What follows belongs to an exercise in optimizing a design on an open flow for a short achievable clock period and few clock cycles; a production flow would make more cautious choices. Where RTL was checked, it was by simulation tests only, not by an equivalence proof against the original. Some runs may be left out. An edit can pass the tests and still lose a function that they never use. Only the layout flow was run in runs 2 to 4, 6 and 7; the RTL was not checked for function there.

## design/flow/constraint.sdc

```tcl
create_clock -name core_clock -period 15.0 [get_ports {CLK100}]
set_input_delay 3.0000 -clock core_clock [delete_from_list [all_inputs] [get_ports {CLK100}]]
set_output_delay 3.0000 -clock core_clock [all_outputs]
set_load 0.01 [all_outputs]
```

## design/flow/config.mk

```make
export PLATFORM = sky130hd
export DESIGN_NAME = RV32_CPU_top
export DESIGN_NICKNAME = RV32_CPU_top
export VERILOG_FILES = /design/flow/design.v
export SDC_FILE = /design/flow/constraint.sdc
export NUM_CORES = 4
export LEC_CHECK = 0
export CAP_MARGIN = 20
export CORE_MARGIN = 2
export CORE_UTILIZATION = 40
export SLEW_MARGIN = 20
```

## design/flow/design.v

```verilog
`timescale 1ns / 1ps
module RV32_CPU_top(
    input CLK100,
    input rst,
    output [9:0] LED,
    input [3:0] PB,
    output [15:2] imem_addr,
    input [31:0] imem_rdata,
    output [15:2] dmem_addr,
    input [31:0] dmem_rdata,
    output dmem_we,
    output [3:0] dmem_be,
    output [31:0] dmem_wdata
);
    wire clk = CLK100;
    reg reset, reset_sync_ff1;
    always_ff @(posedge clk) begin
        reset_sync_ff1 <= rst;
        reset <= reset_sync_ff1;
    end
    wire [31:2] memif_addr;
    wire [31:0] pc_if_out, iw_if_out;
    wire halt_pipeline;
    wire [31:0] i_rdata, d_rdata, d_wdata;
    wire d_we;
    wire [3:0] d_be;
    wire [31:2] d_addr;
    wire [31:2] io_addr;
    wire [31:0] io_rdata, io_wdata;
    wire [3:0] io_be;
    wire io_we;
    wire [31:0] rs1_data_reg_out, rs2_data_reg_out;
    wire [4:0] reg_rs1_id_out, reg_rs2_id_out;
    wire jump_enable;
    wire [31:0] jump_addr;
    wire [31:0] pc_id_out, iw_id_out;
    wire [31:0] rs1_data_id_out, rs2_data_id_out;
    wire [4:0] wb_reg_id_out;
    wire wb_enable_id_out;
    wire [1:0] wb_src_id_out;
    wire we_id_out;
    wire [31:0] pc_ex_out, iw_ex_out, alu_ex_out;
    wire [4:0] wb_reg_ex_out;
    wire wb_enable_ex_out, we_ex_out;
    wire [31:0] rs2_data_ex_out;
    wire [1:0] wb_src_ex_out;
    wire [31:0] pc_mem_out, iw_mem_out, alu_mem_out;
    wire [4:0] wb_reg_mem_out;
    wire wb_enable_mem_out;
    wire [1:0] wb_src_mem_out;
    wire [31:0] mem_rdata_mem_out, io_rdata_mem_out;
    wire [31:0] wb_reg_data_out;
    wire [4:0] wb_reg_wb_out;
    wire wb_enable_wb_out;
    wire df_ex_enable;
    wire [4:0] df_ex_reg;
    wire [31:0] df_ex_data;
    wire df_mem_enable;
    wire [4:0] df_mem_reg;
    wire [31:0] df_mem_data;
    wire df_wb_enable;
    wire [4:0] df_wb_reg;
    wire [31:0] df_wb_data;
    wire wb_from_mem_id_out;
    wire wb_from_mem_ex_out;
    wire wb_from_mem_mem_out;
    wire wb_from_mem_wb_out;
    wire we_mem_out;
    wire rs1_load_fwd_id_out, rs2_load_fwd_id_out;
    RV32_IF_top if_ (
        .clk(clk),
        .reset(reset),
        .jump_enable_in(jump_enable),
        .jump_addr_in(jump_addr),
        .halt_pipeline(halt_pipeline),
        .memif_addr(memif_addr),
        .memif_data(i_rdata),
        .pc_out(pc_if_out),
        .iw_out(iw_if_out)
    );
    assign imem_addr = memif_addr[15:2];
    assign i_rdata = imem_rdata;
    assign dmem_addr = d_addr[15:2];
    assign d_rdata = dmem_rdata;
    assign dmem_we = d_we;
    assign dmem_be = d_be;
    assign dmem_wdata = d_wdata;
    RV32_IO io (
        .clk(clk),
        .reset(reset),
        .io_addr(io_addr),
        .io_wdata(io_wdata),
        .io_we(io_we),
        .io_be(io_be),
        .io_rdata(io_rdata),
        .pushbuttons(PB),
        .leds(LED)
    );
    regs regs (
        .clk(clk),
        .reset(reset),
        .rs1_reg(reg_rs1_id_out),
        .rs2_reg(reg_rs2_id_out),
        .rs1_data(rs1_data_reg_out),
        .rs2_data(rs2_data_reg_out),
        .wb_enable(wb_enable_wb_out),
        .wb_reg(wb_reg_wb_out),
        .wb_data(wb_reg_data_out)
    );
    RV32_ID_top id (
        .clk(clk),
        .reset(reset),
        .pc_in(pc_if_out),
        .iw_in(iw_if_out),
        .regif_rs1_data(rs1_data_reg_out),
        .regif_rs2_data(rs2_data_reg_out),
        .regif_rs1_reg(reg_rs1_id_out),
        .regif_rs2_reg(reg_rs2_id_out),
        .reg_rs1_data_out(rs1_data_id_out),
        .reg_rs2_data_out(rs2_data_id_out),
        .pc_out(pc_id_out),
        .iw_out(iw_id_out),
        .wb_reg_out(wb_reg_id_out),
        .wb_enable_out(wb_enable_id_out),
        .wb_src_out(wb_src_id_out),
        .we_out(we_id_out),
        .halt_pipeline(halt_pipeline),
        .jump_enable_out(jump_enable),
        .jump_addr_out(jump_addr),
        .df_ex_enable(df_ex_enable),
        .df_ex_reg(df_ex_reg),
        .df_ex_data(df_ex_data),
        .df_mem_enable(df_mem_enable),
        .df_mem_reg(df_mem_reg),
        .df_mem_data(df_mem_data),
        .df_wb_enable(df_wb_enable),
        .df_wb_reg(df_wb_reg),
        .df_wb_data(df_wb_data),
        .df_wb_from_mem_ex(wb_from_mem_ex_out),
        .df_wb_from_mem_mem(wb_from_mem_mem_out),
        .wb_from_mem_out(wb_from_mem_id_out),
        .rs1_load_fwd_out(rs1_load_fwd_id_out),
        .rs2_load_fwd_out(rs2_load_fwd_id_out)
    );
    RV32_EX_top ex (
        .clk(clk),
        .reset(reset),
        .pc_in(pc_id_out),
        .iw_in(iw_id_out),
        .rs1_data_in(rs1_data_id_out),
        .rs2_data_in(rs2_data_id_out),
        .wb_reg_in(wb_reg_id_out),
        .wb_enable_in(wb_enable_id_out),
        .we_in(we_id_out),
        .wb_src_in(wb_src_id_out),
        .wb_src_out(wb_src_ex_out),
        .we_out(we_ex_out),
        .pc_out(pc_ex_out),
        .iw_out(iw_ex_out),
        .alu_out(alu_ex_out),
        .rs2_data_out(rs2_data_ex_out),
        .wb_reg_out(wb_reg_ex_out),
        .wb_enable_out(wb_enable_ex_out),
        .df_ex_enable(df_ex_enable),
        .wb_from_mem_out(wb_from_mem_ex_out),
        .df_ex_reg(df_ex_reg),
        .df_ex_data(df_ex_data),
        .df_wb_from_mem_wb(wb_from_mem_wb_out),
        .rs1_load_fwd_in(rs1_load_fwd_id_out),
        .rs2_load_fwd_in(rs2_load_fwd_id_out),
        .df_wb_reg(df_wb_reg),
        .df_wb_data(df_wb_data)
    );
    RV32_MEM_top mem (
        .clk(clk),
        .reset(reset),
        .pc_in(pc_ex_out),
        .iw_in(iw_ex_out),
        .alu_in(alu_ex_out),
        .rs2_data_in(rs2_data_ex_out),
        .wb_reg_in(wb_reg_ex_out),
        .wb_enable_in(wb_enable_ex_out),
        .we_in(we_ex_out),
        .pc_out(pc_mem_out),
        .iw_out(iw_mem_out),
        .alu_out(alu_mem_out),
        .wb_reg_out(wb_reg_mem_out),
        .wb_enable_out(wb_enable_mem_out),
        .wb_src_in(wb_src_ex_out),
        .wb_src_out(wb_src_mem_out),
        .we_out(we_mem_out),
        .memif_addr(d_addr),
        .memif_rdata(d_rdata),
        .memif_we(d_we),
        .memif_be(d_be),
        .memif_wdata(d_wdata),
        .io_addr(io_addr),
        .io_rdata(io_rdata),
        .io_we(io_we),
        .io_be(io_be),
        .io_wdata(io_wdata),
        .mem_rdata_out(mem_rdata_mem_out),
        .io_rdata_out(io_rdata_mem_out),
        .df_mem_enable(df_mem_enable),
        .df_mem_reg(df_mem_reg),
        .df_mem_data(df_mem_data),
        .wb_from_mem_out(wb_from_mem_mem_out)
    );
    RV32_WB_top wb (
        .clk(clk),
        .reset(reset),
        .pc_in(pc_mem_out),
        .iw_in(iw_mem_out),
        .alu_in(alu_mem_out),
        .mem_rdata_in(mem_rdata_mem_out),
        .io_rdata_in(io_rdata_mem_out),
        .wb_reg_in(wb_reg_mem_out),
        .wb_enable_in(wb_enable_mem_out),
        .wb_src_in(wb_src_mem_out),
        .regif_wb_enable(wb_enable_wb_out),
        .regif_wb_reg(wb_reg_wb_out),
        .regif_wb_data(wb_reg_data_out),
        .df_wb_enable(df_wb_enable),
        .df_wb_reg(df_wb_reg),
        .df_wb_data(df_wb_data),
        .wb_from_mem_out(wb_from_mem_wb_out)
    );
endmodule
`timescale 1ns / 1ps
module RV32_IF_top(
    input clk,
    input reset,
    input halt_pipeline,
    input jump_enable_in,
    input [31:0] jump_addr_in,
    output [31:2] memif_addr,
    input [31:0] memif_data,
    output reg [31:0] pc_out,
    output [31:0] iw_out
);
    reg [31:0] pc;
    parameter PC_RESET = 32'h00000000;
    always_ff @(posedge clk) begin
        if (reset) begin
            pc     <= PC_RESET;
            pc_out <= PC_RESET;
        end
        else if (!halt_pipeline) begin
            pc_out <= pc;
            if (jump_enable_in) begin
                pc <= jump_addr_in;   
            end
            else begin
                pc <= pc + 4;         
            end
        end
    end
    assign memif_addr = pc[31:2];
    assign iw_out = memif_data;
endmodule
`timescale 1ns / 1ps
module RV32_ID_top(
    input clk,
    input reset,
    input [31:0] pc_in,
    input [31:0] iw_in,
    output [4:0] regif_rs1_reg,
    output [4:0] regif_rs2_reg,
    input [31:0] regif_rs1_data,
    input [31:0] regif_rs2_data,
    input        df_ex_enable,
    input [4:0]  df_ex_reg,
    input [31:0] df_ex_data,
    input        df_mem_enable,
    input [4:0]  df_mem_reg,
    input [31:0] df_mem_data,
    input        df_wb_enable,
    input [4:0]  df_wb_reg,
    input [31:0] df_wb_data,
    input        df_wb_from_mem_ex,
    input        df_wb_from_mem_mem,
    output logic jump_enable_out,
    output logic [31:0] jump_addr_out,
    output reg [31:0] pc_out,
    output reg [31:0] iw_out,
    output reg [31:0] reg_rs1_data_out,
    output reg [31:0] reg_rs2_data_out,
    output reg [4:0] wb_reg_out,
    output reg [1:0] wb_src_out,
    output reg we_out,
    output reg wb_enable_out,
    output reg halt_pipeline,
    output logic wb_from_mem_out,
    output reg rs1_load_fwd_out,
    output reg rs2_load_fwd_out
);
    logic save_valid;
    logic [31:0] saved_pc, saved_iw;
    assign regif_rs1_reg = (save_valid) ? saved_iw[19:15] : iw_in[19:15];
    assign regif_rs2_reg = (save_valid) ? saved_iw[24:20] : iw_in[24:20];
    wire [6:0] opcode = (save_valid) ? saved_iw[6:0] : iw_in[6:0];
    wire [2:0] funct3 = (save_valid) ? saved_iw[14:12] : iw_in[14:12];
    wire [31:0] imm_jal = (save_valid) ? {{12{saved_iw[31]}}, saved_iw[19:12], saved_iw[20], saved_iw[30:21], 1'b0}
                                        :{{12{iw_in[31]}}, iw_in[19:12], iw_in[20], iw_in[30:21], 1'b0};
    wire [31:0] imm_branch = (save_valid) ? {{20{saved_iw[31]}}, saved_iw[7], saved_iw[30:25], saved_iw[11:8], 1'b0}
                                           : {{20{iw_in[31]}}, iw_in[7], iw_in[30:25], iw_in[11:8], 1'b0};
    wire [31:0] imm_jalr = (save_valid) ? {{20{saved_iw[31]}}, saved_iw[31:20]}
                                         : {{20{iw_in[31]}}, iw_in[31:20]};
    logic flush_next;
    logic [31:0] rs1_val, rs2_val;
    logic [1:0] wb_src_next;
    logic rs1_mem_load, rs2_mem_load;
    assign wb_from_mem_out = (opcode == 7'b0000011);  
    wire stall_ex = !flush_next && df_wb_from_mem_ex &&
        ((df_ex_reg == regif_rs1_reg && regif_rs1_reg != 0) ||
         (df_ex_reg == regif_rs2_reg && regif_rs2_reg != 0));
    wire stall_mem = !flush_next && df_wb_from_mem_mem &&
        (((opcode == 7'b1100011) &&
          ((df_mem_reg == regif_rs1_reg && regif_rs1_reg != 0) ||
           (df_mem_reg == regif_rs2_reg && regif_rs2_reg != 0))) ||
         ((opcode == 7'b1100111) &&
          (df_mem_reg == regif_rs1_reg && regif_rs1_reg != 0)));
    assign halt_pipeline = stall_ex || stall_mem;
    always_ff @(posedge clk) begin
        if (reset)
            flush_next <= 1;
        else
            flush_next <= jump_enable_out;
    end
    always_ff @(posedge clk) begin
        if (reset) begin
            save_valid <= 0;
            saved_pc <= 0;
            saved_iw <= 0;
        end else if ((stall_ex || stall_mem) && !save_valid) begin
            saved_pc <= pc_in;
            saved_iw <= iw_in;
            save_valid <= 1;
        end else if (!stall_ex && !stall_mem && save_valid) begin
            save_valid <= 0;
        end
    end
    always_comb begin
        if (regif_rs1_reg != 0) begin
            if (df_ex_enable && df_ex_reg == regif_rs1_reg)
                rs1_val = df_ex_data;
            else if (df_mem_enable && df_mem_reg == regif_rs1_reg &&
                     !(df_ex_enable && df_ex_reg == regif_rs1_reg))
                rs1_val = df_mem_data;
            else if (df_wb_enable && df_wb_reg == regif_rs1_reg &&
                     !(df_ex_enable && df_ex_reg == regif_rs1_reg) &&
                     !(df_mem_enable && df_mem_reg == regif_rs1_reg))
                rs1_val = df_wb_data;
            else
                rs1_val = regif_rs1_data;
        end else rs1_val = 0;
        if (regif_rs2_reg != 0) begin
            if (df_ex_enable && df_ex_reg == regif_rs2_reg)
                rs2_val = df_ex_data;
            else if (df_mem_enable && df_mem_reg == regif_rs2_reg &&
                     !(df_ex_enable && df_ex_reg == regif_rs2_reg))
                rs2_val = df_mem_data;
            else if (df_wb_enable && df_wb_reg == regif_rs2_reg &&
                     !(df_ex_enable && df_ex_reg == regif_rs2_reg) &&
                     !(df_mem_enable && df_mem_reg == regif_rs2_reg))
                rs2_val = df_wb_data;
            else
                rs2_val = regif_rs2_data;
        end else rs2_val = 0;
        rs1_mem_load = (regif_rs1_reg != 0) && df_wb_from_mem_mem &&
                       df_mem_enable && df_mem_reg == regif_rs1_reg &&
                       !(df_ex_enable && df_ex_reg == regif_rs1_reg);
        rs2_mem_load = (regif_rs2_reg != 0) && df_wb_from_mem_mem &&
                       df_mem_enable && df_mem_reg == regif_rs2_reg &&
                       !(df_ex_enable && df_ex_reg == regif_rs2_reg);
        jump_enable_out = 0;
        jump_addr_out = 0;
        if (!flush_next && !halt_pipeline) begin
            case (opcode)
                7'b1101111: begin
                    jump_enable_out = 1;
                    jump_addr_out = pc_in + imm_jal;
                end
                7'b1100111: begin
                    jump_enable_out = 1;
                    jump_addr_out = (rs1_val + imm_jalr) & ~32'b1;
                end
                7'b1100011: begin
                    case (funct3)
                        3'b000: if (rs1_val == rs2_val) jump_enable_out = 1;
                        3'b001: if (rs1_val != rs2_val) jump_enable_out = 1;
                        3'b100: if ($signed(rs1_val) < $signed(rs2_val)) jump_enable_out = 1;
                        3'b101: if ($signed(rs1_val) >= $signed(rs2_val)) jump_enable_out = 1;
                        3'b110: if (rs1_val < rs2_val) jump_enable_out = 1;
                        3'b111: if (rs1_val >= rs2_val) jump_enable_out = 1;
                    endcase
                    if (jump_enable_out)
                        jump_addr_out = pc_in + imm_branch;
                end
            endcase
        end
        wb_src_next = 2'b00;
        if (opcode == 7'b0000011)
            wb_src_next = 2'b01;
    end
    always_ff @(posedge clk) begin
        if (reset) begin
            pc_out <= 0;
            iw_out <= 0;
            reg_rs1_data_out <= 0;
            reg_rs2_data_out <= 0;
            wb_reg_out <= 0;
            we_out <= 0;
            wb_src_out <= 0;
            wb_enable_out <= 0;
            rs1_load_fwd_out <= 0;
            rs2_load_fwd_out <= 0;
        end else if (stall_ex || stall_mem) begin
            iw_out <= 32'h00000013;
            pc_out <= 0;
            reg_rs1_data_out <= 0;
            reg_rs2_data_out <= 0;
            wb_reg_out <= 0;
            we_out <= 0;
            wb_enable_out <= 0;
            wb_src_out <= 2'b00;
            rs1_load_fwd_out <= 0;
            rs2_load_fwd_out <= 0;
        end else if (save_valid && !stall_ex && !stall_mem) begin
            iw_out <= saved_iw;
            pc_out <= saved_pc;
            reg_rs1_data_out <= rs1_val;
            reg_rs2_data_out <= rs2_val;
            wb_reg_out <= saved_iw[11:7];
            we_out <= (saved_iw[6:0] == 7'b0100011);
            wb_src_out <= wb_src_next;
            rs1_load_fwd_out <= rs1_mem_load;
            rs2_load_fwd_out <= rs2_mem_load;
            wb_enable_out <= (saved_iw[6:0] == 7'b0000011 ||
                              saved_iw[6:0] == 7'b0010011 ||
                              saved_iw[6:0] == 7'b0010111 ||
                              saved_iw[6:0] == 7'b0110011 ||
                              saved_iw[6:0] == 7'b0110111 ||
                              saved_iw[6:0] == 7'b1100111 ||
                              saved_iw[6:0] == 7'b1101111);
        end else if (flush_next) begin
            iw_out <= 32'h00000013;
            reg_rs1_data_out <= 0;
            reg_rs2_data_out <= 0;
            wb_reg_out <= 0;
            wb_enable_out <= 0;
            wb_src_out <= 2'b00;
            we_out <= 0;
            rs1_load_fwd_out <= 0;
            rs2_load_fwd_out <= 0;
        end else begin
            iw_out <= iw_in;
            pc_out <= pc_in;
            reg_rs1_data_out <= rs1_val;
            reg_rs2_data_out <= rs2_val;
            wb_reg_out <= iw_in[11:7];
            we_out <= (opcode == 7'b0100011);
            wb_src_out <= wb_src_next;
            rs1_load_fwd_out <= rs1_mem_load;
            rs2_load_fwd_out <= rs2_mem_load;
            wb_enable_out <= (opcode == 7'b0000011 ||
                              opcode == 7'b0010011 ||
                              opcode == 7'b0010111 ||
                              opcode == 7'b0110011 ||
                              opcode == 7'b0110111 ||
                              opcode == 7'b1100111 ||
                              opcode == 7'b1101111);
        end
    end
endmodule
`timescale 1ns / 1ps
module RV32_EX_top(
    input logic clk,
    input logic reset,
    input logic [31:0] pc_in,
    input logic [31:0] iw_in,
    input logic [31:0] rs1_data_in,
    input logic [31:0] rs2_data_in,
    input logic [4:0] wb_reg_in,
    input logic wb_enable_in,
    input logic we_in,
    input [1:0] wb_src_in,
    input logic df_wb_from_mem_wb,
    input logic [4:0] df_wb_reg,
    input logic [31:0] df_wb_data,
    input logic rs1_load_fwd_in,
    input logic rs2_load_fwd_in,
    output reg [31:0] pc_out,
    output reg [31:0] iw_out,
    output reg [31:0] alu_out,
    output reg [4:0] wb_reg_out,
    output reg wb_enable_out,
    output reg we_out,
    output reg [1:0] wb_src_out,
    output logic [31:0] rs2_data_out,
    output logic wb_from_mem_out,
    output logic df_ex_enable,
    output logic [4:0] df_ex_reg,
    output logic [31:0] df_ex_data
);
    logic [31:0] rs1_val, rs2_val;
    always_comb begin
        rs1_val = rs1_data_in;
        rs2_val = rs2_data_in;
        if (df_wb_from_mem_wb && df_wb_reg != 0) begin
            if (rs1_load_fwd_in && df_wb_reg == iw_in[19:15])   
                rs1_val = df_wb_data;
            if (rs2_load_fwd_in && df_wb_reg == iw_in[24:20])   
                rs2_val = df_wb_data;
        end
    end
    logic[31:0] alu_result;
    ALU alu(
        .iw_in(iw_in),
        .pc_in(pc_in),
        .rs1_data_in(rs1_val),
        .rs2_data_in(rs2_val),
        .alu_out(alu_result)
    );
    always_ff @(posedge clk) begin
        if (reset) begin
            pc_out <= 32'b0;
            iw_out <= 32'b0;
            alu_out <= 32'b0;
            we_out <= 1'b0;
            rs2_data_out <= 32'b0;
            wb_reg_out <= 5'b0;
            wb_enable_out <= 1'b0;
            wb_src_out <= 2'b00;
        end else begin  
            pc_out <= pc_in;
            iw_out <= iw_in;
            we_out <= we_in;
            alu_out <= alu_result;
            rs2_data_out <= rs2_val;
            wb_reg_out <= wb_reg_in;
            wb_enable_out <= wb_enable_in;
            wb_src_out <= wb_src_in;
        end
    end
    assign df_ex_enable = wb_enable_in;
    assign df_ex_reg = wb_reg_in;
    assign df_ex_data = alu_result;
    assign wb_from_mem_out = (wb_src_in == 2'b01 || wb_src_in == 2'b10);
endmodule
`timescale 1ns / 1ps
module ALU(
    input logic [31:0] iw_in,         
    input logic [31:0] pc_in,         
    input logic [31:0] rs1_data_in,   
    input logic [31:0] rs2_data_in,   
    output logic [31:0] alu_out       
);
    logic [6:0] opcode;      
    logic [2:0] funct3;      
    logic [6:0] funct7;      
    logic [31:0] imm;        
    logic [4:0] shamt;       
    logic [31:0] imm_s;      
    logic [31:0] imm_j;      
    always_comb begin
        opcode = iw_in[6:0];
        funct3 = iw_in[14:12];
        funct7 = iw_in[31:25];
        imm = iw_in[31:20];   
        shamt = iw_in[24:20];   
        imm = {{20{iw_in[31]}}, iw_in[31:20]};
        imm_j = {{11{iw_in[31]}}, iw_in[19:12], iw_in[20], iw_in[30:21]};
        imm_s = {{20{iw_in[31]}}, iw_in[31:25], iw_in[11:7]};
    end
    always_comb begin
        alu_out = 32'b0;
        case (opcode)
            7'b0110011: begin   
                case (funct3)
                    3'b000: begin
                        if (funct7 == 7'b0000000) begin   
                            alu_out = rs1_data_in + rs2_data_in;
                        end else if (funct7 == 7'b0100000) begin   
                            alu_out = rs1_data_in - rs2_data_in;
                        end
                    end
                    3'b001: begin   
                        alu_out = rs1_data_in << rs2_data_in[4:0];
                    end
                    3'b010: begin   
                        alu_out = $signed(rs1_data_in) < $signed(rs2_data_in) ? 1 : 0;
                    end
                    3'b011: begin   
                        alu_out = $unsigned(rs1_data_in) < $unsigned(rs2_data_in) ? 1 : 0;
                    end
                    3'b100: begin   
                        alu_out = rs1_data_in ^ rs2_data_in;
                    end
                    3'b101: begin
                        if (funct7 == 7'b0000000) begin   
                            alu_out = rs1_data_in >> rs2_data_in[4:0];
                        end else if (funct7 == 7'b0100000) begin   
                            alu_out = $signed(rs1_data_in) >>> rs2_data_in[4:0];
                        end
                    end
                    3'b110: begin   
                        alu_out = rs1_data_in | rs2_data_in;
                    end
                    3'b111: begin   
                        alu_out = rs1_data_in & rs2_data_in;
                    end
                endcase
            end
            7'b0010011: begin   
                case (funct3)
                    3'b000: begin   
                        alu_out = rs1_data_in + $signed(imm);
                    end
                    3'b001: begin   
                        alu_out = rs1_data_in << shamt;
                    end
                    3'b010: begin   
                        alu_out = $signed(rs1_data_in) < $signed(imm) ? 1 : 0;
                    end
                    3'b011: begin   
                        alu_out = $unsigned(rs1_data_in) < $unsigned(imm) ? 1 : 0;
                    end
                    3'b100: begin   
                        alu_out = rs1_data_in ^ $signed(imm);
                    end
                    3'b110: begin   
                        alu_out = rs1_data_in | $signed(imm);
                    end
                    3'b111: begin   
                        alu_out = rs1_data_in & $signed(imm);
                    end
                    3'b101: begin
                        if (funct7 == 7'b0100000) begin   
                            alu_out = $signed(rs1_data_in) >>> shamt;
                        end else begin   
                            alu_out = rs1_data_in >> shamt;
                        end
                    end
                endcase
            end
            7'b0000011: begin   
                case (funct3)
                    3'b000: begin   
                        alu_out = $signed(rs1_data_in + $signed(imm));   
                    end
                    3'b001: begin   
                        alu_out = $signed(rs1_data_in + $signed(imm));   
                    end
                    3'b010: begin   
                        alu_out = rs1_data_in + $signed(imm);   
                    end
                    3'b100: begin   
                        alu_out = {24'b0, rs1_data_in + $unsigned(imm)};   
                    end
                    3'b101: begin   
                        alu_out = {16'b0, rs1_data_in + $unsigned(imm)};   
                    end
                endcase
            end
            7'b0100011: begin   
                case (funct3)
                    3'b000: begin   
                        alu_out = rs1_data_in + $signed(imm_s);   
                    end
                    3'b001: begin   
                        alu_out = rs1_data_in + $signed(imm_s);   
                    end
                    3'b010: begin   
                        alu_out = rs1_data_in + $signed(imm_s);   
                    end
                endcase
            end
            7'b1101111: begin   
                alu_out = pc_in + 4;
            end
            7'b1100111: begin   
                alu_out = pc_in + 4;
            end
            7'b0110111: begin   
                alu_out = {iw_in[31:12], 12'b0};   
            end
            7'b0010111: begin   
                alu_out = pc_in + {iw_in[31:12], 12'b0};   
            end
            default: begin
                alu_out = 32'b0;   
            end
        endcase
    end    
endmodule
`timescale 1ns / 1ps
module RV32_MEM_top(
    input clk,
    input reset,
    input [31:0] pc_in,
    input logic [31:0] iw_in,
    input [31:0] alu_in,
    input [4:0] wb_reg_in,
    input  we_in,
    input wb_enable_in,
    input [31:0] rs2_data_in,
    output logic [31:2] memif_addr,
    input [31:0] memif_rdata,
    output logic memif_we,
    input  [1:0] wb_src_in,
    output reg [1:0] wb_src_out,
    output reg we_out,
    output logic [3:0] memif_be,
    output logic [31:0] memif_wdata,
    output logic [31:2] io_addr,
    input [31:0] io_rdata,
    output logic io_we,
    output logic [3:0] io_be,
    output logic [31:0] io_wdata,
    output reg [31:0] pc_out,
    output reg [31:0] iw_out,
    output reg [31:0] alu_out,
    output reg [4:0] wb_reg_out,
    output reg wb_enable_out,
    output logic [31:0] mem_rdata_out,
    output logic [31:0] io_rdata_out,
    output logic df_mem_enable,
    output logic [4:0] df_mem_reg,
    output logic [31:0] df_mem_data,
    output logic wb_from_mem_out
);
    always_ff @(posedge clk) begin
        if (reset) begin
            pc_out <= 0;
            iw_out <= 0;
            alu_out <= 0;
            we_out <= 0;
            wb_reg_out <= 0;
            wb_enable_out <= 0;
            wb_src_out <= 0;
        end else begin
            pc_out <= pc_in;
            iw_out <= iw_in;
            alu_out <= alu_in;
            we_out <= we_in;
            wb_reg_out <= wb_reg_in;
            wb_enable_out <= wb_enable_in;
            if (wb_src_in == 2'b01) begin  
                if (alu_in[31] == 1'b1)
                    wb_src_out <= 2'b10;  
                else
                    wb_src_out <= 2'b01;  
            end else begin
                wb_src_out <= wb_src_in;
            end
        end
    end
    assign df_mem_enable = wb_enable_in;
    assign df_mem_reg = wb_reg_in;
    assign df_mem_data = alu_in;
    logic is_store;
    assign is_store = (iw_in[6:0] == 7'b0100011);   
    logic [3:0] store_be;
    always_comb begin
        case (iw_in[14:12])
            3'b000: store_be = 4'b0001 << alu_in[1:0];               
            3'b001: store_be = (alu_in[1]) ? 4'b1100 : 4'b0011;      
            3'b010: store_be = 4'b1111;                              
            default: store_be = 4'b0000;
        endcase
    end
    logic [31:0] shifted_wdata;
    always_comb begin
        case (iw_in[14:12])
            3'b000: shifted_wdata = rs2_data_in[7:0] << (8 * alu_in[1:0]);
            3'b001: shifted_wdata = rs2_data_in[15:0] << (8 * {alu_in[1], 1'b0});
            3'b010: shifted_wdata = rs2_data_in;
            default: shifted_wdata = 32'b0;
        endcase
    end
    always_comb begin
        memif_addr = alu_in[31:2];
        io_addr    = alu_in[31:2];
        memif_wdata = shifted_wdata;
        io_wdata    = shifted_wdata;
        memif_we = 0;
        io_we    = 0;
        memif_be = 4'b0000;
        io_be    = 4'b0000;
        if (is_store && we_in) begin
            if (alu_in[31] == 0) begin
                memif_we = 1;
                memif_be = store_be;
            end else begin
                io_we = 1;
                io_be = store_be;
            end
        end
    end
    assign mem_rdata_out = memif_rdata;
    assign io_rdata_out  = io_rdata;
    assign wb_from_mem_out = (wb_src_in == 2'b01 || wb_src_in == 2'b10);
endmodule
`timescale 1ns / 1ps
module RV32_WB_top(
    input clk,
    input reset,
    input [31:0] pc_in,
    input [31:0] iw_in,
    input [31:0] alu_in,
    input [31:0] mem_rdata_in,      
    input [31:0] io_rdata_in,       
    input [4:0] wb_reg_in,
    input wb_enable_in,
    input [1:0] wb_src_in,
    output logic [4:0] regif_wb_reg,
    output logic regif_wb_enable,
    output logic [31:0] regif_wb_data,
    output logic df_wb_enable,
    output logic [4:0] df_wb_reg,
    output logic [31:0] df_wb_data,
    output logic wb_from_mem_out
);
    logic [31:0] load_data;
    logic [31:0] rdata;
    always_comb begin
        case (wb_src_in)
            2'b01: rdata = mem_rdata_in;
            2'b10: rdata = io_rdata_in;
            default: rdata = alu_in;   
        endcase
        if (iw_in[6:0] == 7'b0000011) begin   
            case (iw_in[14:12])
                3'b000: begin   
                    case (alu_in[1:0])
                        2'b00: load_data = {{24{rdata[7]}},  rdata[7:0]};
                        2'b01: load_data = {{24{rdata[15]}}, rdata[15:8]};
                        2'b10: load_data = {{24{rdata[23]}}, rdata[23:16]};
                        2'b11: load_data = {{24{rdata[31]}}, rdata[31:24]};
                    endcase
                end
                3'b001: begin   
                    case (alu_in[1])
                        1'b0: load_data = {{16{rdata[15]}}, rdata[15:0]};
                        1'b1: load_data = {{16{rdata[31]}}, rdata[31:16]};
                    endcase
                end
                3'b010: load_data = rdata;  
                3'b100: begin   
                    case (alu_in[1:0])
                        2'b00: load_data = {24'b0, rdata[7:0]};
                        2'b01: load_data = {24'b0, rdata[15:8]};
                        2'b10: load_data = {24'b0, rdata[23:16]};
                        2'b11: load_data = {24'b0, rdata[31:24]};
                    endcase
                end
                3'b101: begin   
                    case (alu_in[1])
                        1'b0: load_data = {16'b0, rdata[15:0]};
                        1'b1: load_data = {16'b0, rdata[31:16]};
                    endcase
                end
                default: load_data = 32'b0;
            endcase
        end else begin
            load_data = rdata;   
        end
    end
    assign regif_wb_enable = wb_enable_in;
    assign regif_wb_reg    = wb_reg_in;
    assign regif_wb_data   = load_data;
    assign df_wb_enable = wb_enable_in;
    assign df_wb_reg    = wb_reg_in;
    assign df_wb_data   = load_data;
    assign wb_from_mem_out = (wb_src_in == 2'b01 || wb_src_in == 2'b10);
endmodule
`timescale 1ns / 1ps
module RV32_IO(
    input clk,
    input reset,
    input [31:2] io_addr,
    input [31:0] io_wdata,
    input io_we,
    input [3:0] io_be,
    output logic [31:0] io_rdata,
    input [3:0] pushbuttons,
    output reg [9:0] leds
);
    localparam ADDR_LED  = 2'b01;   
    localparam ADDR_PB   = 2'b00;   
    always_ff @(posedge clk) begin
        if (reset) begin
            leds <= 10'b0;
            io_rdata <= 32'b0;
        end else begin
            if (io_we) begin
                case (io_addr[3:2])
                    ADDR_LED: begin
                        if (io_be[0]) leds[7:0]   <= io_wdata[7:0];
                        if (io_be[1]) leds[9:8]   <= io_wdata[9:8];
                    end
                endcase
            end
            case (io_addr[3:2])
                ADDR_PB: io_rdata <= {28'b0, pushbuttons};
                default: io_rdata <= 32'b0;
            endcase
        end
    end
endmodule
`timescale 1ns / 1ps
module regs(
    input clk,              
    input reset,           
    input [4:0] rs1_reg,    
    input [4:0] rs2_reg,    
    input wb_enable,        
    input [4:0] wb_reg,     
    input [31:0] wb_data,   
    output [31:0] rs1_data, 
    output [31:0] rs2_data  
);
    logic [31:0] registers [31:0];
    always_ff @(posedge clk) begin
        if (reset) begin
            for (int i = 0; i < 32; i = i + 1) begin
                registers[i] <= 32'b0;
            end
        end
        else if (wb_enable && wb_reg != 5'b00000) begin
            registers[wb_reg] <= wb_data;   
        end
    end
    assign rs1_data = (rs1_reg == 5'b00000) ? 32'b0 : registers[rs1_reg];
    assign rs2_data = (rs2_reg == 5'b00000) ? 32'b0 : registers[rs2_reg];
endmodule
```

## design/flow/run.sh

```bash
#!/bin/bash
# synth_recipe.tcl (not shown) runs the flow's synth.tcl, then flattens the netlist and writes it again
# the make line also repeats each setting of config.mk as NAME=value (left out here)
make -C /OpenROAD-flow-scripts/flow DESIGN_CONFIG=/design/flow/config.mk WORK_HOME=/design/flow/orfs CLKGATE_MAP_FILE= SYNTH_SCRIPT=/design/flow/synth_recipe.tcl finish
```

Fig. 1: run 1, wiring by layer
Scale: 1 px per um.
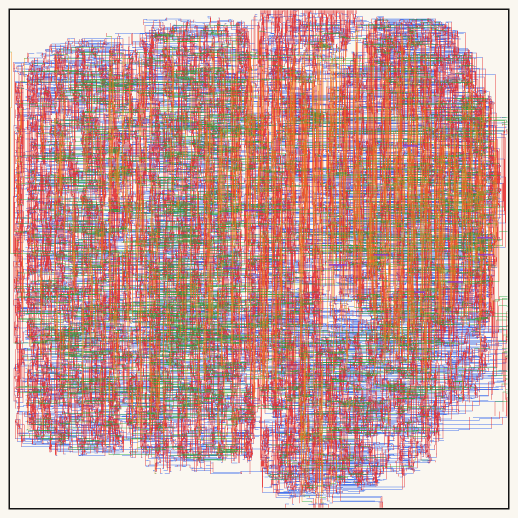
M4 -> orange  # wire length 45.2 mm
M2 -> red  # wire length 218 mm
M3 -> green  # wire length 57.7 mm
M5 -> purple  # wire length 124 um
M1 -> blue  # wire length 180 mm
drt wl/cell: 32.8 um
vias: 100814
GRT Overall Usage: 38.8%
WL final: 501000 um

Fig. 2: run 1, the whole layout, all layers
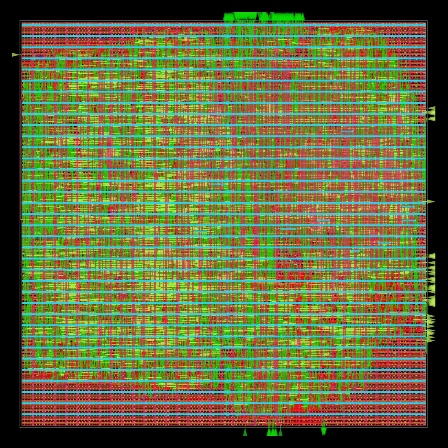
non-filler cells, final: 15284
Core Util, Final: 44.5%
Design Area, Final: 108000 um^2

==> results.py, run 1 <==
metrics = {
    "sta": {
        "tns_ns": 0,
        "timing.final.crit_period_ns": 13.44,
        "fin_ws_ns": 1.56,
        "max_freq_mhz": 74.4,
        "finalSetupViolCount": 0,
        "slew_headroom_pct": 8.61,
        "hold_violations": 0,
        "rsz0062_at_grt": "no",
    },
    "die": {
        "start_util_pct": 40.2,
        "io_pins": 145,
        "num_rows": 181,
        "dieWidth_um": 498,
    },
    "hold_path": {
        "min_path_type": "register to register",
    },
    "setup_path": {
        "arrival_ns": 14.13,
        "cp-start-kind": "input port",
        "required_ns": 15.69,
        "cp-end-kind": "register",
        "critPathMaxStageDelay_ns": 0.73,
        "critPathKind": "input port to register",
        "worstPathMaxFanout": 23,
        "crit_slowest_cell": "a221oi_1",
    },
    "synth": {
        "syn_area_um2": 97600,
        "synth.top_cell.area_share_pct": 31.5,
        "ys_async_sr_fraction_pct": 0,
        "synth.area.top_cells": "edfxtp_1 (32%), nand2_1 (10%), dfxtp_1 (8.4%), nor2_1 (6.5%), nand3_1 (5.7%)",
        "synth_area_leader_cell": "edfxtp_1",
    },
    "cts": {
        "clockRootBuffer": "clkbuf_16",
        "cts_htree_levels": 4,
        "post_cts_resized": 0,
        "postCtsHoldBufs": 0,
        "insertion_delay_ns": 0.88,
        "clkTransAtPathRegs_ns": 0.06,
        "clockBufferDepth": 3,
    },
    "layout": {
        "final_cell_mix": "nand2_1 (2618), nor2_1 (1672), nand3_1 (1105)",
        "final_net_count": 12349,
        "syn_to_final_growth_pct": 10.7,
        "final_layout_size_suffix_gt1_share_pct": 7.46,
    },
    "detailed_routing": {
        "ant_nets": 0,
        "vias_per_cell": 6.60,
        "first_pass_iters": 10,
        "drtIter0Drc": 15687,
    },
    "global_route": {
        "antenna_found_initial": 29,
    },
    "flow_run": {
        "maxCapViolCount": 0,
    },
    "place": {
        "hpwl_um": 335000,
        "place.gp.congestion": 1.07,
        "port_buffers": 144,
        "place_ws_ns": 1.15,
    },
    "status": {
        "status": "complete, no violations",
    },
}
Testbench counts for the RTL of run 1, summed over its fixed seeds: cycles 194,437.
Fig. 3: run 1, placed cells, one color a class
Scale: 1 px per um.
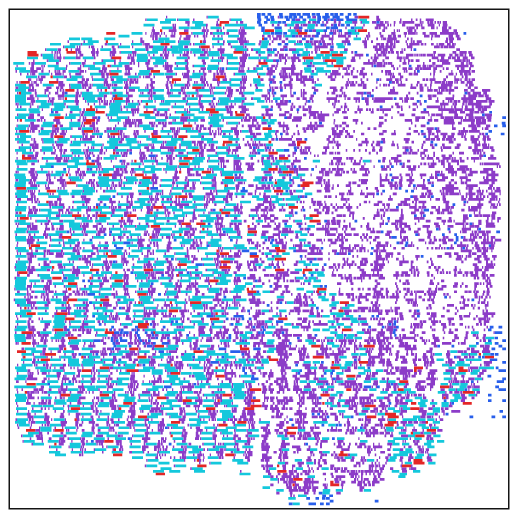
sequential cells -> cyan  # cells 1435, share of their area 37%
remaining logic cells -> purple  # cells 9834, share of their area 53%
remaining buffers and delay cells -> blue  # cells 505, share of their area 4.2%
clock drivers and dummy loads -> red  # cells 296, share of their area 5.2%
sequential fraction of total cell area: 36.1%
Core Box Area: 243000 um^2

## run 1: layer usage
layer	GRT usage (%)	vias up	wire [um]
li1	-	42934	-
met1	47.6	48570	180000
met2	59.5	7482	218000
met3	8.96	1810	57700
met4	28.9	18	45200
met5	0	-	123
## run 1: sequential cells by signal, summed over array words and instances, names as in the netlist, 2 cells and up
signal	count
id.wb_reg_out	4
id.saved_iw	32
mem.alu_out	32
ex.iw_out	11
id.pc_out	32
ex.wb_reg_out	4
id.reg_rs1_data_out	32
if_.pc_out	32
if_.pc	32
mem.wb_src_out	2
ex.rs2_data_out	32
regs.registers	1024
ex.alu_out	32
mem.wb_reg_out	4
io.leds	10
id.iw_out	28
io.io_rdata	4
mem.iw_out	11
id.saved_pc	32
id.reg_rs2_data_out	32
## run 1: metrics by stage
step,util [%],std cells,instance area (um^2),hold slack (ns)
2_1_floorplan,-,12371,97700,0.310
3_3_place_gp,42.2,14972,103000,0.310
3_5_place_dp,42.2,14975,103000,0.322
4_1_cts,44.4,15271,108000,0.332
5_1_grt,44.5,15274,108000,0.338
6_report,44.5,15284,108000,0.327
## run 1: synthesized netlist by cell type (43+ instances only)
cell and count:
o211ai_1 66, nand4_1 47, and3_1 194, a21oi_1 663, inv_1 199, xor2_1 46, mux2_2 44, edfxtp_1 1024
mux2i_1 236, nor2b_1 94, a311oi_1 317, o21bai_1 50, a22oi_1 48, a221oi_1 83, a211oi_1 84, dfxtp_1 411
buf_1 142, nor3_1 89, ha_1 330, o21a_1 50, o22ai_1 46, nand2_1 2681, o21ai_0 487, a21o_1 103
clkbuf_1 887, mux4_2 43, nand3_1 1106, xnor2_1 163, o221ai_1 79, nor2_1 1688, and2_1 92, a31oi_1 145
## run 1: cells by family (layout without fill, tap and decap cells)
logic type      count (synthesis)  after routing  synth area share [%]
compound gates               2528           2528                  17.4
xor+xnor                      209            209                  1.88
fa+ha+maj                     338            338                  4.39
buf+inv                      1313           1012                  5.25
flops                        1435           1435                  39.9
mux                           325            325                  3.95
other cells                     1             44               0.00384
simple gates                 6191           6191                  27.2
## run 1: critical path: cells and delay by family
family                     cells  cell delay [ns]
buffers and inverters          4             1.44
adders and majority gates      2             0.57
AOI/OAI and AO/OA             23             7.35
and+or+nand+nor                5             1.41
muxes                          1             0.33
## run 1: final timing paths
| path | startpoint | end | slack (ns) | cells past startpoint |
|---|---|---|---|---|
| max | dmem_rdata[0] | if_.pc[23] | 1.56 | 35 |
| min | reset_sync_ff1 | reset | 0.33 | 0 |
| max reg2reg | mem.wb_src_out[0] | if_.pc[23] | 2.58 | 37 |
| min reg2reg | reset_sync_ff1 | reset | 0.33 | 0 |
## run 1: cell type report
| class | count | area, um^2 |
|---|---|---|
| Tap cell | 3202 | 4010 |
| Inverter | 211 | 831 |
| Timing Repair Buffer | 505 | 4420 |
| Sequential cell | 1435 | 39000 |
| Clock inverter | 86 | 1020 |
| Antenna cell | 12 | 30.0 |
| Clock buffer | 210 | 4390 |
| Multi-Input combinational cell | 9623 | 54400 |
| Fill cell | 23847 | 135000 |
Fig. 4: run 1, clock distribution
Scale: 1 px per um.
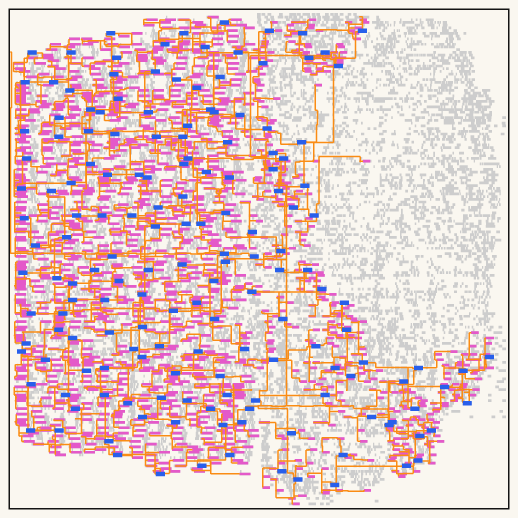

## Run 2: files that changed since run 1, shown whole
==> design/flow/design.v <==
`timescale 1ns / 1ps
module RV32_CPU_top(
    input CLK100,
    input rst,
    output [9:0] LED,
    input [3:0] PB,
    output [15:2] imem_addr,
    input [31:0] imem_rdata,
    output [15:2] dmem_addr,
    input [31:0] dmem_rdata,
    output dmem_we,
    output [3:0] dmem_be,
    output [31:0] dmem_wdata
);
    wire clk = CLK100;
    function automatic [32:0] ks_add(input [31:0] a, input [31:0] b, input cin);
        reg [31:0] g, p, gg, pp, g2, p2;
        integer i, d;
        begin
            g = a & b;
            p = a ^ b;
            gg = g;
            pp = p;
            gg[0] = g[0] | (p[0] & cin);
            for (d = 1; d < 32; d = d * 2) begin
                g2 = gg;
                p2 = pp;
                for (i = d; i < 32; i = i + 1) begin
                    g2[i] = gg[i] | (pp[i] & gg[i-d]);
                    p2[i] = pp[i] & pp[i-d];
                end
                gg = g2;
                pp = p2;
            end
            ks_add = {gg[31], p ^ {gg[30:0], cin}};
        end
    endfunction
    wire reset = rst;
    localparam OP_LUI    = 7'b0110111;
    localparam OP_AUIPC  = 7'b0010111;
    localparam OP_JAL    = 7'b1101111;
    localparam OP_JALR   = 7'b1100111;
    localparam OP_BRANCH = 7'b1100011;
    localparam OP_LOAD   = 7'b0000011;
    localparam OP_STORE  = 7'b0100011;
    localparam OP_IMM    = 7'b0010011;
    localparam OP_OP     = 7'b0110011;
    reg [31:0] pc_f;         
    reg [31:0] pc_arr;       
    reg        fv;           
    reg        hold;
    reg [31:0] ir_hold, pc_hold;
    reg        e_valid;
    reg [31:0] e_pc, e_rs1, e_rs2, e_imm;
    reg [4:0]  e_rd;
    reg        e_wen, e_load, e_store, e_branch, e_jalr, e_ft;
    reg [2:0]  e_f3;
    reg        e_op1_pc, e_op1_zero, e_op2_imm, e_op2_four;
    reg        e_sub, e_sel_add, e_sel_slt, e_sel_sltu, e_sel_xor, e_sel_or,
               e_sel_and, e_sel_sll, e_sel_srl, e_sra;
    reg [31:0] m_result;
    reg [4:0]  m_rd;
    reg        m_wen, m_load;
    reg [2:0]  m_f3;
    reg [15:2] m_daddr;
    reg        m_we, m_io_we;
    reg [3:0]  m_be;
    reg [31:0] m_wdata;
    reg [31:0] w_result;
    reg [4:0]  w_rd;
    reg        w_wen, w_load, w_io;
    reg [2:0]  w_f3;
    reg [1:0]  w_alo;
    reg [3:0]  io_rdata;
    reg [9:0]  led_r;
    assign imem_addr  = pc_f[15:2];
    assign dmem_addr  = m_daddr;
    assign dmem_we    = m_we;
    assign dmem_be    = m_be;
    assign dmem_wdata = m_wdata;
    assign LED        = led_r;
    logic [31:0] w_raw, w_data;
    always_comb begin
        w_raw = w_io ? {28'b0, io_rdata} : dmem_rdata;
        if (w_load) begin
            case (w_f3)
                3'b000: case (w_alo)
                    2'b00: w_data = {{24{w_raw[7]}},  w_raw[7:0]};
                    2'b01: w_data = {{24{w_raw[15]}}, w_raw[15:8]};
                    2'b10: w_data = {{24{w_raw[23]}}, w_raw[23:16]};
                    default: w_data = {{24{w_raw[31]}}, w_raw[31:24]};
                endcase
                3'b001: w_data = w_alo[1] ? {{16{w_raw[31]}}, w_raw[31:16]}
                                          : {{16{w_raw[15]}}, w_raw[15:0]};
                3'b100: case (w_alo)
                    2'b00: w_data = {24'b0, w_raw[7:0]};
                    2'b01: w_data = {24'b0, w_raw[15:8]};
                    2'b10: w_data = {24'b0, w_raw[23:16]};
                    default: w_data = {24'b0, w_raw[31:24]};
                endcase
                3'b101: w_data = w_alo[1] ? {16'b0, w_raw[31:16]} : {16'b0, w_raw[15:0]};
                3'b010: w_data = w_raw;
                default: w_data = 32'b0;
            endcase
        end else begin
            w_data = w_result;
        end
    end
    wire [31:0] alu_a = e_op1_pc ? e_pc : (e_op1_zero ? 32'b0 : e_rs1);
    wire [31:0] alu_b = e_op2_four ? 32'd4 : (e_op2_imm ? e_imm : e_rs2);
    wire [31:0] ex_result;
    ALU alu (
        .a(alu_a), .b(alu_b),
        .sub(e_sub), .sel_add(e_sel_add), .sel_slt(e_sel_slt), .sel_sltu(e_sel_sltu),
        .sel_xor(e_sel_xor), .sel_or(e_sel_or), .sel_and(e_sel_and),
        .sel_sll(e_sel_sll), .sel_srl(e_sel_srl), .sra(e_sra),
        .y(ex_result)
    );
    logic br_cond;
    wire br_eq  = (e_rs1 == e_rs2);
    wire br_lt  = ($signed(e_rs1) < $signed(e_rs2));
    wire br_ltu = (e_rs1 < e_rs2);
    always_comb begin
        case (e_f3)
            3'b000: br_cond = br_eq;
            3'b001: br_cond = !br_eq;
            3'b100: br_cond = br_lt;
            3'b101: br_cond = !br_lt;
            3'b110: br_cond = br_ltu;
            3'b111: br_cond = !br_ltu;
            default: br_cond = 1'b0;
        endcase
    end
    wire ex_br_t  = e_valid && e_branch && br_cond;     
    wire ex_br_nt = e_valid && e_branch && !br_cond;    
    wire ex_jalr  = e_valid && e_jalr;
    wire [32:0] jalr_sum = ks_add(e_rs1, e_imm, 1'b0);
    wire [31:0] jalr_target = {jalr_sum[31:1], 1'b0};
    wire ex_kill  = ex_br_t || ex_jalr;                  
    logic [3:0] st_be;
    logic [31:0] st_data;
    always_comb begin
        case (e_f3[1:0])
            2'b00: begin
                st_be = 4'b0001 << ex_result[1:0];
                st_data = {4{e_rs2[7:0]}};
            end
            2'b01: begin
                st_be = ex_result[1] ? 4'b1100 : 4'b0011;
                st_data = {2{e_rs2[15:0]}};
            end
            2'b10: begin
                st_be = 4'b1111;
                st_data = e_rs2;
            end
            default: begin
                st_be = 4'b0000;
                st_data = e_rs2;
            end
        endcase
    end
    wire [31:0] d_inst  = hold ? ir_hold : imem_rdata;
    wire [31:0] d_pc    = hold ? pc_hold : pc_arr;
    wire        d_valid = hold || (fv && !ex_kill);
    wire [6:0] d_op  = d_inst[6:0];
    wire [4:0] d_rd  = d_inst[11:7];
    wire [2:0] d_f3  = d_inst[14:12];
    wire [4:0] d_rs1 = d_inst[19:15];
    wire [4:0] d_rs2 = d_inst[24:20];
    wire d_lui    = (d_op == OP_LUI);
    wire d_auipc  = (d_op == OP_AUIPC);
    wire d_jal    = (d_op == OP_JAL);
    wire d_jalr   = (d_op == OP_JALR);
    wire d_branch = (d_op == OP_BRANCH);
    wire d_load   = (d_op == OP_LOAD);
    wire d_store  = (d_op == OP_STORE);
    wire d_opimm  = (d_op == OP_IMM);
    wire d_opreg  = (d_op == OP_OP);
    wire d_use1 = d_jalr || d_branch || d_load || d_store || d_opimm || d_opreg;
    wire d_use2 = d_branch || d_store || d_opreg;
    wire d_wen  = (d_lui || d_auipc || d_jal || d_jalr || d_load || d_opimm || d_opreg) && (d_rd != 5'd0);
    wire [31:0] imm_i = {{20{d_inst[31]}}, d_inst[31:20]};
    wire [31:0] imm_s = {{20{d_inst[31]}}, d_inst[31:25], d_inst[11:7]};
    wire [31:0] imm_b = {{20{d_inst[31]}}, d_inst[7], d_inst[30:25], d_inst[11:8], 1'b0};
    wire [31:0] imm_u = {d_inst[31:12], 12'b0};
    wire [31:0] imm_j = {{12{d_inst[31]}}, d_inst[19:12], d_inst[20], d_inst[30:21], 1'b0};
    logic [31:0] d_imm;
    always_comb begin
        if (d_store) d_imm = imm_s;
        else if (d_lui || d_auipc) d_imm = imm_u;
        else d_imm = imm_i;
    end
    wire e_ld = e_valid && e_load;
    wire m_ld = m_wen && m_load;
    wire haz1 = d_use1 && (d_rs1 != 5'd0) &&
                ((e_ld && e_rd == d_rs1) || (m_ld && m_rd == d_rs1));
    wire haz2 = d_use2 && (d_rs2 != 5'd0) &&
                ((e_ld && e_rd == d_rs2) || (m_ld && m_rd == d_rs2));
    wire stall_d = d_valid && (haz1 || haz2);
    wire [32:0] tgt_jal_s = ks_add(d_pc, imm_j, 1'b0);
    wire [32:0] tgt_br_s  = ks_add(d_pc, imm_b, 1'b0);
    wire [31:0] tgt_jal = tgt_jal_s[31:0];
    wire [31:0] tgt_br  = tgt_br_s[31:0];
    wire id_redirect = d_valid && !stall_d && (d_jal || d_branch);
    wire [31:0] id_target = d_jal ? tgt_jal : tgt_br;
    wire [31:0] rf1, rf2;
    regs regs (
        .clk(clk), .reset(reset),
        .rs1_a(imem_rdata[19:15]), .rs2_a(imem_rdata[24:20]),
        .rs1_h(ir_hold[19:15]), .rs2_h(ir_hold[24:20]), .sel_h(hold),
        .rs1_data(rf1), .rs2_data(rf2),
        .wb_enable(w_wen), .wb_reg(w_rd), .wb_data(w_data)
    );
    wire e_fw = e_valid && e_wen;
    logic [31:0] d_v1, d_v2;
    always_comb begin
        if (d_rs1 == 5'd0) d_v1 = 32'b0;
        else if (e_fw && e_rd == d_rs1) d_v1 = ex_result;
        else if (m_wen && m_rd == d_rs1) d_v1 = m_result;
        else if (w_wen && w_rd == d_rs1) d_v1 = w_data;
        else d_v1 = rf1;
        if (d_rs2 == 5'd0) d_v2 = 32'b0;
        else if (e_fw && e_rd == d_rs2) d_v2 = ex_result;
        else if (m_wen && m_rd == d_rs2) d_v2 = m_result;
        else if (w_wen && w_rd == d_rs2) d_v2 = w_data;
        else d_v2 = rf2;
    end
    wire d_arith = d_opimm || d_opreg;
    wire d_is_sub = d_opreg && d_inst[30] && (d_f3 == 3'b000);
    logic [31:0] pc_next;
    always_comb begin
        if (ex_jalr) pc_next = jalr_target;
        else if (ex_br_t) pc_next = pc_f + 32'd4;
        else if (ex_br_nt && !e_ft) pc_next = e_pc + 32'd4;
        else if (id_redirect) pc_next = id_target;
        else if (stall_d || ex_br_nt) pc_next = d_pc + 32'd4;
        else pc_next = pc_f + 32'd4;
    end
    wire fv_next = !(ex_jalr || ex_br_nt || (id_redirect && d_jal));
    always_ff @(posedge clk) begin
        if (reset) begin
            pc_f <= 32'b0;
            fv <= 1'b0;
            hold <= 1'b0;
        end else begin
            pc_f <= pc_next;
            fv <= fv_next;
            hold <= stall_d;
        end
        pc_arr <= pc_f;
        if (!hold) begin
            ir_hold <= imem_rdata;
            pc_hold <= pc_arr;
        end
    end
    always_ff @(posedge clk) begin
        if (reset) begin
            e_valid <= 1'b0;
        end else begin
            e_valid <= d_valid && !stall_d;
        end
        e_pc <= d_pc;
        e_rs1 <= d_v1;
        e_rs2 <= d_v2;
        e_imm <= d_imm;
        e_rd <= d_rd;
        e_wen <= d_wen;
        e_load <= d_load;
        e_store <= d_store;
        e_branch <= d_branch;
        e_jalr <= d_jalr;
        e_ft <= !ex_br_nt;
        e_f3 <= d_f3;
        e_op1_pc <= d_auipc || d_jal || d_jalr;
        e_op1_zero <= d_lui;
        e_op2_four <= d_jal || d_jalr;
        e_op2_imm <= !d_opreg;
        e_sub <= d_opreg && (d_inst[30] ? (d_f3 == 3'b000) : 1'b0) ||
                 d_arith && (d_f3 == 3'b010 || d_f3 == 3'b011);
        e_sel_add <= !d_arith || d_f3 == 3'b000;
        e_sel_slt <= d_arith && d_f3 == 3'b010;
        e_sel_sltu <= d_arith && d_f3 == 3'b011;
        e_sel_xor <= d_arith && d_f3 == 3'b100;
        e_sel_or <= d_arith && d_f3 == 3'b110;
        e_sel_and <= d_arith && d_f3 == 3'b111;
        e_sel_sll <= d_arith && d_f3 == 3'b001;
        e_sel_srl <= d_arith && d_f3 == 3'b101;
        e_sra <= d_inst[30];
    end
    wire ex_mem_op = e_valid && (e_load || e_store);
    always_ff @(posedge clk) begin
        if (reset) begin
            m_wen <= 1'b0;
            m_we <= 1'b0;
            m_io_we <= 1'b0;
        end else begin
            m_wen <= e_valid && e_wen;
            m_we <= e_valid && e_store && !ex_result[31];
            m_io_we <= e_valid && e_store && ex_result[31];
        end
        m_result <= ex_result;
        m_rd <= e_rd;
        m_load <= e_load;
        m_f3 <= e_f3;
        m_daddr <= ex_result[15:2];
        m_be <= st_be;
        m_wdata <= st_data;
    end
    always_ff @(posedge clk) begin
        if (reset) begin
            led_r <= 10'b0;
        end else if (m_io_we && m_result[3:2] == 2'b01) begin
            if (m_be[0]) led_r[7:0] <= m_wdata[7:0];
            if (m_be[1]) led_r[9:8] <= m_wdata[9:8];
        end
        io_rdata <= (m_result[3:2] == 2'b00) ? PB : 4'b0;
    end
    always_ff @(posedge clk) begin
        if (reset) begin
            w_wen <= 1'b0;
        end else begin
            w_wen <= m_wen;
        end
        w_result <= m_result;
        w_rd <= m_rd;
        w_load <= m_load;
        w_io <= m_result[31];
        w_f3 <= m_f3;
        w_alo <= m_result[1:0];
    end
endmodule
module ALU(
    input  logic [31:0] a,
    input  logic [31:0] b,
    input  logic        sub,       
    input  logic        sel_add,   
    input  logic        sel_slt,
    input  logic        sel_sltu,
    input  logic        sel_xor,
    input  logic        sel_or,
    input  logic        sel_and,
    input  logic        sel_sll,
    input  logic        sel_srl,   
    input  logic        sra,
    output logic [31:0] y
);
    logic [32:0] sum;
    always_comb begin
        logic [31:0] g, p, gg, pp, g2, p2, bb;
        bb = sub ? ~b : b;
        g = a & bb;
        p = a ^ bb;
        gg = g;
        pp = p;
        gg[0] = g[0] | (p[0] & sub);
        for (int d = 1; d < 32; d = d * 2) begin
            g2 = gg;
            p2 = pp;
            for (int i = d; i < 32; i = i + 1) begin
                g2[i] = gg[i] | (pp[i] & gg[i-d]);
                p2[i] = pp[i] & pp[i-d];
            end
            gg = g2;
            pp = p2;
        end
        sum = {gg[31], p ^ {gg[30:0], sub}};
    end
    logic lt_s, lt_u;
    assign lt_u = !sum[32];
    assign lt_s = (a[31] ^ b[31]) ? a[31] : sum[31];
    logic [31:0] shl, shr;
    assign shl = a << b[4:0];
    assign shr = $signed({sra & a[31], a}) >>> b[4:0];
    always_comb begin
        y = ({32{sel_add}}  & sum[31:0])
          | ({32{sel_slt}}  & {31'b0, lt_s})
          | ({32{sel_sltu}} & {31'b0, lt_u})
          | ({32{sel_xor}}  & (a ^ b))
          | ({32{sel_or}}   & (a | b))
          | ({32{sel_and}}  & (a & b))
          | ({32{sel_sll}}  & shl)
          | ({32{sel_srl}}  & shr);
    end
endmodule
module regs(
    input clk,
    input reset,
    input [4:0] rs1_a,
    input [4:0] rs2_a,
    input [4:0] rs1_h,
    input [4:0] rs2_h,
    input sel_h,
    input wb_enable,
    input [4:0] wb_reg,
    input [31:0] wb_data,
    output [31:0] rs1_data,
    output [31:0] rs2_data
);
    logic [31:0] registers [31:1];
    always_ff @(posedge clk) begin
        if (reset) begin
            for (int i = 1; i < 32; i = i + 1)
                registers[i] <= 32'b0;
        end else if (wb_enable && wb_reg != 5'd0) begin
            registers[wb_reg] <= wb_data;
        end
    end
    wire [31:0] r1a = (rs1_a == 5'd0) ? 32'b0 : registers[rs1_a];
    wire [31:0] r2a = (rs2_a == 5'd0) ? 32'b0 : registers[rs2_a];
    wire [31:0] r1h = (rs1_h == 5'd0) ? 32'b0 : registers[rs1_h];
    wire [31:0] r2h = (rs2_h == 5'd0) ? 32'b0 : registers[rs2_h];
    assign rs1_data = sel_h ? r1h : r1a;
    assign rs2_data = sel_h ? r2h : r2a;
endmodule
==> design/flow/config.mk <==
export PLATFORM = sky130hd
export DESIGN_NAME = RV32_CPU_top
export DESIGN_NICKNAME = RV32_CPU_top
export VERILOG_FILES = /design/flow/design.v
export SDC_FILE = /design/flow/constraint.sdc
export NUM_CORES = 4
export LEC_CHECK = 0
export ABC_CLOCK_PERIOD_IN_PS = 4000
export CAP_MARGIN = 20
export CORE_MARGIN = 2
export CORE_UTILIZATION = 40
export SLEW_MARGIN = 20
Fig. 5: run 2, clock distribution
Scale: 1 px per um.
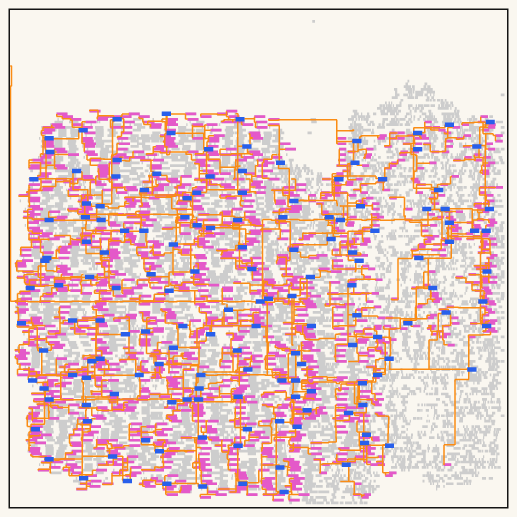
clock-net drivers -> blue  # count 154
clock wires -> orange  # length 19500 um
flip-flops -> magenta  # count 1405
routed clock nets = 155
Fin Clk Skew: 0.0534 ns
Skew-Pair Late Insertion Delay: 0.84 ns

==> results.py, run 2 <==
metrics = {
    "hold_path": {
        "min_path_type": "register to register",
        "worstHoldStart": "m_f3[0]",
    },
    "detailed_routing": {
        "first_pass_iters": 8,
        "ant_nets": 0,
        "drtIter0Drc": 13949,
        "vias_per_cell": 7.15,
    },
    "layout": {
        "final_net_count": 8005,
        "seq_area_um2": 38400,
        "fill_cells": 21799,
        "multi_input_area_um2": 55300,
        "largest_register": "regs.registers",
        "syn_to_final_growth_pct": 10.4,
        "final_cell_mix": "nor2_1 (1326), mux4_2 (1262), edfxtp_1 (1024)",
    },
    "setup_path": {
        "r2r_start": "e_op2_imm",
        "required_ns": 15.73,
        "worstPathMaxFanout": 59,
        "startpoint": "imem_rdata[15]",
        "cp-start-kind": "input port",
        "arrival_ns": 8.36,
        "critPathKind": "input port to register",
        "crit_slowest_cell": "buf_4",
    },
    "place": {
        "place_ws_ns": 6.54,
        "place.gp.congestion": 0.998,
        "port_buffers": 144,
        "hpwl_um": 268000,
    },
    "sta": {
        "finalSetupViolCount": 0,
        "slew_headroom_pct": 9.59,
        "rsz0062_at_grt": "no",
        "hold_slack_ns": 0.351,
        "max_freq_mhz": 131,
        "tns_ns": 0,
        "timing.final.crit_period_ns": 7.63,
        "hold_violations": 0,
    },
    "die": {
        "start_util_pct": 40.3,
        "core_um2": 241000,
    },
    "synth": {
        "syn_area_um2": 97200,
        "yosys-top-cells-count": "nor2_1 (1332), mux4_2 (1262), edfxtp_1 (1024)",
        "synth_area_leader_cell": "edfxtp_1",
        "synth.area.top_cells": "edfxtp_1 (32%), mux4_2 (29%), dfxtp_1 (7.8%), nor2_1 (5.1%), mux2i_1 (4.0%)",
    },
    "global_route": {
        "antenna_found_initial": 24,
    },
    "status": {
        "status": "complete, no violations",
    },
    "cts": {
        "clockRootBuffer": "clkbuf_16",
        "post_cts_resized": 0,
        "clockBufferDepth": 3,
        "postCtsHoldBufs": 0,
        "cts_htree_levels": 4,
    },
    "flow_run": {
        "maxCapViolCount": 0,
    },
}
Fig. 6: run 2, wiring by layer
Scale: 1 px per um.
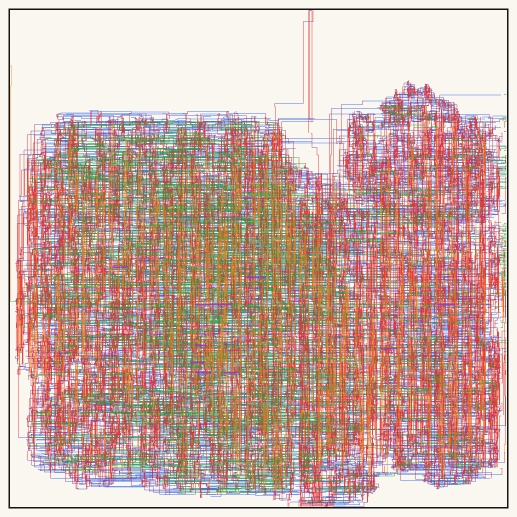
M3 -> green  # wire length 69.1 mm
M4 -> orange  # wire length 35.0 mm
M5 -> purple  # wire length 148 um
M2 -> red  # wire length 185 mm
M1 -> blue  # wire length 143 mm
vias: 78967
WL final: 432000 um
drt wl/cell: 39.1 um
GRT Overall Usage: 34.1%

==> run 2: cell count changes after synthesis, sizes merged, moves of 251 or more <==
cell	change
a311oi	-307
nand2	-2288
nand3	-1015
clkbuf	-364
a21oi	-351
nor2	-359
o21ai	-251
mux4	+1219
==> run 2: worst paths after layout <==
kind,endpoint,slack [ns],cells after the start
setup / recovery,e_rs1[28],7.37,13
hold / removal,w_f3[0],0.35,0
setup reg to reg,e_rs2[23],7.50,18
hold reg to reg,w_f3[0],0.35,0
==> run 2: logic make-up (layout without fill, tap and decap cells) <==
kind of cell    after synthesis  in the layout  share of synthesized area, %
mux                        1719           1719                          34.0
xor+xnor                    221            221                          1.99
buf+inv                    1027            928                          4.26
other cells                   1             41                       0.00386
compound gates             1219           1219                          8.29
simple gates               2122           2122                          9.20
flops                      1405           1405                          39.5
fa+ha+maj                   208            208                          2.71
==> run 2: worst max-delay path, delay by kind of cell <==
family	cells	cell delay (ns)
buffers and inverters	4	2.98
multiplexers	3	1.28
AO/OA/AOI/OAI	4	0.60
AND/OR/NAND/NOR	2	0.20
==> run 2: per-layer routing <==
metal / vias up / part of all wire, % / wire length, um / track usage, %
li1: 30422 / - / - / -
met2: 7240 / 43 / 185000 / 50.0
met1: 39501 / 33 / 143000 / 41.2
met3: 1786 / 16 / 69100 / 14.2
met5: - / 0.034 / 148 / 0
met4: 18 / 8.1 / 35000 / 22.4
==> run 2: layout make-up <==
| cell class | instances | share of cell area (%) |
|---|---|---|
| repair buffers | 385 | 3.14 |
| flip-flops and latches | 1405 | 35.8 |
| clock inverters | 83 | 0.833 |
| diodes | 9 | 0.0210 |
| clock buffers | 200 | 4.08 |
| well taps | 3185 | 3.71 |
| multi-input cells | 5521 | 51.5 |
| inverters | 260 | 0.911 |
==> run 2: metrics by stage <==
stage	area, um^2	util, %	cells
2_1_floorplan	97300	-	7953
3_3_place_gp	102000	42.3	10753
3_5_place_dp	102000	42.3	10755
4_1_cts	107000	44.5	11038
5_1_grt	107000	44.5	11040
6_report	107000	44.5	11048
Fig. 7: run 2, floorplan with the power grid
Scale: 1 px per um. Pins as bars on the die edge. Tap cells in gray.
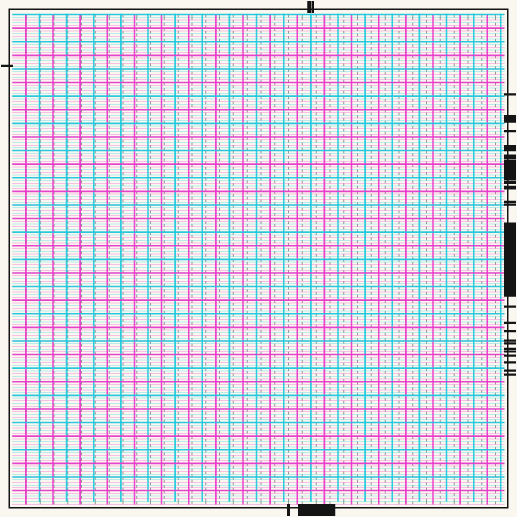

==> run 3: changes to the inputs <==
==> design/flow/flow/run.sh (new file) <==
#!/bin/bash
# Own layout flow: the standard synthesis and standard ORFS layout
# (standard.sh), with ORFS's timing repair asked to leave more setup slack
# than the design's 15 ns clock needs. With the 15 ns clock every path has
# slack, so repair_timing would otherwise leave the critical paths as they
# are. The constraints (SDC) are the design's, unchanged.
set -euo pipefail
MARGIN=$(cat flow/setup_margin.txt 2>/dev/null || echo 10)
bash standard.sh synth > flow_synth.log 2>&1
bash standard.sh SETUP_SLACK_MARGIN=$MARGIN finish > flow_layout.log 2>&1
==> design/flow/flow/setup_margin.txt (new file) <==
10
==> design/flow/standard.sh (new file) <==
#!/bin/bash
# synth_recipe.tcl (not shown) runs the flow's synth.tcl, then flattens the netlist and writes it again
# the make line also repeats each setting of config.mk as NAME=value (left out here)
make -C /OpenROAD-flow-scripts/flow DESIGN_CONFIG=/design/flow/config.mk WORK_HOME=/design/flow/orfs CLKGATE_MAP_FILE= SYNTH_SCRIPT=/design/flow/synth_recipe.tcl "${@:-finish}"
removed: design/flow/run.sh
Fig. 8: run 3, floorplan with the power grid
Scale: 1 px per um. Pins as bars on the die edge. Tap cells in gray.
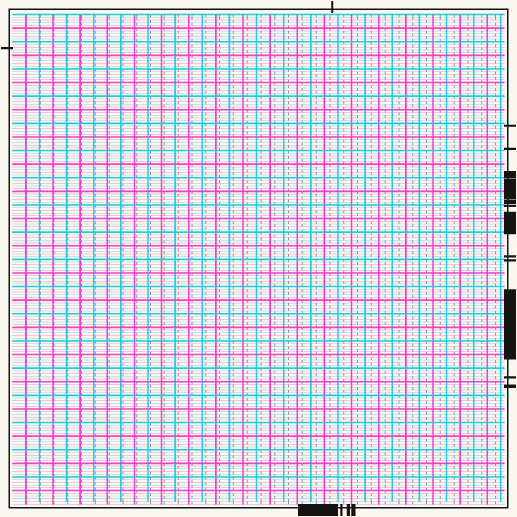
VDD -> cyan
VSS -> magenta
tap cells = 3185
signal pins = 145
Core Box Area: 241000 um^2
DIE WIDTH: 497 um
Vert. Die Dim: 497 um

Fig. 9: run 3, placed cells, one color a class
Scale: 1 px per um.
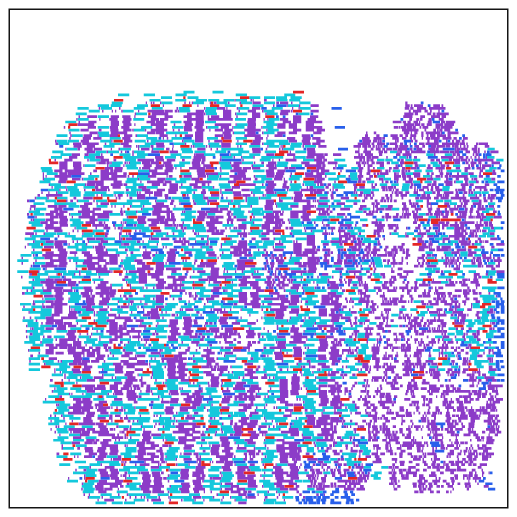
clock drivers and dummy loads -> red  # cells 292, share of their area 4.8%
remaining buffers and delay cells -> blue  # cells 645, share of their area 7.0%
sequential cells -> cyan  # cells 1405, share of their area 35%
remaining logic cells -> purple  # cells 5793, share of their area 53%
Core Util, Final: 47.3%
row cnt: 180
Design Area, Final: 114000 um^2
sequential fraction of total cell area: 33.7%

==> results.py, run 3 <==
metrics = {
    "setup_path": {
        "arrival_ns": 5.94,
        "required_ns": 15.75,
        "critPathKind": "input port to register",
        "rrSetupSlack_ns": 9.99,
        "cp-end-kind": "register",
        "worstPathMaxFanout": 3,
    },
    "synth": {
        "yosys.area_share.simple_pct": 9.20,
        "synth_area_leader_cell": "edfxtp_1",
        "synth.top_cell.area_share_pct": 31.6,
        "synth_top_family_by_area": "multiplexers",
        "synth_compound_area_share_pct": 8.29,
        "synth.area.top_cells": "edfxtp_1 (32%), mux4_2 (29%), dfxtp_1 (7.8%), nor2_1 (5.1%), mux2i_1 (4.0%)",
        "syn_area_um2": 97200,
        "synth-xor-area-share_pct": 1.99,
        "synthMuxAreaShare_pct": 34.0,
        "ys_async_sr_fraction_pct": 0,
    },
    "detailed_routing": {
        "num_vias": 81822,
        "drt_wl_total_um": 456000,
        "drtIter0Drc": 14179,
        "vias_per_cell": 7.22,
        "first_pass_iters": 7,
    },
    "cts": {
        "clockRootBuffer": "clkbuf_16",
        "clockBufferDepth": 3,
        "insertion_delay_ns": 0.88,
    },
    "global_route": {
        "track_usage_pct": 35.5,
    },
    "die": {
        "start_util_pct": 40.3,
        "io_pins": 145,
    },
    "layout": {
        "fill_cells": 21153,
        "final_cells": 11333,
        "final_net_count": 8280,
        "largest_register_ffs": 1024,
        "final_layout_size_suffix_gt1_share_pct": 31.3,
    },
    "sta": {
        "max_freq_mhz": 193,
        "finalSetupViolCount": 0,
        "tns_ns": 0,
    },
    "hold_path": {
        "min_path_type": "register to register",
    },
    "place": {
        "place.gp.congestion": 1.01,
        "dpl-instance-area_um2": 103000,
    },
    "status": {
        "status": "complete, no violations",
    },
}
[run 3: cell count changes in the layout (fill, tap and decap cells not counted), sizes merged, moves of 4 or more]
cell,change
buf,+223
clkbuf,+29
bufbuf,+28
clkdlybuf4s50,-20
dlygate4sd2,+8
clkinvlp,+6
clkinv,-4
diode,+4
[run 3: final cells by class]
cell class / instances / area, um^2 / area share (%)
antenna: 13 / 32.5 / 0.0285
multi-input combinational: 5533 / 57700 / 50.6
tap: 3185 / 3990 / 3.49
inverter: 260 / 1010 / 0.886
clock inverter: 83 / 926 / 0.812
sequential: 1405 / 38400 / 33.7
timing repair buffer: 645 / 7680 / 6.73
clock buffer: 209 / 4320 / 3.79
[run 3: through the flow]
step	hold WS, ns	setup WS [ns]	utilization (%)
floorplan	0.310	9.43	-
global placement	0.320	7.34	42.6
detailed placement	0.317	7.38	42.6
global route	0.342	9.80	47.3
finish	0.335	9.81	47.3
CTS	0.340	9.78	46.6
[run 3: path summary, 6_finish.rpt]
path                                 end  depth (start not counted)     startpoint
worst min-delay path             w_f3[1]                          0        m_f3[1]
worst min register to register   w_f3[1]                          0        m_f3[1]
worst max-delay path            pc_f[16]                         14  imem_rdata[9]
worst max register to register  e_rs1[2]                         11       e_op1_pc
[run 3: kinds of logic (layout without fill, tap and decap cells)]
| group | Yosys count | after routing |
|---|---|---|
| adder cells (fa/ha/maj) | 208 | 208 |
| AO/OA/AOI/OAI | 1219 | 1219 |
| XOR/XNOR | 221 | 221 |
| AND/OR/NAND/NOR | 2122 | 2132 |
| other | 1 | 45 |
| buffers and inverters | 1027 | 1197 |
| multiplexers | 1719 | 1721 |
| flip-flops | 1405 | 1405 |
[run 3: critical path, stage by stage]
cell and delay (ns):
buf_6 0.11, mux2i_4 0.16, inv_2 0.08, ha_4 0.21, a211o_1 0.32, a211o_1 0.36, a22oi_2 0.26, buf_4 0.18
a21boi_4 0.06, o41ai_4 0.34, xor2_1 0.12, o211ai_1 0.37, o211ai_1 0.17, a31oi_1 0.20
[run 3: per-layer routing]
metal  part of all wire [%]  up-vias  global-route usage (%)
met3                     17     2118                    16.7
met2                     42     7988                    50.5
met5                   0.11        -                   0.174
li1                       -    31050                       -
met4                    9.0       36                    25.5
met1                     32    40630                    42.1
[run 3: timing repair]
item / CTS / global route
buffers inserted: 115 / 92
endpoints found under the setup margin: 1206 / 291
cloned: 41 / 17
pin swaps: 97 / 82
resized for setup: 523 / 175
Fig. 10: run 3, wiring by layer
Scale: 1 px per um.
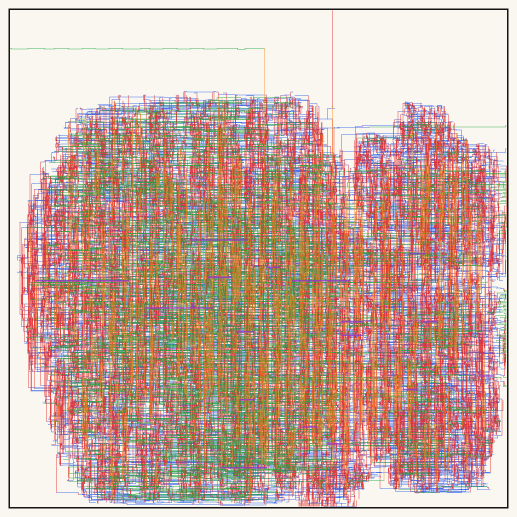

==> run 4: a larger rewrite; changed files in full <==
==> design/flow/design.v <==
`timescale 1ns / 1ps
module RV32_CPU_top(
    input CLK100,
    input rst,
    output [9:0] LED,
    input [3:0] PB,
    output [15:2] imem_addr,
    input [31:0] imem_rdata,
    output [15:2] dmem_addr,
    input [31:0] dmem_rdata,
    output dmem_we,
    output [3:0] dmem_be,
    output [31:0] dmem_wdata
);
    wire clk = CLK100;
    wire reset = rst;
    localparam OP_LUI    = 7'b0110111;
    localparam OP_AUIPC  = 7'b0010111;
    localparam OP_JAL    = 7'b1101111;
    localparam OP_JALR   = 7'b1100111;
    localparam OP_BRANCH = 7'b1100011;
    localparam OP_LOAD   = 7'b0000011;
    localparam OP_STORE  = 7'b0100011;
    localparam OP_IMM    = 7'b0010011;
    localparam OP_OP     = 7'b0110011;
    reg [15:2]  pc_lo;        
    reg [31:16] pc_hi;        
    reg         hi_pend;      
    reg [31:16] hi_a, hi_b;
    reg         hi_c;
    reg [31:0]  pc_arr;       
    reg         fv;           
    reg        hold;
    reg [31:0] ir_hold, pc_hold;
    reg        e_valid;
    reg [31:0] e_pc, e_imm;
    reg [127:0] e_c1, e_c2;     
    reg [1:0]  e_g1, e_g2;
    reg        e_f1m, e_f1w, e_f1x, e_f2m, e_f2w, e_f2x;   
    reg [4:0]  e_rd;
    reg        e_wen, e_load, e_store, e_branch, e_jalr, e_ft;
    reg [2:0]  e_f3;
    reg        e_op1_pc, e_op1_zero, e_op2_imm, e_op2_four;
    reg        e_sub, e_sel_add, e_sel_slt, e_sel_sltu, e_sel_xor, e_sel_or,
               e_sel_and, e_sel_sll, e_sel_srl, e_sra;
    reg [31:0] m_result;
    reg [4:0]  m_rd;
    reg        m_wen, m_load;
    reg [2:0]  m_f3;
    reg [15:2] m_daddr;
    reg        m_we, m_io_we;
    reg [3:0]  m_be;
    reg [31:0] m_wdata;
    reg [31:0] w_result;
    reg [4:0]  w_rd;
    reg        w_wen, w_load, w_io;
    reg [2:0]  w_f3;
    reg [1:0]  w_alo;
    reg [3:0]  io_rdata;
    reg [31:0] w2_data;
    reg [9:0]  led_r;
    assign imem_addr  = pc_lo;
    assign dmem_addr  = m_daddr;
    assign dmem_we    = m_we;
    assign dmem_be    = m_be;
    assign dmem_wdata = m_wdata;
    assign LED        = led_r;
    logic [31:0] w_raw, w_data;
    always_comb begin
        w_raw = w_io ? {28'b0, io_rdata} : dmem_rdata;
        if (w_load) begin
            case (w_f3)
                3'b000: case (w_alo)
                    2'b00: w_data = {{24{w_raw[7]}},  w_raw[7:0]};
                    2'b01: w_data = {{24{w_raw[15]}}, w_raw[15:8]};
                    2'b10: w_data = {{24{w_raw[23]}}, w_raw[23:16]};
                    default: w_data = {{24{w_raw[31]}}, w_raw[31:24]};
                endcase
                3'b001: w_data = w_alo[1] ? {{16{w_raw[31]}}, w_raw[31:16]}
                                          : {{16{w_raw[15]}}, w_raw[15:0]};
                3'b100: case (w_alo)
                    2'b00: w_data = {24'b0, w_raw[7:0]};
                    2'b01: w_data = {24'b0, w_raw[15:8]};
                    2'b10: w_data = {24'b0, w_raw[23:16]};
                    default: w_data = {24'b0, w_raw[31:24]};
                endcase
                3'b101: w_data = w_alo[1] ? {16'b0, w_raw[31:16]} : {16'b0, w_raw[15:0]};
                3'b010: w_data = w_raw;
                default: w_data = 32'b0;
            endcase
        end else begin
            w_data = w_result;
        end
    end
    wire [31:0] rf1 = e_c1[32*e_g1 +: 32];
    wire [31:0] rf2 = e_c2[32*e_g2 +: 32];
    wire [31:0] e_rs1 = e_f1m ? m_result : e_f1w ? w_result : e_f1x ? w2_data : rf1;
    wire [31:0] e_rs2 = e_f2m ? m_result : e_f2w ? w_result : e_f2x ? w2_data : rf2;
    wire [31:0] alu_a = e_op1_pc ? e_pc : (e_op1_zero ? 32'b0 : e_rs1);
    wire [31:0] alu_b = e_op2_four ? 32'd4 : (e_op2_imm ? e_imm : e_rs2);
    wire [31:0] ex_result;
    ALU alu (
        .a(alu_a), .b(alu_b),
        .sub(e_sub), .sel_add(e_sel_add), .sel_slt(e_sel_slt), .sel_sltu(e_sel_sltu),
        .sel_xor(e_sel_xor), .sel_or(e_sel_or), .sel_and(e_sel_and),
        .sel_sll(e_sel_sll), .sel_srl(e_sel_srl), .sra(e_sra),
        .y(ex_result)
    );
    logic br_cond;
    wire br_eq  = (e_rs1 == e_rs2);
    wire br_lt  = ($signed(e_rs1) < $signed(e_rs2));
    wire br_ltu = (e_rs1 < e_rs2);
    always_comb begin
        case (e_f3)
            3'b000: br_cond = br_eq;
            3'b001: br_cond = !br_eq;
            3'b100: br_cond = br_lt;
            3'b101: br_cond = !br_lt;
            3'b110: br_cond = br_ltu;
            3'b111: br_cond = !br_ltu;
            default: br_cond = 1'b0;
        endcase
    end
    wire ex_br_t  = e_valid && e_branch && br_cond;     
    wire ex_br_nt = e_valid && e_branch && !br_cond;    
    wire ex_jalr  = e_valid && e_jalr;
    wire [31:0] jalr_sum = e_rs1 + e_imm;
    wire [31:0] jalr_target = {jalr_sum[31:1], 1'b0};
    wire ex_kill  = ex_br_t || ex_jalr;                  
    logic [3:0] st_be;
    logic [31:0] st_data;
    always_comb begin
        case (e_f3[1:0])
            2'b00: begin
                st_be = 4'b0001 << ex_result[1:0];
                st_data = {4{e_rs2[7:0]}};
            end
            2'b01: begin
                st_be = ex_result[1] ? 4'b1100 : 4'b0011;
                st_data = {2{e_rs2[15:0]}};
            end
            2'b10: begin
                st_be = 4'b1111;
                st_data = e_rs2;
            end
            default: begin
                st_be = 4'b0000;
                st_data = e_rs2;
            end
        endcase
    end
    wire [31:0] d_inst  = hold ? ir_hold : imem_rdata;
    wire [31:0] d_pc    = hold ? pc_hold : pc_arr;
    wire        d_valid_u = hold || fv;
    wire        d_valid   = hold || (fv && !ex_kill);
    wire [6:0] d_op  = d_inst[6:0];
    wire [4:0] d_rd  = d_inst[11:7];
    wire [2:0] d_f3  = d_inst[14:12];
    wire [4:0] d_rs1 = d_inst[19:15];
    wire [4:0] d_rs2 = d_inst[24:20];
    wire d_lui    = (d_op == OP_LUI);
    wire d_auipc  = (d_op == OP_AUIPC);
    wire d_jal    = (d_op == OP_JAL);
    wire d_jalr   = (d_op == OP_JALR);
    wire d_branch = (d_op == OP_BRANCH);
    wire d_load   = (d_op == OP_LOAD);
    wire d_store  = (d_op == OP_STORE);
    wire d_opimm  = (d_op == OP_IMM);
    wire d_opreg  = (d_op == OP_OP);
    wire d_use1 = d_jalr || d_branch || d_load || d_store || d_opimm || d_opreg;
    wire d_use2 = d_branch || d_store || d_opreg;
    wire d_wen  = (d_lui || d_auipc || d_jal || d_jalr || d_load || d_opimm || d_opreg) && (d_rd != 5'd0);
    wire [31:0] imm_i = {{20{d_inst[31]}}, d_inst[31:20]};
    wire [31:0] imm_s = {{20{d_inst[31]}}, d_inst[31:25], d_inst[11:7]};
    wire [31:0] imm_b = {{20{d_inst[31]}}, d_inst[7], d_inst[30:25], d_inst[11:8], 1'b0};
    wire [31:0] imm_u = {d_inst[31:12], 12'b0};
    wire [31:0] imm_j = {{12{d_inst[31]}}, d_inst[19:12], d_inst[20], d_inst[30:21], 1'b0};
    logic [31:0] d_imm;
    always_comb begin
        if (d_store) d_imm = imm_s;
        else if (d_lui || d_auipc) d_imm = imm_u;
        else d_imm = imm_i;
    end
    wire e_ld = e_valid && e_load;
    wire m_ld = m_wen && m_load;
    wire haz1 = d_use1 && (d_rs1 != 5'd0) &&
                ((e_ld && e_rd == d_rs1) || (m_ld && m_rd == d_rs1));
    wire haz2 = d_use2 && (d_rs2 != 5'd0) &&
                ((e_ld && e_rd == d_rs2) || (m_ld && m_rd == d_rs2));
    wire stall_u = d_valid_u && (haz1 || haz2);
    wire stall_d = d_valid && (haz1 || haz2);
    wire [14:0] tlo_j = {1'b0, d_pc[15:2]} + {1'b0, imm_j[15:2]};
    wire [14:0] tlo_b = {1'b0, d_pc[15:2]} + {1'b0, imm_b[15:2]};
    wire [14:0] tlo   = d_inst[3] ? tlo_j : tlo_b;      
    wire [31:16] thi_b = d_inst[3] ? imm_j[31:16] : imm_b[31:16];
    wire id_redirect_u = d_valid_u && !stall_u && (d_jal || d_branch);
    wire id_redirect   = d_valid && !stall_d && (d_jal || d_branch);
    wire [127:0] d_c1, d_c2;
    regs regs (
        .clk(clk), .reset(reset),
        .rs1_lo(d_rs1[2:0]), .rs2_lo(d_rs2[2:0]),
        .rs1_cand(d_c1), .rs2_cand(d_c2),
        .wb_enable(w_wen), .wb_reg(w_rd), .wb_data(w_data)
    );
    wire e_fw = e_valid && e_wen;
    wire d_f1m = (d_rs1 != 5'd0) && e_fw && e_rd == d_rs1;
    wire d_f1w = (d_rs1 != 5'd0) && m_wen && m_rd == d_rs1;
    wire d_f1x = (d_rs1 != 5'd0) && w_wen && w_rd == d_rs1;
    wire d_f2m = (d_rs2 != 5'd0) && e_fw && e_rd == d_rs2;
    wire d_f2w = (d_rs2 != 5'd0) && m_wen && m_rd == d_rs2;
    wire d_f2x = (d_rs2 != 5'd0) && w_wen && w_rd == d_rs2;
    wire d_arith = d_opimm || d_opreg;
    wire [31:16] pc_hi_cur = hi_pend ? (hi_a + hi_b + {15'b0, hi_c}) : pc_hi;
    wire [31:0]  pc_cur = {pc_hi_cur, pc_lo, 2'b00};
    wire [31:0]  pc_cur4 = pc_cur + 32'd4;
    logic [31:0] pc_next;
    logic        take_id;
    always_comb begin
        take_id = 1'b0;
        if (ex_jalr) pc_next = jalr_target;
        else if (ex_br_t) pc_next = pc_cur4;
        else if (ex_br_nt && !e_ft) pc_next = e_pc + 32'd4;
        else if (id_redirect_u) begin
            pc_next = pc_cur4;
            take_id = 1'b1;
        end
        else if (stall_u || ex_br_nt) pc_next = d_pc + 32'd4;
        else pc_next = pc_cur4;
    end
    wire fv_next = !(ex_jalr || ex_br_nt || (id_redirect && d_jal));
    always_ff @(posedge clk) begin
        if (reset) begin
            pc_lo <= 14'b0;
            pc_hi <= 16'b0;
            hi_pend <= 1'b0;
            fv <= 1'b0;
            hold <= 1'b0;
        end else begin
            if (take_id) begin
                pc_lo <= tlo[13:0];
                hi_pend <= 1'b1;
            end else begin
                pc_lo <= pc_next[15:2];
                pc_hi <= pc_next[31:16];
                hi_pend <= 1'b0;
            end
            fv <= fv_next;
            hold <= stall_d;
        end
        hi_a <= d_pc[31:16];
        hi_b <= thi_b;
        hi_c <= tlo[14];
        pc_arr <= pc_cur;
        if (!hold) begin
            ir_hold <= imem_rdata;
            pc_hold <= pc_arr;
        end
    end
    always_ff @(posedge clk) begin
        if (reset) begin
            e_valid <= 1'b0;
        end else begin
            e_valid <= d_valid && !stall_d;
        end
        e_pc <= d_pc;
        e_imm <= d_imm;
        e_c1 <= d_c1;
        e_c2 <= d_c2;
        e_g1 <= d_rs1[4:3];
        e_g2 <= d_rs2[4:3];
        e_f1m <= d_f1m;
        e_f1w <= d_f1w;
        e_f1x <= d_f1x;
        e_f2m <= d_f2m;
        e_f2w <= d_f2w;
        e_f2x <= d_f2x;
        e_rd <= d_rd;
        e_wen <= d_wen;
        e_load <= d_load;
        e_store <= d_store;
        e_branch <= d_branch;
        e_jalr <= d_jalr;
        e_ft <= !ex_br_nt;
        e_f3 <= d_f3;
        e_op1_pc <= d_auipc || d_jal || d_jalr;
        e_op1_zero <= d_lui;
        e_op2_four <= d_jal || d_jalr;
        e_op2_imm <= !d_opreg;
        e_sub <= d_opreg && (d_inst[30] ? (d_f3 == 3'b000) : 1'b0) ||
                 d_arith && (d_f3 == 3'b010 || d_f3 == 3'b011);
        e_sel_add <= !d_arith || d_f3 == 3'b000;
        e_sel_slt <= d_arith && d_f3 == 3'b010;
        e_sel_sltu <= d_arith && d_f3 == 3'b011;
        e_sel_xor <= d_arith && d_f3 == 3'b100;
        e_sel_or <= d_arith && d_f3 == 3'b110;
        e_sel_and <= d_arith && d_f3 == 3'b111;
        e_sel_sll <= d_arith && d_f3 == 3'b001;
        e_sel_srl <= d_arith && d_f3 == 3'b101;
        e_sra <= d_inst[30];
    end
    always_ff @(posedge clk) begin
        if (reset) begin
            m_wen <= 1'b0;
            m_we <= 1'b0;
            m_io_we <= 1'b0;
        end else begin
            m_wen <= e_valid && e_wen;
            m_we <= e_valid && e_store && !ex_result[31];
            m_io_we <= e_valid && e_store && ex_result[31];
        end
        m_result <= ex_result;
        m_rd <= e_rd;
        m_load <= e_load;
        m_f3 <= e_f3;
        m_daddr <= ex_result[15:2];
        m_be <= st_be;
        m_wdata <= st_data;
    end
    always_ff @(posedge clk) begin
        if (reset) begin
            led_r <= 10'b0;
        end else if (m_io_we && m_result[3:2] == 2'b01) begin
            if (m_be[0]) led_r[7:0] <= m_wdata[7:0];
            if (m_be[1]) led_r[9:8] <= m_wdata[9:8];
        end
        io_rdata <= (m_result[3:2] == 2'b00) ? PB : 4'b0;
    end
    always_ff @(posedge clk) begin
        if (reset) begin
            w_wen <= 1'b0;
        end else begin
            w_wen <= m_wen;
        end
        w_result <= m_result;
        w_rd <= m_rd;
        w_load <= m_load;
        w_io <= m_result[31];
        w_f3 <= m_f3;
        w_alo <= m_result[1:0];
        w2_data <= w_data;
    end
endmodule
module ALU(
    input  logic [31:0] a,
    input  logic [31:0] b,
    input  logic        sub,       
    input  logic        sel_add,   
    input  logic        sel_slt,
    input  logic        sel_sltu,
    input  logic        sel_xor,
    input  logic        sel_or,
    input  logic        sel_and,
    input  logic        sel_sll,
    input  logic        sel_srl,   
    input  logic        sra,
    output logic [31:0] y
);
    logic [32:0] sum;
    always_comb begin
        logic [31:0] g, p, gg, pp, g2, p2, bb;
        bb = sub ? ~b : b;
        g = a & bb;
        p = a ^ bb;
        gg = g;
        pp = p;
        gg[0] = g[0] | (p[0] & sub);
        for (int d = 1; d < 32; d = d * 2) begin
            g2 = gg;
            p2 = pp;
            for (int i = d; i < 32; i = i + 1) begin
                g2[i] = gg[i] | (pp[i] & gg[i-d]);
                p2[i] = pp[i] & pp[i-d];
            end
            gg = g2;
            pp = p2;
        end
        sum = {gg[31], p ^ {gg[30:0], sub}};
    end
    logic lt_s, lt_u;
    assign lt_u = !sum[32];
    assign lt_s = (a[31] ^ b[31]) ? a[31] : sum[31];
    logic [31:0] shl, shr;
    assign shl = a << b[4:0];
    assign shr = $signed({sra & a[31], a}) >>> b[4:0];
    always_comb begin
        y = ({32{sel_add}}  & sum[31:0])
          | ({32{sel_slt}}  & {31'b0, lt_s})
          | ({32{sel_sltu}} & {31'b0, lt_u})
          | ({32{sel_xor}}  & (a ^ b))
          | ({32{sel_or}}   & (a | b))
          | ({32{sel_and}}  & (a & b))
          | ({32{sel_sll}}  & shl)
          | ({32{sel_srl}}  & shr);
    end
endmodule
module regs(
    input clk,
    input reset,
    input [2:0] rs1_lo,
    input [2:0] rs2_lo,
    input wb_enable,
    input [4:0] wb_reg,
    input [31:0] wb_data,
    output [127:0] rs1_cand,
    output [127:0] rs2_cand
);
    logic [31:0] registers [31:1];
    always_ff @(posedge clk) begin
        if (reset) begin
            for (int i = 1; i < 32; i = i + 1)
                registers[i] <= 32'b0;
        end else if (wb_enable && wb_reg != 5'd0) begin
            registers[wb_reg] <= wb_data;
        end
    end
    wire [31:0] rd [0:31];
    assign rd[0] = 32'b0;
    genvar i, g;
    generate
        for (i = 1; i < 32; i = i + 1) begin : rd_g
            assign rd[i] = registers[i];
        end
        for (g = 0; g < 4; g = g + 1) begin : cand_g
            assign rs1_cand[32*g +: 32] = rd[{g[1:0], rs1_lo}];
            assign rs2_cand[32*g +: 32] = rd[{g[1:0], rs2_lo}];
        end
    endgenerate
endmodule
Fig. 11: run 4, wiring by layer
Scale: 1 px per um.
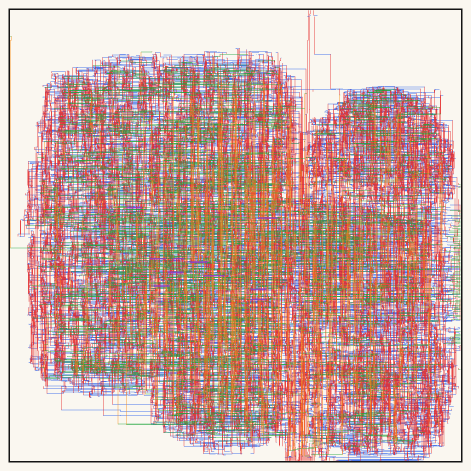
M5 -> purple  # wire length 147 um
M4 -> orange  # wire length 30.3 mm
M2 -> red  # wire length 158 mm
M1 -> blue  # wire length 132 mm
M3 -> green  # wire length 51.1 mm
GRT Overall Usage: 34.9%
vias: 71990
drt wl/cell: 33.8 um
WL final: 371000 um

==> results.py, run 4 <==
metrics = {
    "setup_path": {
        "endpoint": "m_be[0]",
        "arrival_ns": 5.98,
        "r2r_end": "m_be[0]",
        "startpoint": "ir_hold[23]",
        "rrSetupSlack_ns": 9.74,
        "reg2reg_depth": 24,
        "critPathKind": "register to register",
    },
    "synth": {
        "ys_async_sr_fraction_pct": 0,
        "synth_most_common_cell": "nor2_1",
        "synth.area.top_cells": "edfxtp_1 (37%), dfxtp_1 (15%), a22oi_1 (7.9%), nor2_1 (6.0%), nand2_1 (3.0%)",
        "synth.top_cell.area_share_pct": 37.3,
        "syn_area_um2": 79900,
        "synth_area_leader_cell": "edfxtp_1",
    },
    "place": {
        "hpwl_um": 227000,
        "dp_cells": 10349,
        "place.gp.congestion": 1.01,
    },
    "die": {
        "start_util_pct": 40.1,
    },
    "detailed_routing": {
        "ant_nets": 0,
        "drtIter0Drc": 13059,
    },
    "cts": {
        "postCtsHoldBufs": 0,
        "clockRootBuffer": "clkbuf_16",
        "clockBufferDepth": 3,
        "insertion_delay_ns": 0.87,
        "cts_htree_levels": 4,
    },
    "sta": {
        "finalSetupViolCount": 0,
        "tns_ns": 0,
        "max_freq_mhz": 190,
        "slew_headroom_pct": 17.8,
        "rsz0062_at_grt": "yes",
        "timing.final.crit_period_ns": 5.26,
    },
    "layout": {
        "final_cell_mix": "nor2_1 (1255), edfxtp_1 (992), a22oi_1 (834)",
        "largest_register_ffs": 992,
        "final_layout_size_suffix_gt1_share_pct": 15.7,
        "final_net_count": 8426,
    },
    "status": {
        "status": "complete, no violations",
    },
    "hold_path": {
        "min_path_type": "register to register",
    },
}
Fig. 12: run 4, the whole layout, all layers
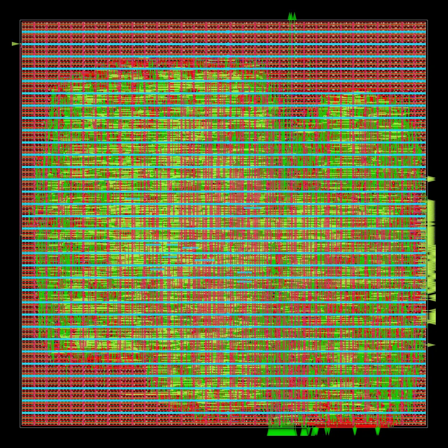
Vert. Die Dim: 451 um
DIE WIDTH: 451 um
Design Area, Final: 95800 um^2
die area: 203000 um^2
# IOs: 145

## run 4: worst min-delay path by stage
| stage | startpoint | end | slack, ns | cells after the start |
|---|---|---|---|---|
| final | m_f3[2] | w_f3[2] | 0.34 | 0 |
| after global routing | m_f3[2] | w_f3[2] | 0.37 | 0 |
| after CTS | m_f3[2] | w_f3[2] | 0.35 | 0 |
| after detailed placement | m_f3[2] | w_f3[2] | 0.32 | 0 |
| after global placement | m_f3[2] | w_f3[2] | 0.33 | 0 |
| after floorplan | m_f3[0] | w_f3[0] | 0.31 | 0 |
## run 4: critical path: stages, from the launching register on
cell and delay (ns):
dfxtp_4 0.45, buf_12 0.18, mux4_2 0.56, nand2_2 0.11
a21oi_4 0.08, a21oi_2 0.24, o21ai_1 0.08, buf_4 0.16
o211ai_1 0.15, buf_4 0.18, xnor2_2 0.08, ha_4 0.33
nand2_4 0.06, nor2_4 0.12, nand3_4 0.10, buf_4 0.16
o22ai_2 0.19, a2111oi_4 0.07, buf_4 0.17, o31ai_4 0.33
a31oi_4 0.20, o31ai_4 0.23, xor2_1 0.13, a311o_2 0.43
a221oi_2 0.30
## run 4: metal layers
layer,share of wire [%],wire length [um],vias up,global-route usage (%)
li1,-,-,29808,-
met1,36,132000,34904,44.0
met2,43,158000,6020,52.0
met3,14,51100,1238,10.4
met4,8.2,30300,20,22.3
met5,0.039,146,-,0
## run 4: timing repair
action | 4_1_cts | 5_1_grt
cloned | 25 | 8
endpoints found under the setup margin | 1219 | 1016
resized for setup | 443 | 177
pin swaps | 114 | 65
setup buffers | 193 | 69
## run 4: layout make-up
cell class	count	area, um^2
Inverter	235	911
Multi-Input combinational cell	5491	36600
Timing Repair Buffer	656	6860
Clock buffer	238	4820
Timing Repair inverter	2	15.0
Tap cell	2656	3320
Fill cell	17953	103000
Clock inverter	85	1180
Antenna cell	13	32.5
Sequential cell	1605	42100
## run 4: per-stage QoR
step	instance area, um^2	hold slack (ns)	util, %	setup WS, ns
global route	95800	0.365	48.1	9.66
detailed placement	84500	0.325	42.4	7.03
global placement	84500	0.330	42.4	7.07
finish	95800	0.343	48.1	9.74
CTS	94400	0.345	47.4	9.88
floorplan	80300	0.310	-	9.27
## run 4: logic make-up (layout without fill, tap and decap cells)
family | after synthesis | in the layout | share of synthesized area [%]
AND/OR/NAND/NOR | 2660 | 2664 | 14.6
adder cells (fa/ha/maj) | 193 | 193 | 3.06
multiplexers | 307 | 307 | 4.72
flip-flops | 1605 | 1605 | 52.6
XOR/XNOR | 205 | 205 | 2.25
buffers and inverters | 910 | 1216 | 4.57
AO/OA/AOI/OAI | 2122 | 2122 | 18.2
other | 0 | 13 | 0
Fig. 13: run 4, floorplan with the power grid
Scale: 1 px per um. Pins as bars on the die edge. Tap cells in gray.
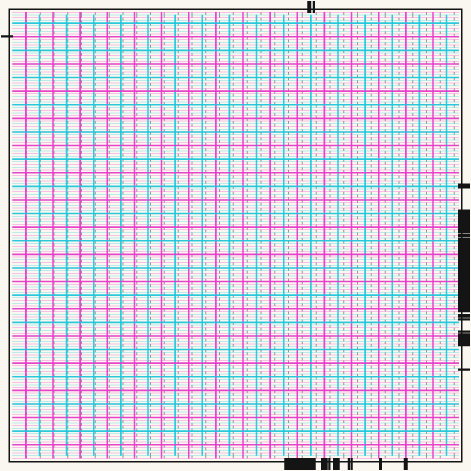

## Run 5: large edit since run 4, in outline
design/flow/design.v: 428 -> 525 lines; modules unchanged: 2
  RV32_CPU_top: edited, 341 -> 438 lines
Fig. 14: run 5, floorplan with the power grid
Scale: 1 px per um. Pins as bars on the die edge. Tap cells in gray.
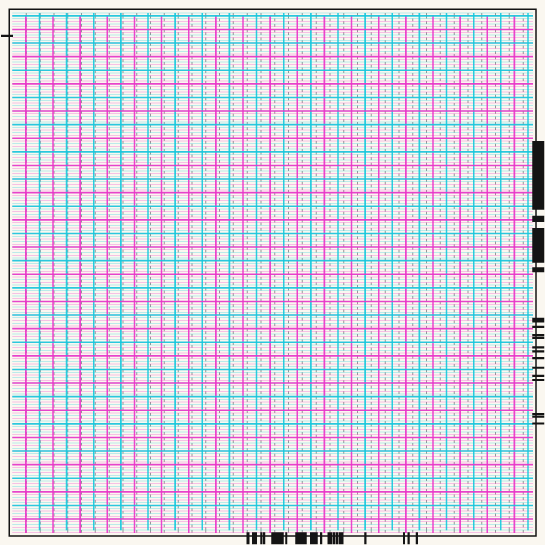
VDD -> cyan
VSS -> magenta
met4 straps = 38
tap cells = 3570
met1 rails = 192
Core Box Area: 271000 um^2
Vert. Die Dim: 525 um
DIE WIDTH: 525 um

Fig. 15: run 5, clock distribution
Scale: 1 px per um.
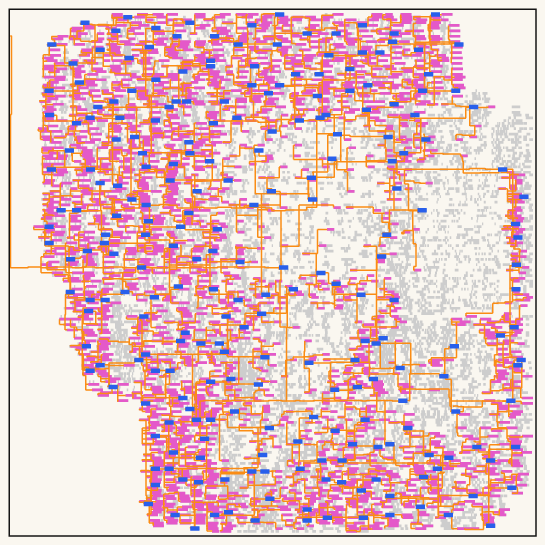
clock wires -> orange  # length 29.1 mm
clock-net drivers -> blue  # count 243
flip-flops -> magenta  # count 2289
routed clock nets = 244
flops lie = spread over the die
Fin Clk Skew: 0.110 ns
Skew-Pair Late Insertion Delay: 0.98 ns

==> results.py, run 5 <==
metrics = {
    "place": {
        "port_buffers": 144,
        "place.gp.congestion": 1.04,
        "hpwl_um": 353000,
    },
    "detailed_routing": {
        "first_pass_iters": 11,
        "wl_per_cell_um": 38.8,
        "drt_wl_total_um": 550000,
        "num_vias": 95270,
        "vias_per_cell": 6.73,
    },
    "global_route": {
        "antenna_found_initial": 50,
    },
    "sta": {
        "max_freq_mhz": 193,
        "finalSetupViolCount": 0,
        "hold_violations": 0,
        "rsz0062_at_grt": "yes",
    },
    "flow_run": {
        "maxCapViolCount": 0,
    },
    "synth": {
        "syn_area_um2": 109000,
        "ys_async_sr_fraction_pct": 0,
        "synth.top_cell.area_share_pct": 41.1,
        "synth.area.top_cells": "edfxtp_1 (41%), dfxtp_1 (15%), a22oi_1 (7.9%), nor2_1 (5.1%), xnor2_1 (4.1%)",
        "yosys-top-cells-count": "edfxtp_1 (1488), nor2_1 (1467), a22oi_1 (1148)",
        "synth_area_leader_cell": "edfxtp_1",
    },
    "layout": {
        "final_cells": 14165,
        "fill_cells": 24253,
        "largest_register_ffs": 992,
        "final_layout_size_suffix_gt1_share_pct": 14.0,
        "multi_input_area_um2": 46800,
        "final_net_count": 10648,
        "largest_register": "regs.registers",
    },
    "cts": {
        "clockRootBuffer": "clkbuf_16",
        "clockBufferDepth": 4,
        "cts_htree_levels": 4,
    },
    "hold_path": {
        "min_path_type": "register to register",
    },
    "die": {
        "die_area_um2": 276000,
        "num_rows": 191,
    },
    "setup_path": {
        "r2r_start": "hi_a[16]",
        "worst-path-buf-inv": 2,
        "worstPathMaxFanout": 8,
        "cp_top_family": "simple AND/OR/NAND/NOR gates",
        "crit_slowest_cell": "clkdlybuf4s50_1",
        "path_cells": "clkdlybuf4s50_1 -> mux2_4 -> nor3_4 -> nand4b_1 -> a2111oi_4 -> nor2_4 -> buf_12 -> nand2_8 -> nor2_4 -> nand2_1 -> o31ai_4 -> a221oi_1 -> or3_1 -> a31oi_1",
        "cpMostUsedCell": "nor2_4",
        "cp-start-kind": "input port",
    },
    "status": {
        "status": "complete, no violations",
    },
}
Testbench counts for the RTL of run 5, summed over its fixed seeds: cycles 202,279.
==> run 5: changes by cell type in the layout (fill, tap and decap cells not counted), sizes merged, moves of 92 or more <==
| cell | before | now |
|---|---|---|
| edfxtp | 992 | 1488 |
| xnor2 | 157 | 515 |
| a22oi | 836 | 1148 |
| nor2 | 1277 | 1470 |
| dfxtp | 613 | 801 |
| nand3 | 197 | 334 |
| xor2 | 48 | 169 |
| a21oi | 411 | 504 |
| a222oi | 5 | 97 |
==> run 5: worst paths after layout <==
check / to / depth (start not counted) / slack (ns)
hold reg to reg: w_f3[1] / 0 / 0.33
setup / recovery: pc_lo[4] / 14 / 9.83
setup reg to reg: pc_hi[25] / 17 / 9.88
hold / removal: w_f3[1] / 0 / 0.33
==> run 5: per-layer routing <==
metal | wire [um] | GRT usage, %
met5 | 531 | 0.208
met4 | 40800 | 22.1
met3 | 81400 | 13.1
met2 | 227000 | 54.6
met1 | 200000 | 48.7
==> run 5: cells by family after synthesis <==
logic type                 Yosys count  synth area share, %
muxes                              233                 2.43
AOI/OAI and AO/OA                 2597                 16.7
DFF                               2289                 55.8
adders and majority gates          207                 2.42
and+or+nand+nor                   3238                 13.4
buffers and inverters             1009                 3.68
xor gates and xnor gates           684                 5.52
==> run 5: through the flow <==
step	util, %	area [um^2]	setup WS, ns
after detailed placement	42.4	115000	7.22
final	47.5	128000	9.83
after CTS	46.8	127000	9.84
after global routing	47.5	128000	9.79
after global placement	42.4	115000	7.33
after floorplan	-	109000	9.44
==> run 5: worst reg2reg max path: stages (launching register included) <==
cell,delay (ns)
edfxtp_1,0.39
buf_8,0.15
fa_2,0.40
inv_2,0.08
fa_2,0.25
nor2b_4,0.08
o31a_4,0.38
o21ai_4,0.34
a211oi_1,0.15
mux2_4,0.41
xnor2_1,0.17
and4_4,0.21
buf_12,0.15
bufbuf_16,0.31
a222oi_1,0.91
nand4_1,0.30
a31oi_1,0.21
a211oi_1,0.08
==> run 5: area by class of cell <==
cell class	instances	share of cell area [%]
inverters	183	0.540
clock buffers	314	5.21
well taps	3570	3.48
repair buffers	691	6.09
clock inverters	136	0.949
flip-flops and latches	2289	47.3
diodes	19	0.0370
multi-input cells	6963	36.4
==> run 5: repair_timing <==
item                                    in CTS  in global routing
pin swaps                                   78                 71
endpoints found under the setup margin    1790                553
buffers inserted                           139                 69
resized for setup                          549                186
gates cloned                                20                 15
Fig. 16: run 5, placed cells, one color a class
Scale: 1 px per um.
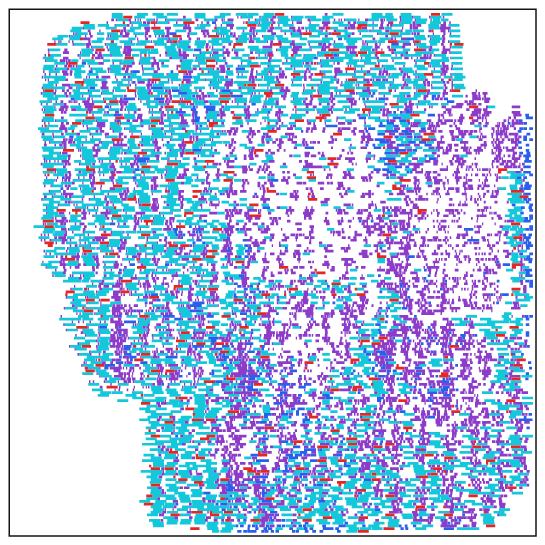

==> run 6: changes to the inputs <==
--- a/design/flow/design.v
+++ b/design/flow/design.v
@@ -14,27 +14,6 @@
 );
     wire clk = CLK100;
     wire reset = rst;
-    function automatic [14:0] add14(input [13:0] a, input [13:0] b);
-        reg [13:0] g, p, gg, pp, g2, p2;
-        integer i, d;
-        begin
-            g = a & b;
-            p = a ^ b;
-            gg = g;
-            pp = p;
-            for (d = 1; d < 14; d = d * 2) begin
-                g2 = gg;
-                p2 = pp;
-                for (i = d; i < 14; i = i + 1) begin
-                    g2[i] = gg[i] | (pp[i] & gg[i-d]);
-                    p2[i] = pp[i] & pp[i-d];
-                end
-                gg = g2;
-                pp = p2;
-            end
-            add14 = {gg[13], p ^ {gg[12:0], 1'b0}};
-        end
-    endfunction
     localparam OP_LUI    = 7'b0110111;
     localparam OP_AUIPC  = 7'b0010111;
     localparam OP_JAL    = 7'b1101111;
@@ -222,20 +201,30 @@
     end
     wire e_ld = e_valid && e_load;
     wire m_ld = m_wen && m_load;
-    wire haz1 = d_use1 && (d_rs1 != 5'd0) &&
-                ((e_ld && e_rd == d_rs1) || (m_ld && m_rd == d_rs1));
-    wire haz2 = d_use2 && (d_rs2 != 5'd0) &&
-                ((e_ld && e_rd == d_rs2) || (!d_store && m_ld && m_rd == d_rs2));
+    wire fa_haz, fa_jal, fa_branch, fh_haz, fh_jal, fh_branch;
+    wire [14:0] fa_tlo, fh_tlo;
+    wire [31:16] fa_thi, fh_thi;
+    id_fast id_arr (
+        .inst(imem_rdata), .pc(pc_arr),
+        .e_ld(e_ld), .e_rd(e_rd), .m_ld(m_ld), .m_rd(m_rd),
+        .haz(fa_haz), .jal(fa_jal), .branch(fa_branch), .tlo(fa_tlo), .thi_b(fa_thi)
+    );
+    id_fast id_hold (
+        .inst(ir_hold), .pc(pc_hold),
+        .e_ld(e_ld), .e_rd(e_rd), .m_ld(m_ld), .m_rd(m_rd),
+        .haz(fh_haz), .jal(fh_jal), .branch(fh_branch), .tlo(fh_tlo), .thi_b(fh_thi)
+    );
+    wire f_haz = hold ? fh_haz : fa_haz;
+    wire f_jal = hold ? fh_jal : fa_jal;
+    wire f_branch = hold ? fh_branch : fa_branch;
+    wire [14:0] tlo = hold ? fh_tlo : fa_tlo;      
+    wire [31:16] thi_b = hold ? fh_thi : fa_thi;
     wire d_sf2 = d_store && (d_rs2 != 5'd0) && m_ld && m_rd == d_rs2 &&
                  !(e_valid && e_wen && e_rd == d_rs2);
-    wire stall_u = d_valid_u && (haz1 || haz2);
-    wire stall_d = d_valid && (haz1 || haz2);
-    wire [14:0] tlo_j = add14(d_pc[15:2], imm_j[15:2]);
-    wire [14:0] tlo_b = add14(d_pc[15:2], imm_b[15:2]);
-    wire [14:0] tlo   = d_inst[3] ? tlo_j : tlo_b;      
-    wire [31:16] thi_b = d_inst[3] ? imm_j[31:16] : imm_b[31:16];
-    wire id_redirect_u = d_valid_u && !stall_u && (d_jal || (d_branch && !d_bp));
-    wire id_redirect   = d_valid && !stall_d && (d_jal || (d_branch && !d_bp));
+    wire stall_u = d_valid_u && f_haz;
+    wire stall_d = d_valid && f_haz;
+    wire id_redirect_u = d_valid_u && !stall_u && (f_jal || (f_branch && !d_bp));
+    wire id_redirect   = d_valid && !stall_d && (f_jal || (f_branch && !d_bp));
     wire [127:0] d_c1, d_c2;
     regs regs (
         .clk(clk), .reset(reset),
@@ -296,7 +285,7 @@
             use_bp = bp_hit;
         end
     end
-    wire fv_next = !(ex_jalr || ex_bp_nt || ex_br_nt || (id_redirect && d_jal));
+    wire fv_next = !(ex_jalr || ex_bp_nt || ex_br_nt || (id_redirect && f_jal));
     always_ff @(posedge clk) begin
         if (reset) begin
             pc_lo <= 14'b0;
@@ -437,6 +426,64 @@
         w_alo <= m_addr[1:0];
     end
 endmodule
+module id_fast(
+    input  [31:0] inst,
+    input  [31:0] pc,
+    input         e_ld,         
+    input  [4:0]  e_rd,         
+    input         m_ld,         
+    input  [4:0]  m_rd,
+    output        haz,          
+    output        jal,
+    output        branch,
+    output [14:0] tlo,          
+    output [31:16] thi_b        
+);
+    function automatic [14:0] add14(input [13:0] a, input [13:0] b);
+        reg [13:0] g, p, gg, pp, g2, p2;
+        integer i, d;
+        begin
+            g = a & b;
+            p = a ^ b;
+            gg = g;
+            pp = p;
+            for (d = 1; d < 14; d = d * 2) begin
+                g2 = gg;
+                p2 = pp;
+                for (i = d; i < 14; i = i + 1) begin
+                    g2[i] = gg[i] | (pp[i] & gg[i-d]);
+                    p2[i] = pp[i] & pp[i-d];
+                end
+                gg = g2;
+                pp = p2;
+            end
+            add14 = {gg[13], p ^ {gg[12:0], 1'b0}};
+        end
+    endfunction
+    wire [6:0] op  = inst[6:0];
+    wire [4:0] rs1 = inst[19:15];
+    wire [4:0] rs2 = inst[24:20];
+    assign jal    = (op == 7'b1101111);
+    assign branch = (op == 7'b1100011);
+    wire jalr   = (op == 7'b1100111);
+    wire load   = (op == 7'b0000011);
+    wire store  = (op == 7'b0100011);
+    wire opimm  = (op == 7'b0010011);
+    wire opreg  = (op == 7'b0110011);
+    wire use1 = jalr || branch || load || store || opimm || opreg;
+    wire use2 = branch || store || opreg;
+    wire haz1 = use1 && (rs1 != 5'd0) &&
+                ((e_ld && e_rd == rs1) || (m_ld && m_rd == rs1));
+    wire haz2 = use2 && (rs2 != 5'd0) &&
+                ((e_ld && e_rd == rs2) || (!store && m_ld && m_rd == rs2));
+    assign haz = haz1 || haz2;
+    wire [31:0] imm_b = {{20{inst[31]}}, inst[7], inst[30:25], inst[11:8], 1'b0};
+    wire [31:0] imm_j = {{12{inst[31]}}, inst[19:12], inst[20], inst[30:21], 1'b0};
+    wire [14:0] tlo_j = add14(pc[15:2], imm_j[15:2]);
+    wire [14:0] tlo_b = add14(pc[15:2], imm_b[15:2]);
+    assign tlo   = inst[3] ? tlo_j : tlo_b;
+    assign thi_b = inst[3] ? imm_j[31:16] : imm_b[31:16];
+endmodule
 module ALU(
     input  logic [31:0] a,
     input  logic [31:0] b,
@@ -502,20 +549,23 @@
     output [127:0] rs2_cand
 );
     logic [31:0] registers [31:1];
+    logic [31:1] written;
     always_ff @(posedge clk) begin
-        if (reset) begin
-            for (int i = 1; i < 32; i = i + 1)
-                registers[i] <= 32'b0;
-        end else if (wb_enable && wb_reg != 5'd0) begin
+        if (reset)
+            written <= 31'b0;
+        else if (wb_enable && wb_reg != 5'd0)
+            written[wb_reg] <= 1'b1;
+    end
+    always_ff @(posedge clk) begin
+        if (wb_enable && wb_reg != 5'd0)
             registers[wb_reg] <= wb_data;
-        end
     end
     wire [31:0] rd [0:31];
     assign rd[0] = 32'b0;
     genvar i, g;
     generate
         for (i = 1; i < 32; i = i + 1) begin : rd_g
-            assign rd[i] = registers[i];
+            assign rd[i] = written[i] ? registers[i] : 32'b0;
         end
         for (g = 0; g < 4; g = g + 1) begin : cand_g
             assign rs1_cand[32*g +: 32] = rd[{g[1:0], rs1_lo}];
Fig. 17: run 6, placed cells, one color a class
Scale: 1 px per um.
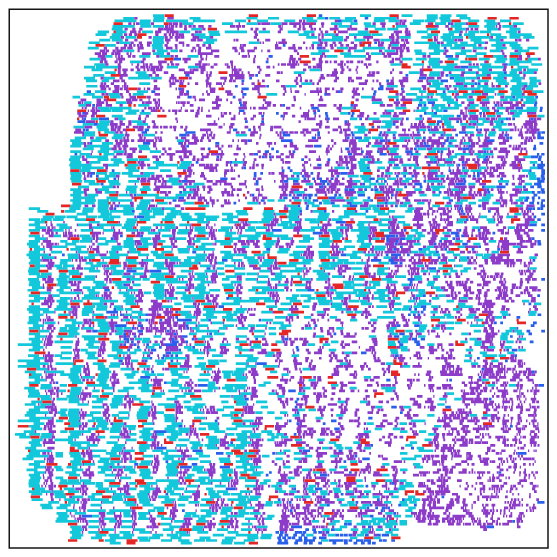
clock drivers and dummy loads -> red  # cells 492, share of their area 6.9%
remaining buffers and delay cells -> blue  # cells 706, share of their area 5.5%
sequential cells -> cyan  # cells 2320, share of their area 47%
remaining logic cells -> purple  # cells 7746, share of their area 40%
row cnt: 195
Core Box Area: 283000 um^2
Design Area, Final: 135000 um^2
Core Util, Final: 47.6%

Fig. 18: run 6, wiring by layer
Scale: 1 px per um.
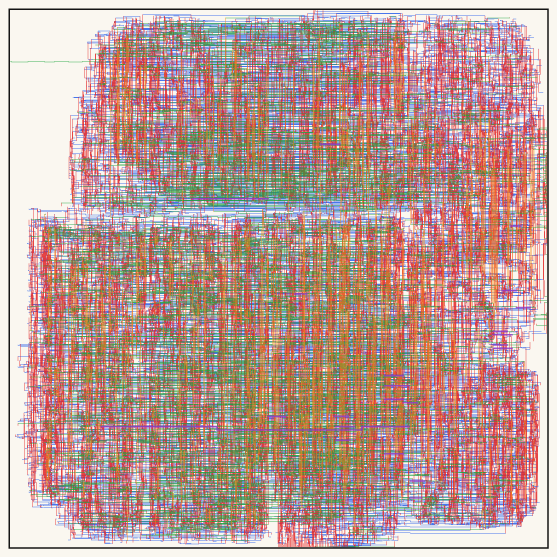
M5 -> purple  # wire length 704 um
M1 -> blue  # wire length 239 mm
M3 -> green  # wire length 104 mm
M2 -> red  # wire length 246 mm
M4 -> orange  # wire length 43.9 mm
WL final: 633000 um
GRT Overall Usage: 42.3%

==> results.py, run 6 <==
metrics = {
    "status": {
        "status": "complete, no violations",
    },
    "hold_path": {
        "worstHoldStart": "m_addr[0]",
        "hold_end": "w_alo[0]",
    },
    "synth": {
        "yosys-top-cells-count": "edfxtp_1 (1502), nand2_1 (1345), o22ai_1 (857)",
        "ys_async_sr_fraction_pct": 0,
        "synth_area_leader_cell": "edfxtp_1",
        "synth_most_common_cell": "edfxtp_1",
        "syn_area_um2": 114000,
    },
    "die": {
        "die-height_um": 537,
        "io_pins": 145,
    },
    "setup_path": {
        "path_cells": "buf_6 -> ha_2 -> buf_12 -> nand4_1 -> nor2_4 -> nand3_2 -> o32ai_1 -> nor4b_1 -> and4_1 -> and4_1 -> buf_6 -> a222oi_1 -> nand4_1 -> mux2_4 -> o2bb2ai_1",
        "cp-end-kind": "register",
        "r2r_start": "hi_a[21]",
        "rrSetupSlack_ns": 9.44,
        "cp_top_family": "simple AND/OR/NAND/NOR gates",
        "cp-start-kind": "register",
        "critPathMaxStageDelay_ns": 0.83,
        "arrival_ns": 6.32,
        "r2r_end": "pc_lo[15]",
        "crit_slowest_cell": "nand4_1",
        "reg2reg_depth": 15,
    },
    "sta": {
        "fin_worst_skew_ns": 0.0711,
        "rsz0062_at_grt": "yes",
        "timing.final.crit_period_ns": 5.56,
        "finalSetupViolCount": 0,
        "fin_ws_ns": 9.44,
    },
    "layout": {
        "largest_register": "regs.registers",
        "syn_to_final_growth_pct": 18.3,
        "final_cell_mix": "edfxtp_1 (1502), nand2_1 (1318), o22ai_1 (851)",
    },
    "place": {
        "dpl-instance-area_um2": 121000,
        "place.gp.congestion": 1.06,
        "place_ws_ns": 7.10,
        "port_buffers": 144,
    },
    "detailed_routing": {
        "first_pass_iters": 9,
        "ant_nets": 0,
        "num_vias": 104470,
        "vias_per_cell": 6.93,
    },
    "cts": {
        "cts_htree_levels": 5,
        "clockBufferDepth": 4,
        "insertion_delay_ns": 0.91,
    },
    "global_route": {
        "antenna_found_initial": 74,
    },
}
[run 6: cell count changes after synthesis, moves of 37 or more]
cell      previous run  this run
nor2_1            1467       545
o22ai_1             20       857
a22oi_1           1148       386
nand2_1            658      1345
or4_1               12       224
xnor2_1            514       613
a21oi_1            504       415
nand3_1            333       416
a31oi_1             38       116
inv_1              175       244
nand4_1            292       228
a221oi_1            84        39
a22o_1              48         5
o21ai_0            275       312
[run 6: worst max path at each step]
| stage | start | to | slack (ns) | cells past startpoint |
|---|---|---|---|---|
| after detailed placement | imem_rdata[16] | e_a[5] | 7.10 | 12 |
| final | hi_a[21] | pc_lo[15] | 9.44 | 15 |
| after global placement | imem_rdata[16] | e_a[3] | 7.09 | 12 |
| after global routing | hi_a[16] | pc_lo[15] | 9.51 | 18 |
| after floorplan | rst | btb_pc[0][0] | 9.39 | 3 |
| after CTS | hi_a[16] | pc_lo[3] | 9.59 | 17 |
[run 6: repair_timing]
item	4_1_cts	5_1_grt
gates resized for setup	516	243
pin swaps	69	55
setup endpoints to repair	1155	613
gates cloned	17	4
buffers inserted	126	53
[run 6: cell families after synthesis]
| group | count (synthesis) | synth area share [%] |
|---|---|---|
| multiplexers | 201 | 1.95 |
| adder cells (fa/ha/maj) | 244 | 2.74 |
| XOR/XNOR | 764 | 5.94 |
| AO/OA/AOI/OAI | 2851 | 16.9 |
| buffers and inverters | 1077 | 3.78 |
| AND/OR/NAND/NOR | 3416 | 14.6 |
| flip-flops | 2320 | 54.0 |
[run 6: final cells by class]
| cell class | instances | area [um^2] |
|---|---|---|
| antenna | 64 | 160 |
| clock buffer | 374 | 7540 |
| clock inverter | 118 | 1410 |
| fill | 25574 | 148000 |
| inverter | 260 | 1040 |
| multi-input combinational | 7484 | 51000 |
| sequential | 2320 | 61600 |
| tap | 3743 | 4680 |
| timing repair buffer | 706 | 7070 |
| timing repair inverter | 2 | 13.8 |
[run 6: stage by stage]
step	hold slack [ns]	instances
CTS	0.327	14949
detailed placement	0.315	14314
global placement	0.312	14312
floorplan	0.310	10873
global route	0.330	15024
finish	0.327	15071
[run 6: metal layers]
layer | track usage [%] | vias to the layer above | part of all wire (%)
li1 | - | 41715 | -
met1 | 55.6 | 51756 | 38
met2 | 56.8 | 9055 | 39
met3 | 19.4 | 1900 | 16
met4 | 23.2 | 44 | 6.9
met5 | 0.740 | - | 0.11
Fig. 19: run 6, the whole layout, all layers
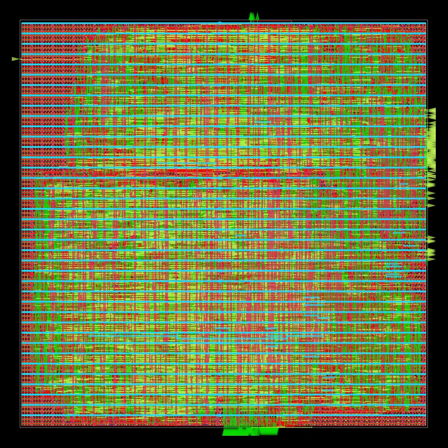

--- run 7: outline of the changes from run 6 ---
design/flow/design.v: 575 -> 621 lines; modules unchanged: 0
  RV32_CPU_top: edited, 427 -> 414 lines
  id_dec: new, 110 lines
  ALU: edited, 53 -> 54 lines
  regs: edited, 36 -> 42 lines
  removed: id_fast
==> module ALU as of run 7 <==
module ALU(
    input  logic [31:0] a,
    input  logic [31:0] b,
    input  logic [4:0]  shamt,     
    input  logic        sub,       
    input  logic        sel_add,   
    input  logic        sel_slt,
    input  logic        sel_sltu,
    input  logic        sel_xor,
    input  logic        sel_or,
    input  logic        sel_and,
    input  logic        sel_sll,
    input  logic        sel_srl,   
    input  logic        sra,
    output logic [31:0] y
);
    logic [32:0] sum;
    always_comb begin
        logic [31:0] g, p, gg, pp, g2, p2, bb;
        bb = sub ? ~b : b;
        g = a & bb;
        p = a ^ bb;
        gg = g;
        pp = p;
        gg[0] = g[0] | (p[0] & sub);
        for (int d = 1; d < 32; d = d * 2) begin
            g2 = gg;
            p2 = pp;
            for (int i = d; i < 32; i = i + 1) begin
                g2[i] = gg[i] | (pp[i] & gg[i-d]);
                p2[i] = pp[i] & pp[i-d];
            end
            gg = g2;
            pp = p2;
        end
        sum = {gg[31], p ^ {gg[30:0], sub}};
    end
    logic lt_s, lt_u;
    assign lt_u = !sum[32];
    assign lt_s = (a[31] ^ b[31]) ? a[31] : sum[31];
    logic [31:0] shl, shr;
    assign shl = a << shamt;
    assign shr = $signed({sra & a[31], a}) >>> shamt;
    always_comb begin
        y = ({32{sel_add}}  & sum[31:0])
          | ({32{sel_slt}}  & {31'b0, lt_s})
          | ({32{sel_sltu}} & {31'b0, lt_u})
          | ({32{sel_xor}}  & (a ^ b))
          | ({32{sel_or}}   & (a | b))
          | ({32{sel_and}}  & (a & b))
          | ({32{sel_sll}}  & shl)
          | ({32{sel_srl}}  & shr);
    end
endmodule
==> module regs as of run 7 <==
module regs(
    input clk,
    input reset,
    input [2:0] rs1_a,
    input [2:0] rs2_a,
    input [2:0] rs1_h,
    input [2:0] rs2_h,
    input wb_enable,
    input [4:0] wb_reg,
    input [31:0] wb_data,
    output [127:0] rs1_cand_a,
    output [127:0] rs2_cand_a,
    output [127:0] rs1_cand_h,
    output [127:0] rs2_cand_h
);
    logic [31:0] registers [31:1];
    logic [31:1] written;
    always_ff @(posedge clk) begin
        if (reset)
            written <= 31'b0;
        else if (wb_enable && wb_reg != 5'd0)
            written[wb_reg] <= 1'b1;
    end
    always_ff @(posedge clk) begin
        if (wb_enable && wb_reg != 5'd0)
            registers[wb_reg] <= wb_data;
    end
    wire [31:0] rd [0:31];
    assign rd[0] = 32'b0;
    genvar i, g;
    generate
        for (i = 1; i < 32; i = i + 1) begin : rd_g
            assign rd[i] = written[i] ? registers[i] : 32'b0;
        end
        for (g = 0; g < 4; g = g + 1) begin : cand_g
            assign rs1_cand_a[32*g +: 32] = rd[{g[1:0], rs1_a}];
            assign rs2_cand_a[32*g +: 32] = rd[{g[1:0], rs2_a}];
            assign rs1_cand_h[32*g +: 32] = rd[{g[1:0], rs1_h}];
            assign rs2_cand_h[32*g +: 32] = rd[{g[1:0], rs2_h}];
        end
    endgenerate
endmodule
Fig. 20: run 7, the whole layout, all layers
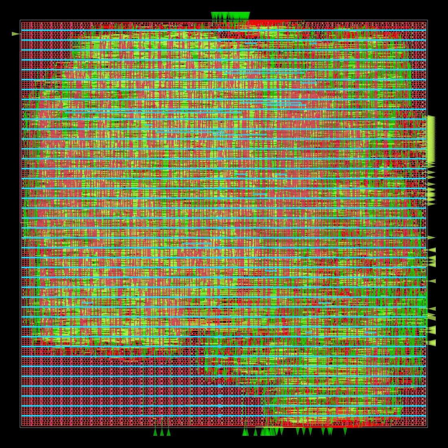
WL final: 725000 um
Design Area, Final: 143000 um^2
die area: 314000 um^2

Fig. 21: run 7, placed cells, one color a class
Scale: 1 px per um.
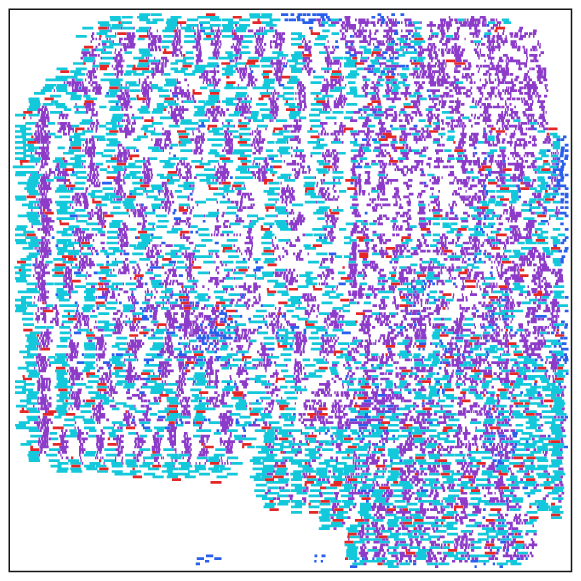
remaining logic cells -> purple  # cells 9245, share of their area 43%
clock drivers and dummy loads -> red  # cells 509, share of their area 6.7%
remaining buffers and delay cells -> blue  # cells 633, share of their area 4.4%
sequential cells -> cyan  # cells 2359, share of their area 46%
sequential fraction of total cell area: 44.0%
Core Box Area: 309000 um^2
row cnt: 204
Core Util, Final: 46.2%

==> results.py, run 7 <==
metrics = {
    "detailed_routing": {
        "vias_per_cell": 7.45,
        "drtIter0Drc": 26092,
        "ant_nets": 0,
        "wl_per_cell_um": 42.7,
    },
    "setup_path": {
        "cpMostUsedCell": "a211oi_1",
        "critPathKind": "register to register",
        "reg2reg_depth": 15,
        "path_cells": "a22oi_1 -> nand3_1 -> ha_1 -> a211oi_1 -> o211ai_1 -> o221ai_1 -> and3b_1 -> a2111oi_4 -> buf_4 -> or3_4 -> nand2_1 -> nor3_4 -> buf_6 -> or2_4 -> a211oi_1",
        "cp-start-kind": "register",
        "r2r_end": "pcm_r[4]",
        "rrSetupSlack_ns": 9.88,
        "crit_slowest_cell": "dfxtp_1",
    },
    "synth": {
        "ys_async_sr_fraction_pct": 0,
        "synth_top_family_by_area": "compound AO/OA/AOI/OAI gates",
        "synth-xor-area-share_pct": 4.83,
        "syn_area_um2": 124000,
        "synth_fa_ha_area_share_pct": 2.49,
        "synth_compound_area_share_pct": 21.8,
        "synth_most_common_cell": "edfxtp_1",
        "synth_area_leader_cell": "edfxtp_1",
        "yosys-top-cells-count": "edfxtp_1 (1534), o22ai_1 (1460), nand2_1 (1407)",
        "synth.top_cell.area_share_pct": 37.1,
    },
    "layout": {
        "largest_register_ffs": 992,
        "syn_to_final_growth_pct": 15.0,
        "final_cell_mix": "edfxtp_1 (1534), o22ai_1 (1428), nand2_1 (1382)",
        "final_layout_size_suffix_gt1_share_pct": 11.7,
        "reg.largest.list": "regs.registers (992), btb_pc (240), btb_tgt (240)",
        "largest_register": "regs.registers",
    },
    "sta": {
        "fin_worst_skew_ns": 0.0763,
        "tns_ns": 0,
        "slew_headroom_pct": 10.4,
        "max_freq_mhz": 195,
        "timing.final.crit_period_ns": 5.12,
        "rsz0062_at_grt": "yes",
    },
    "cts": {
        "clkTransAtPathRegs_ns": 0.06,
        "insertion_delay_ns": 0.97,
        "clockBufferDepth": 4,
        "cts_htree_levels": 5,
    },
    "status": {
        "status": "complete, no violations",
    },
    "place": {
        "port_buffers": 144,
        "place.gp.congestion": 1.06,
        "hpwl_um": 459000,
    },
    "flow_run": {
        "maxCapViolCount": 0,
    },
    "die": {
        "die-height_um": 561,
        "io_pins": 145,
    },
    "global_route": {
        "track_usage_pct": 43.8,
    },
}
[run 7: changes by cell type after synthesis, sizes merged, moves of 64 or more]
| cell | previous run | this run |
|---|---|---|
| a22oi | 386 | 542 |
| a31oi | 117 | 440 |
| clkbuf | 624 | 838 |
| mux2i | 93 | 157 |
| nand3 | 416 | 343 |
| nand4 | 229 | 126 |
| nor2 | 547 | 680 |
| nor3 | 135 | 436 |
| nor4 | 101 | 300 |
| o21ai | 325 | 499 |
| o221ai | 34 | 131 |
| o22ai | 857 | 1462 |
| or4 | 225 | 16 |
| xnor2 | 616 | 506 |
[run 7: critical path, delay by kind of cell, from the launching register on]
| kind | cells | cell delay (ns) |
|---|---|---|
| compound gates | 6 | 1.30 |
| fa+ha+maj | 1 | 0.35 |
| simple gates | 6 | 2.02 |
| flops | 1 | 0.98 |
| buf+inv | 2 | 0.35 |
[run 7: cell type report]
type | count | area (um^2)
Multi-Input combinational cell | 8983 | 58200
Antenna cell | 97 | 243
Timing Repair Buffer | 633 | 6030
Sequential cell | 2359 | 62700
Tap cell | 4120 | 5150
Clock buffer | 380 | 7790
Clock inverter | 129 | 1370
Inverter | 262 | 1020
Fill cell | 28457 | 166000
[run 7: how the worst max path moves through the flow]
| stage | to | depth (start not counted) | slack [ns] | start |
|---|---|---|---|---|
| floorplan | pc_r_hi[23] | 10 | 9.63 | imem_rdata[3] |
| global placement | e_c2[5] | 10 | 8.03 | imem_rdata[22] |
| detailed placement | pc_r_hi[23] | 12 | 8.09 | imem_rdata[3] |
| CTS | m_wdata[27] | 12 | 9.79 | dmem_rdata[15] |
| global route | m_result[30] | 15 | 9.86 | e_c2[96] |
| finish | pcm_r[4] | 15 | 9.88 | e_c1[21] |
[run 7: kinds of logic (layout without fill, tap and decap cells)]
group | after synthesis | after routing
DFF | 2359 | 2359
muxes | 304 | 304
adders and majority gates | 242 | 242
buffers and inverters | 1309 | 1404
AOI/OAI and AO/OA | 4111 | 4111
other | 0 | 97
and+or+nand+nor | 3635 | 3642
xor gates and xnor gates | 684 | 684
[run 7: timing repair]
action,in CTS,in global routing
resized for setup,251,160
pin swaps,21,24
setup buffers,59,37
setup endpoints to repair,481,225
gates cloned,7,6
[run 7: metrics by stage]
step	hold slack [ns]	utilization [%]	setup slack, ns	instance area, um^2
global route	0.343	46.1	9.86	142000
global placement	0.320	42.4	8.03	131000
floorplan	0.310	-	9.63	124000
detailed placement	0.312	42.4	8.09	131000
finish	0.331	46.2	9.88	143000
CTS	0.333	45.8	9.79	141000
[run 7: metal layers]
layer | vias to the layer above | wire [um] | global-route usage (%)
met5 | - | 844 | 1.88
met4 | 38 | 68800 | 32.6
li1 | 48749 | - | -
met2 | 12843 | 275000 | 58.0
met3 | 4015 | 129000 | 23.7
met1 | 60779 | 251000 | 52.6

==> port drivers added, routing unchanged <==
How much do the figures lean on ideal ports? The routed layouts below were timed once more, with nothing changed but the port constraints. Step 1 sets driving cells, clkbuf_16 on the clock port and buf_2 on the other inputs (assumed; they add their load-dependent delay and slew). Step 2 times the ports against the registers' clock, not the clock port: input delays grow and output delays shrink by t, the midpoint of the rising clock arrivals with the driver on. Slacks: no drivers / after step 1 / after step 2; pairs: no drivers / after step 1.
| run | shift t [ns] | setup slack, ns | worst setup path after step 2 | worst register clock-pin slew, ns | cell pins on the clock port's net |
|---|---|---|---|---|---|
| run 1 | 0.936 | 1.561 / 1.590 / 0.654 | input to register | 0.08 / 0.08 | 1 |
| run 2 | 0.903 | 7.372 / 7.369 / 6.466 | input to register | 0.08 / 0.08 | 1 |
| run 3 | 0.949 | 9.807 / 9.479 / 8.530 | input to register | 0.07 / 0.07 | 1 |
| run 4 | 0.907 | 9.736 / 9.736 / 8.901 | input to register | 0.07 / 0.07 | 1 |
| run 5 | 1.010 | 9.825 / 9.878 / 8.868 | input to register | 0.08 / 0.08 | 1 |
| run 6 | 0.986 | 9.444 / 9.444 / 8.850 | input to register | 0.07 / 0.07 | 1 |
| run 7 | 1.032 | 9.876 / 9.876 / 8.900 | input to register | 0.07 / 0.07 | 1 |
After both steps setup and hold are still met in every run listed. For run 3, which loses most, drivers alone change the setup slack by -0.328 ns; drivers and shift together by -1.277 ns.
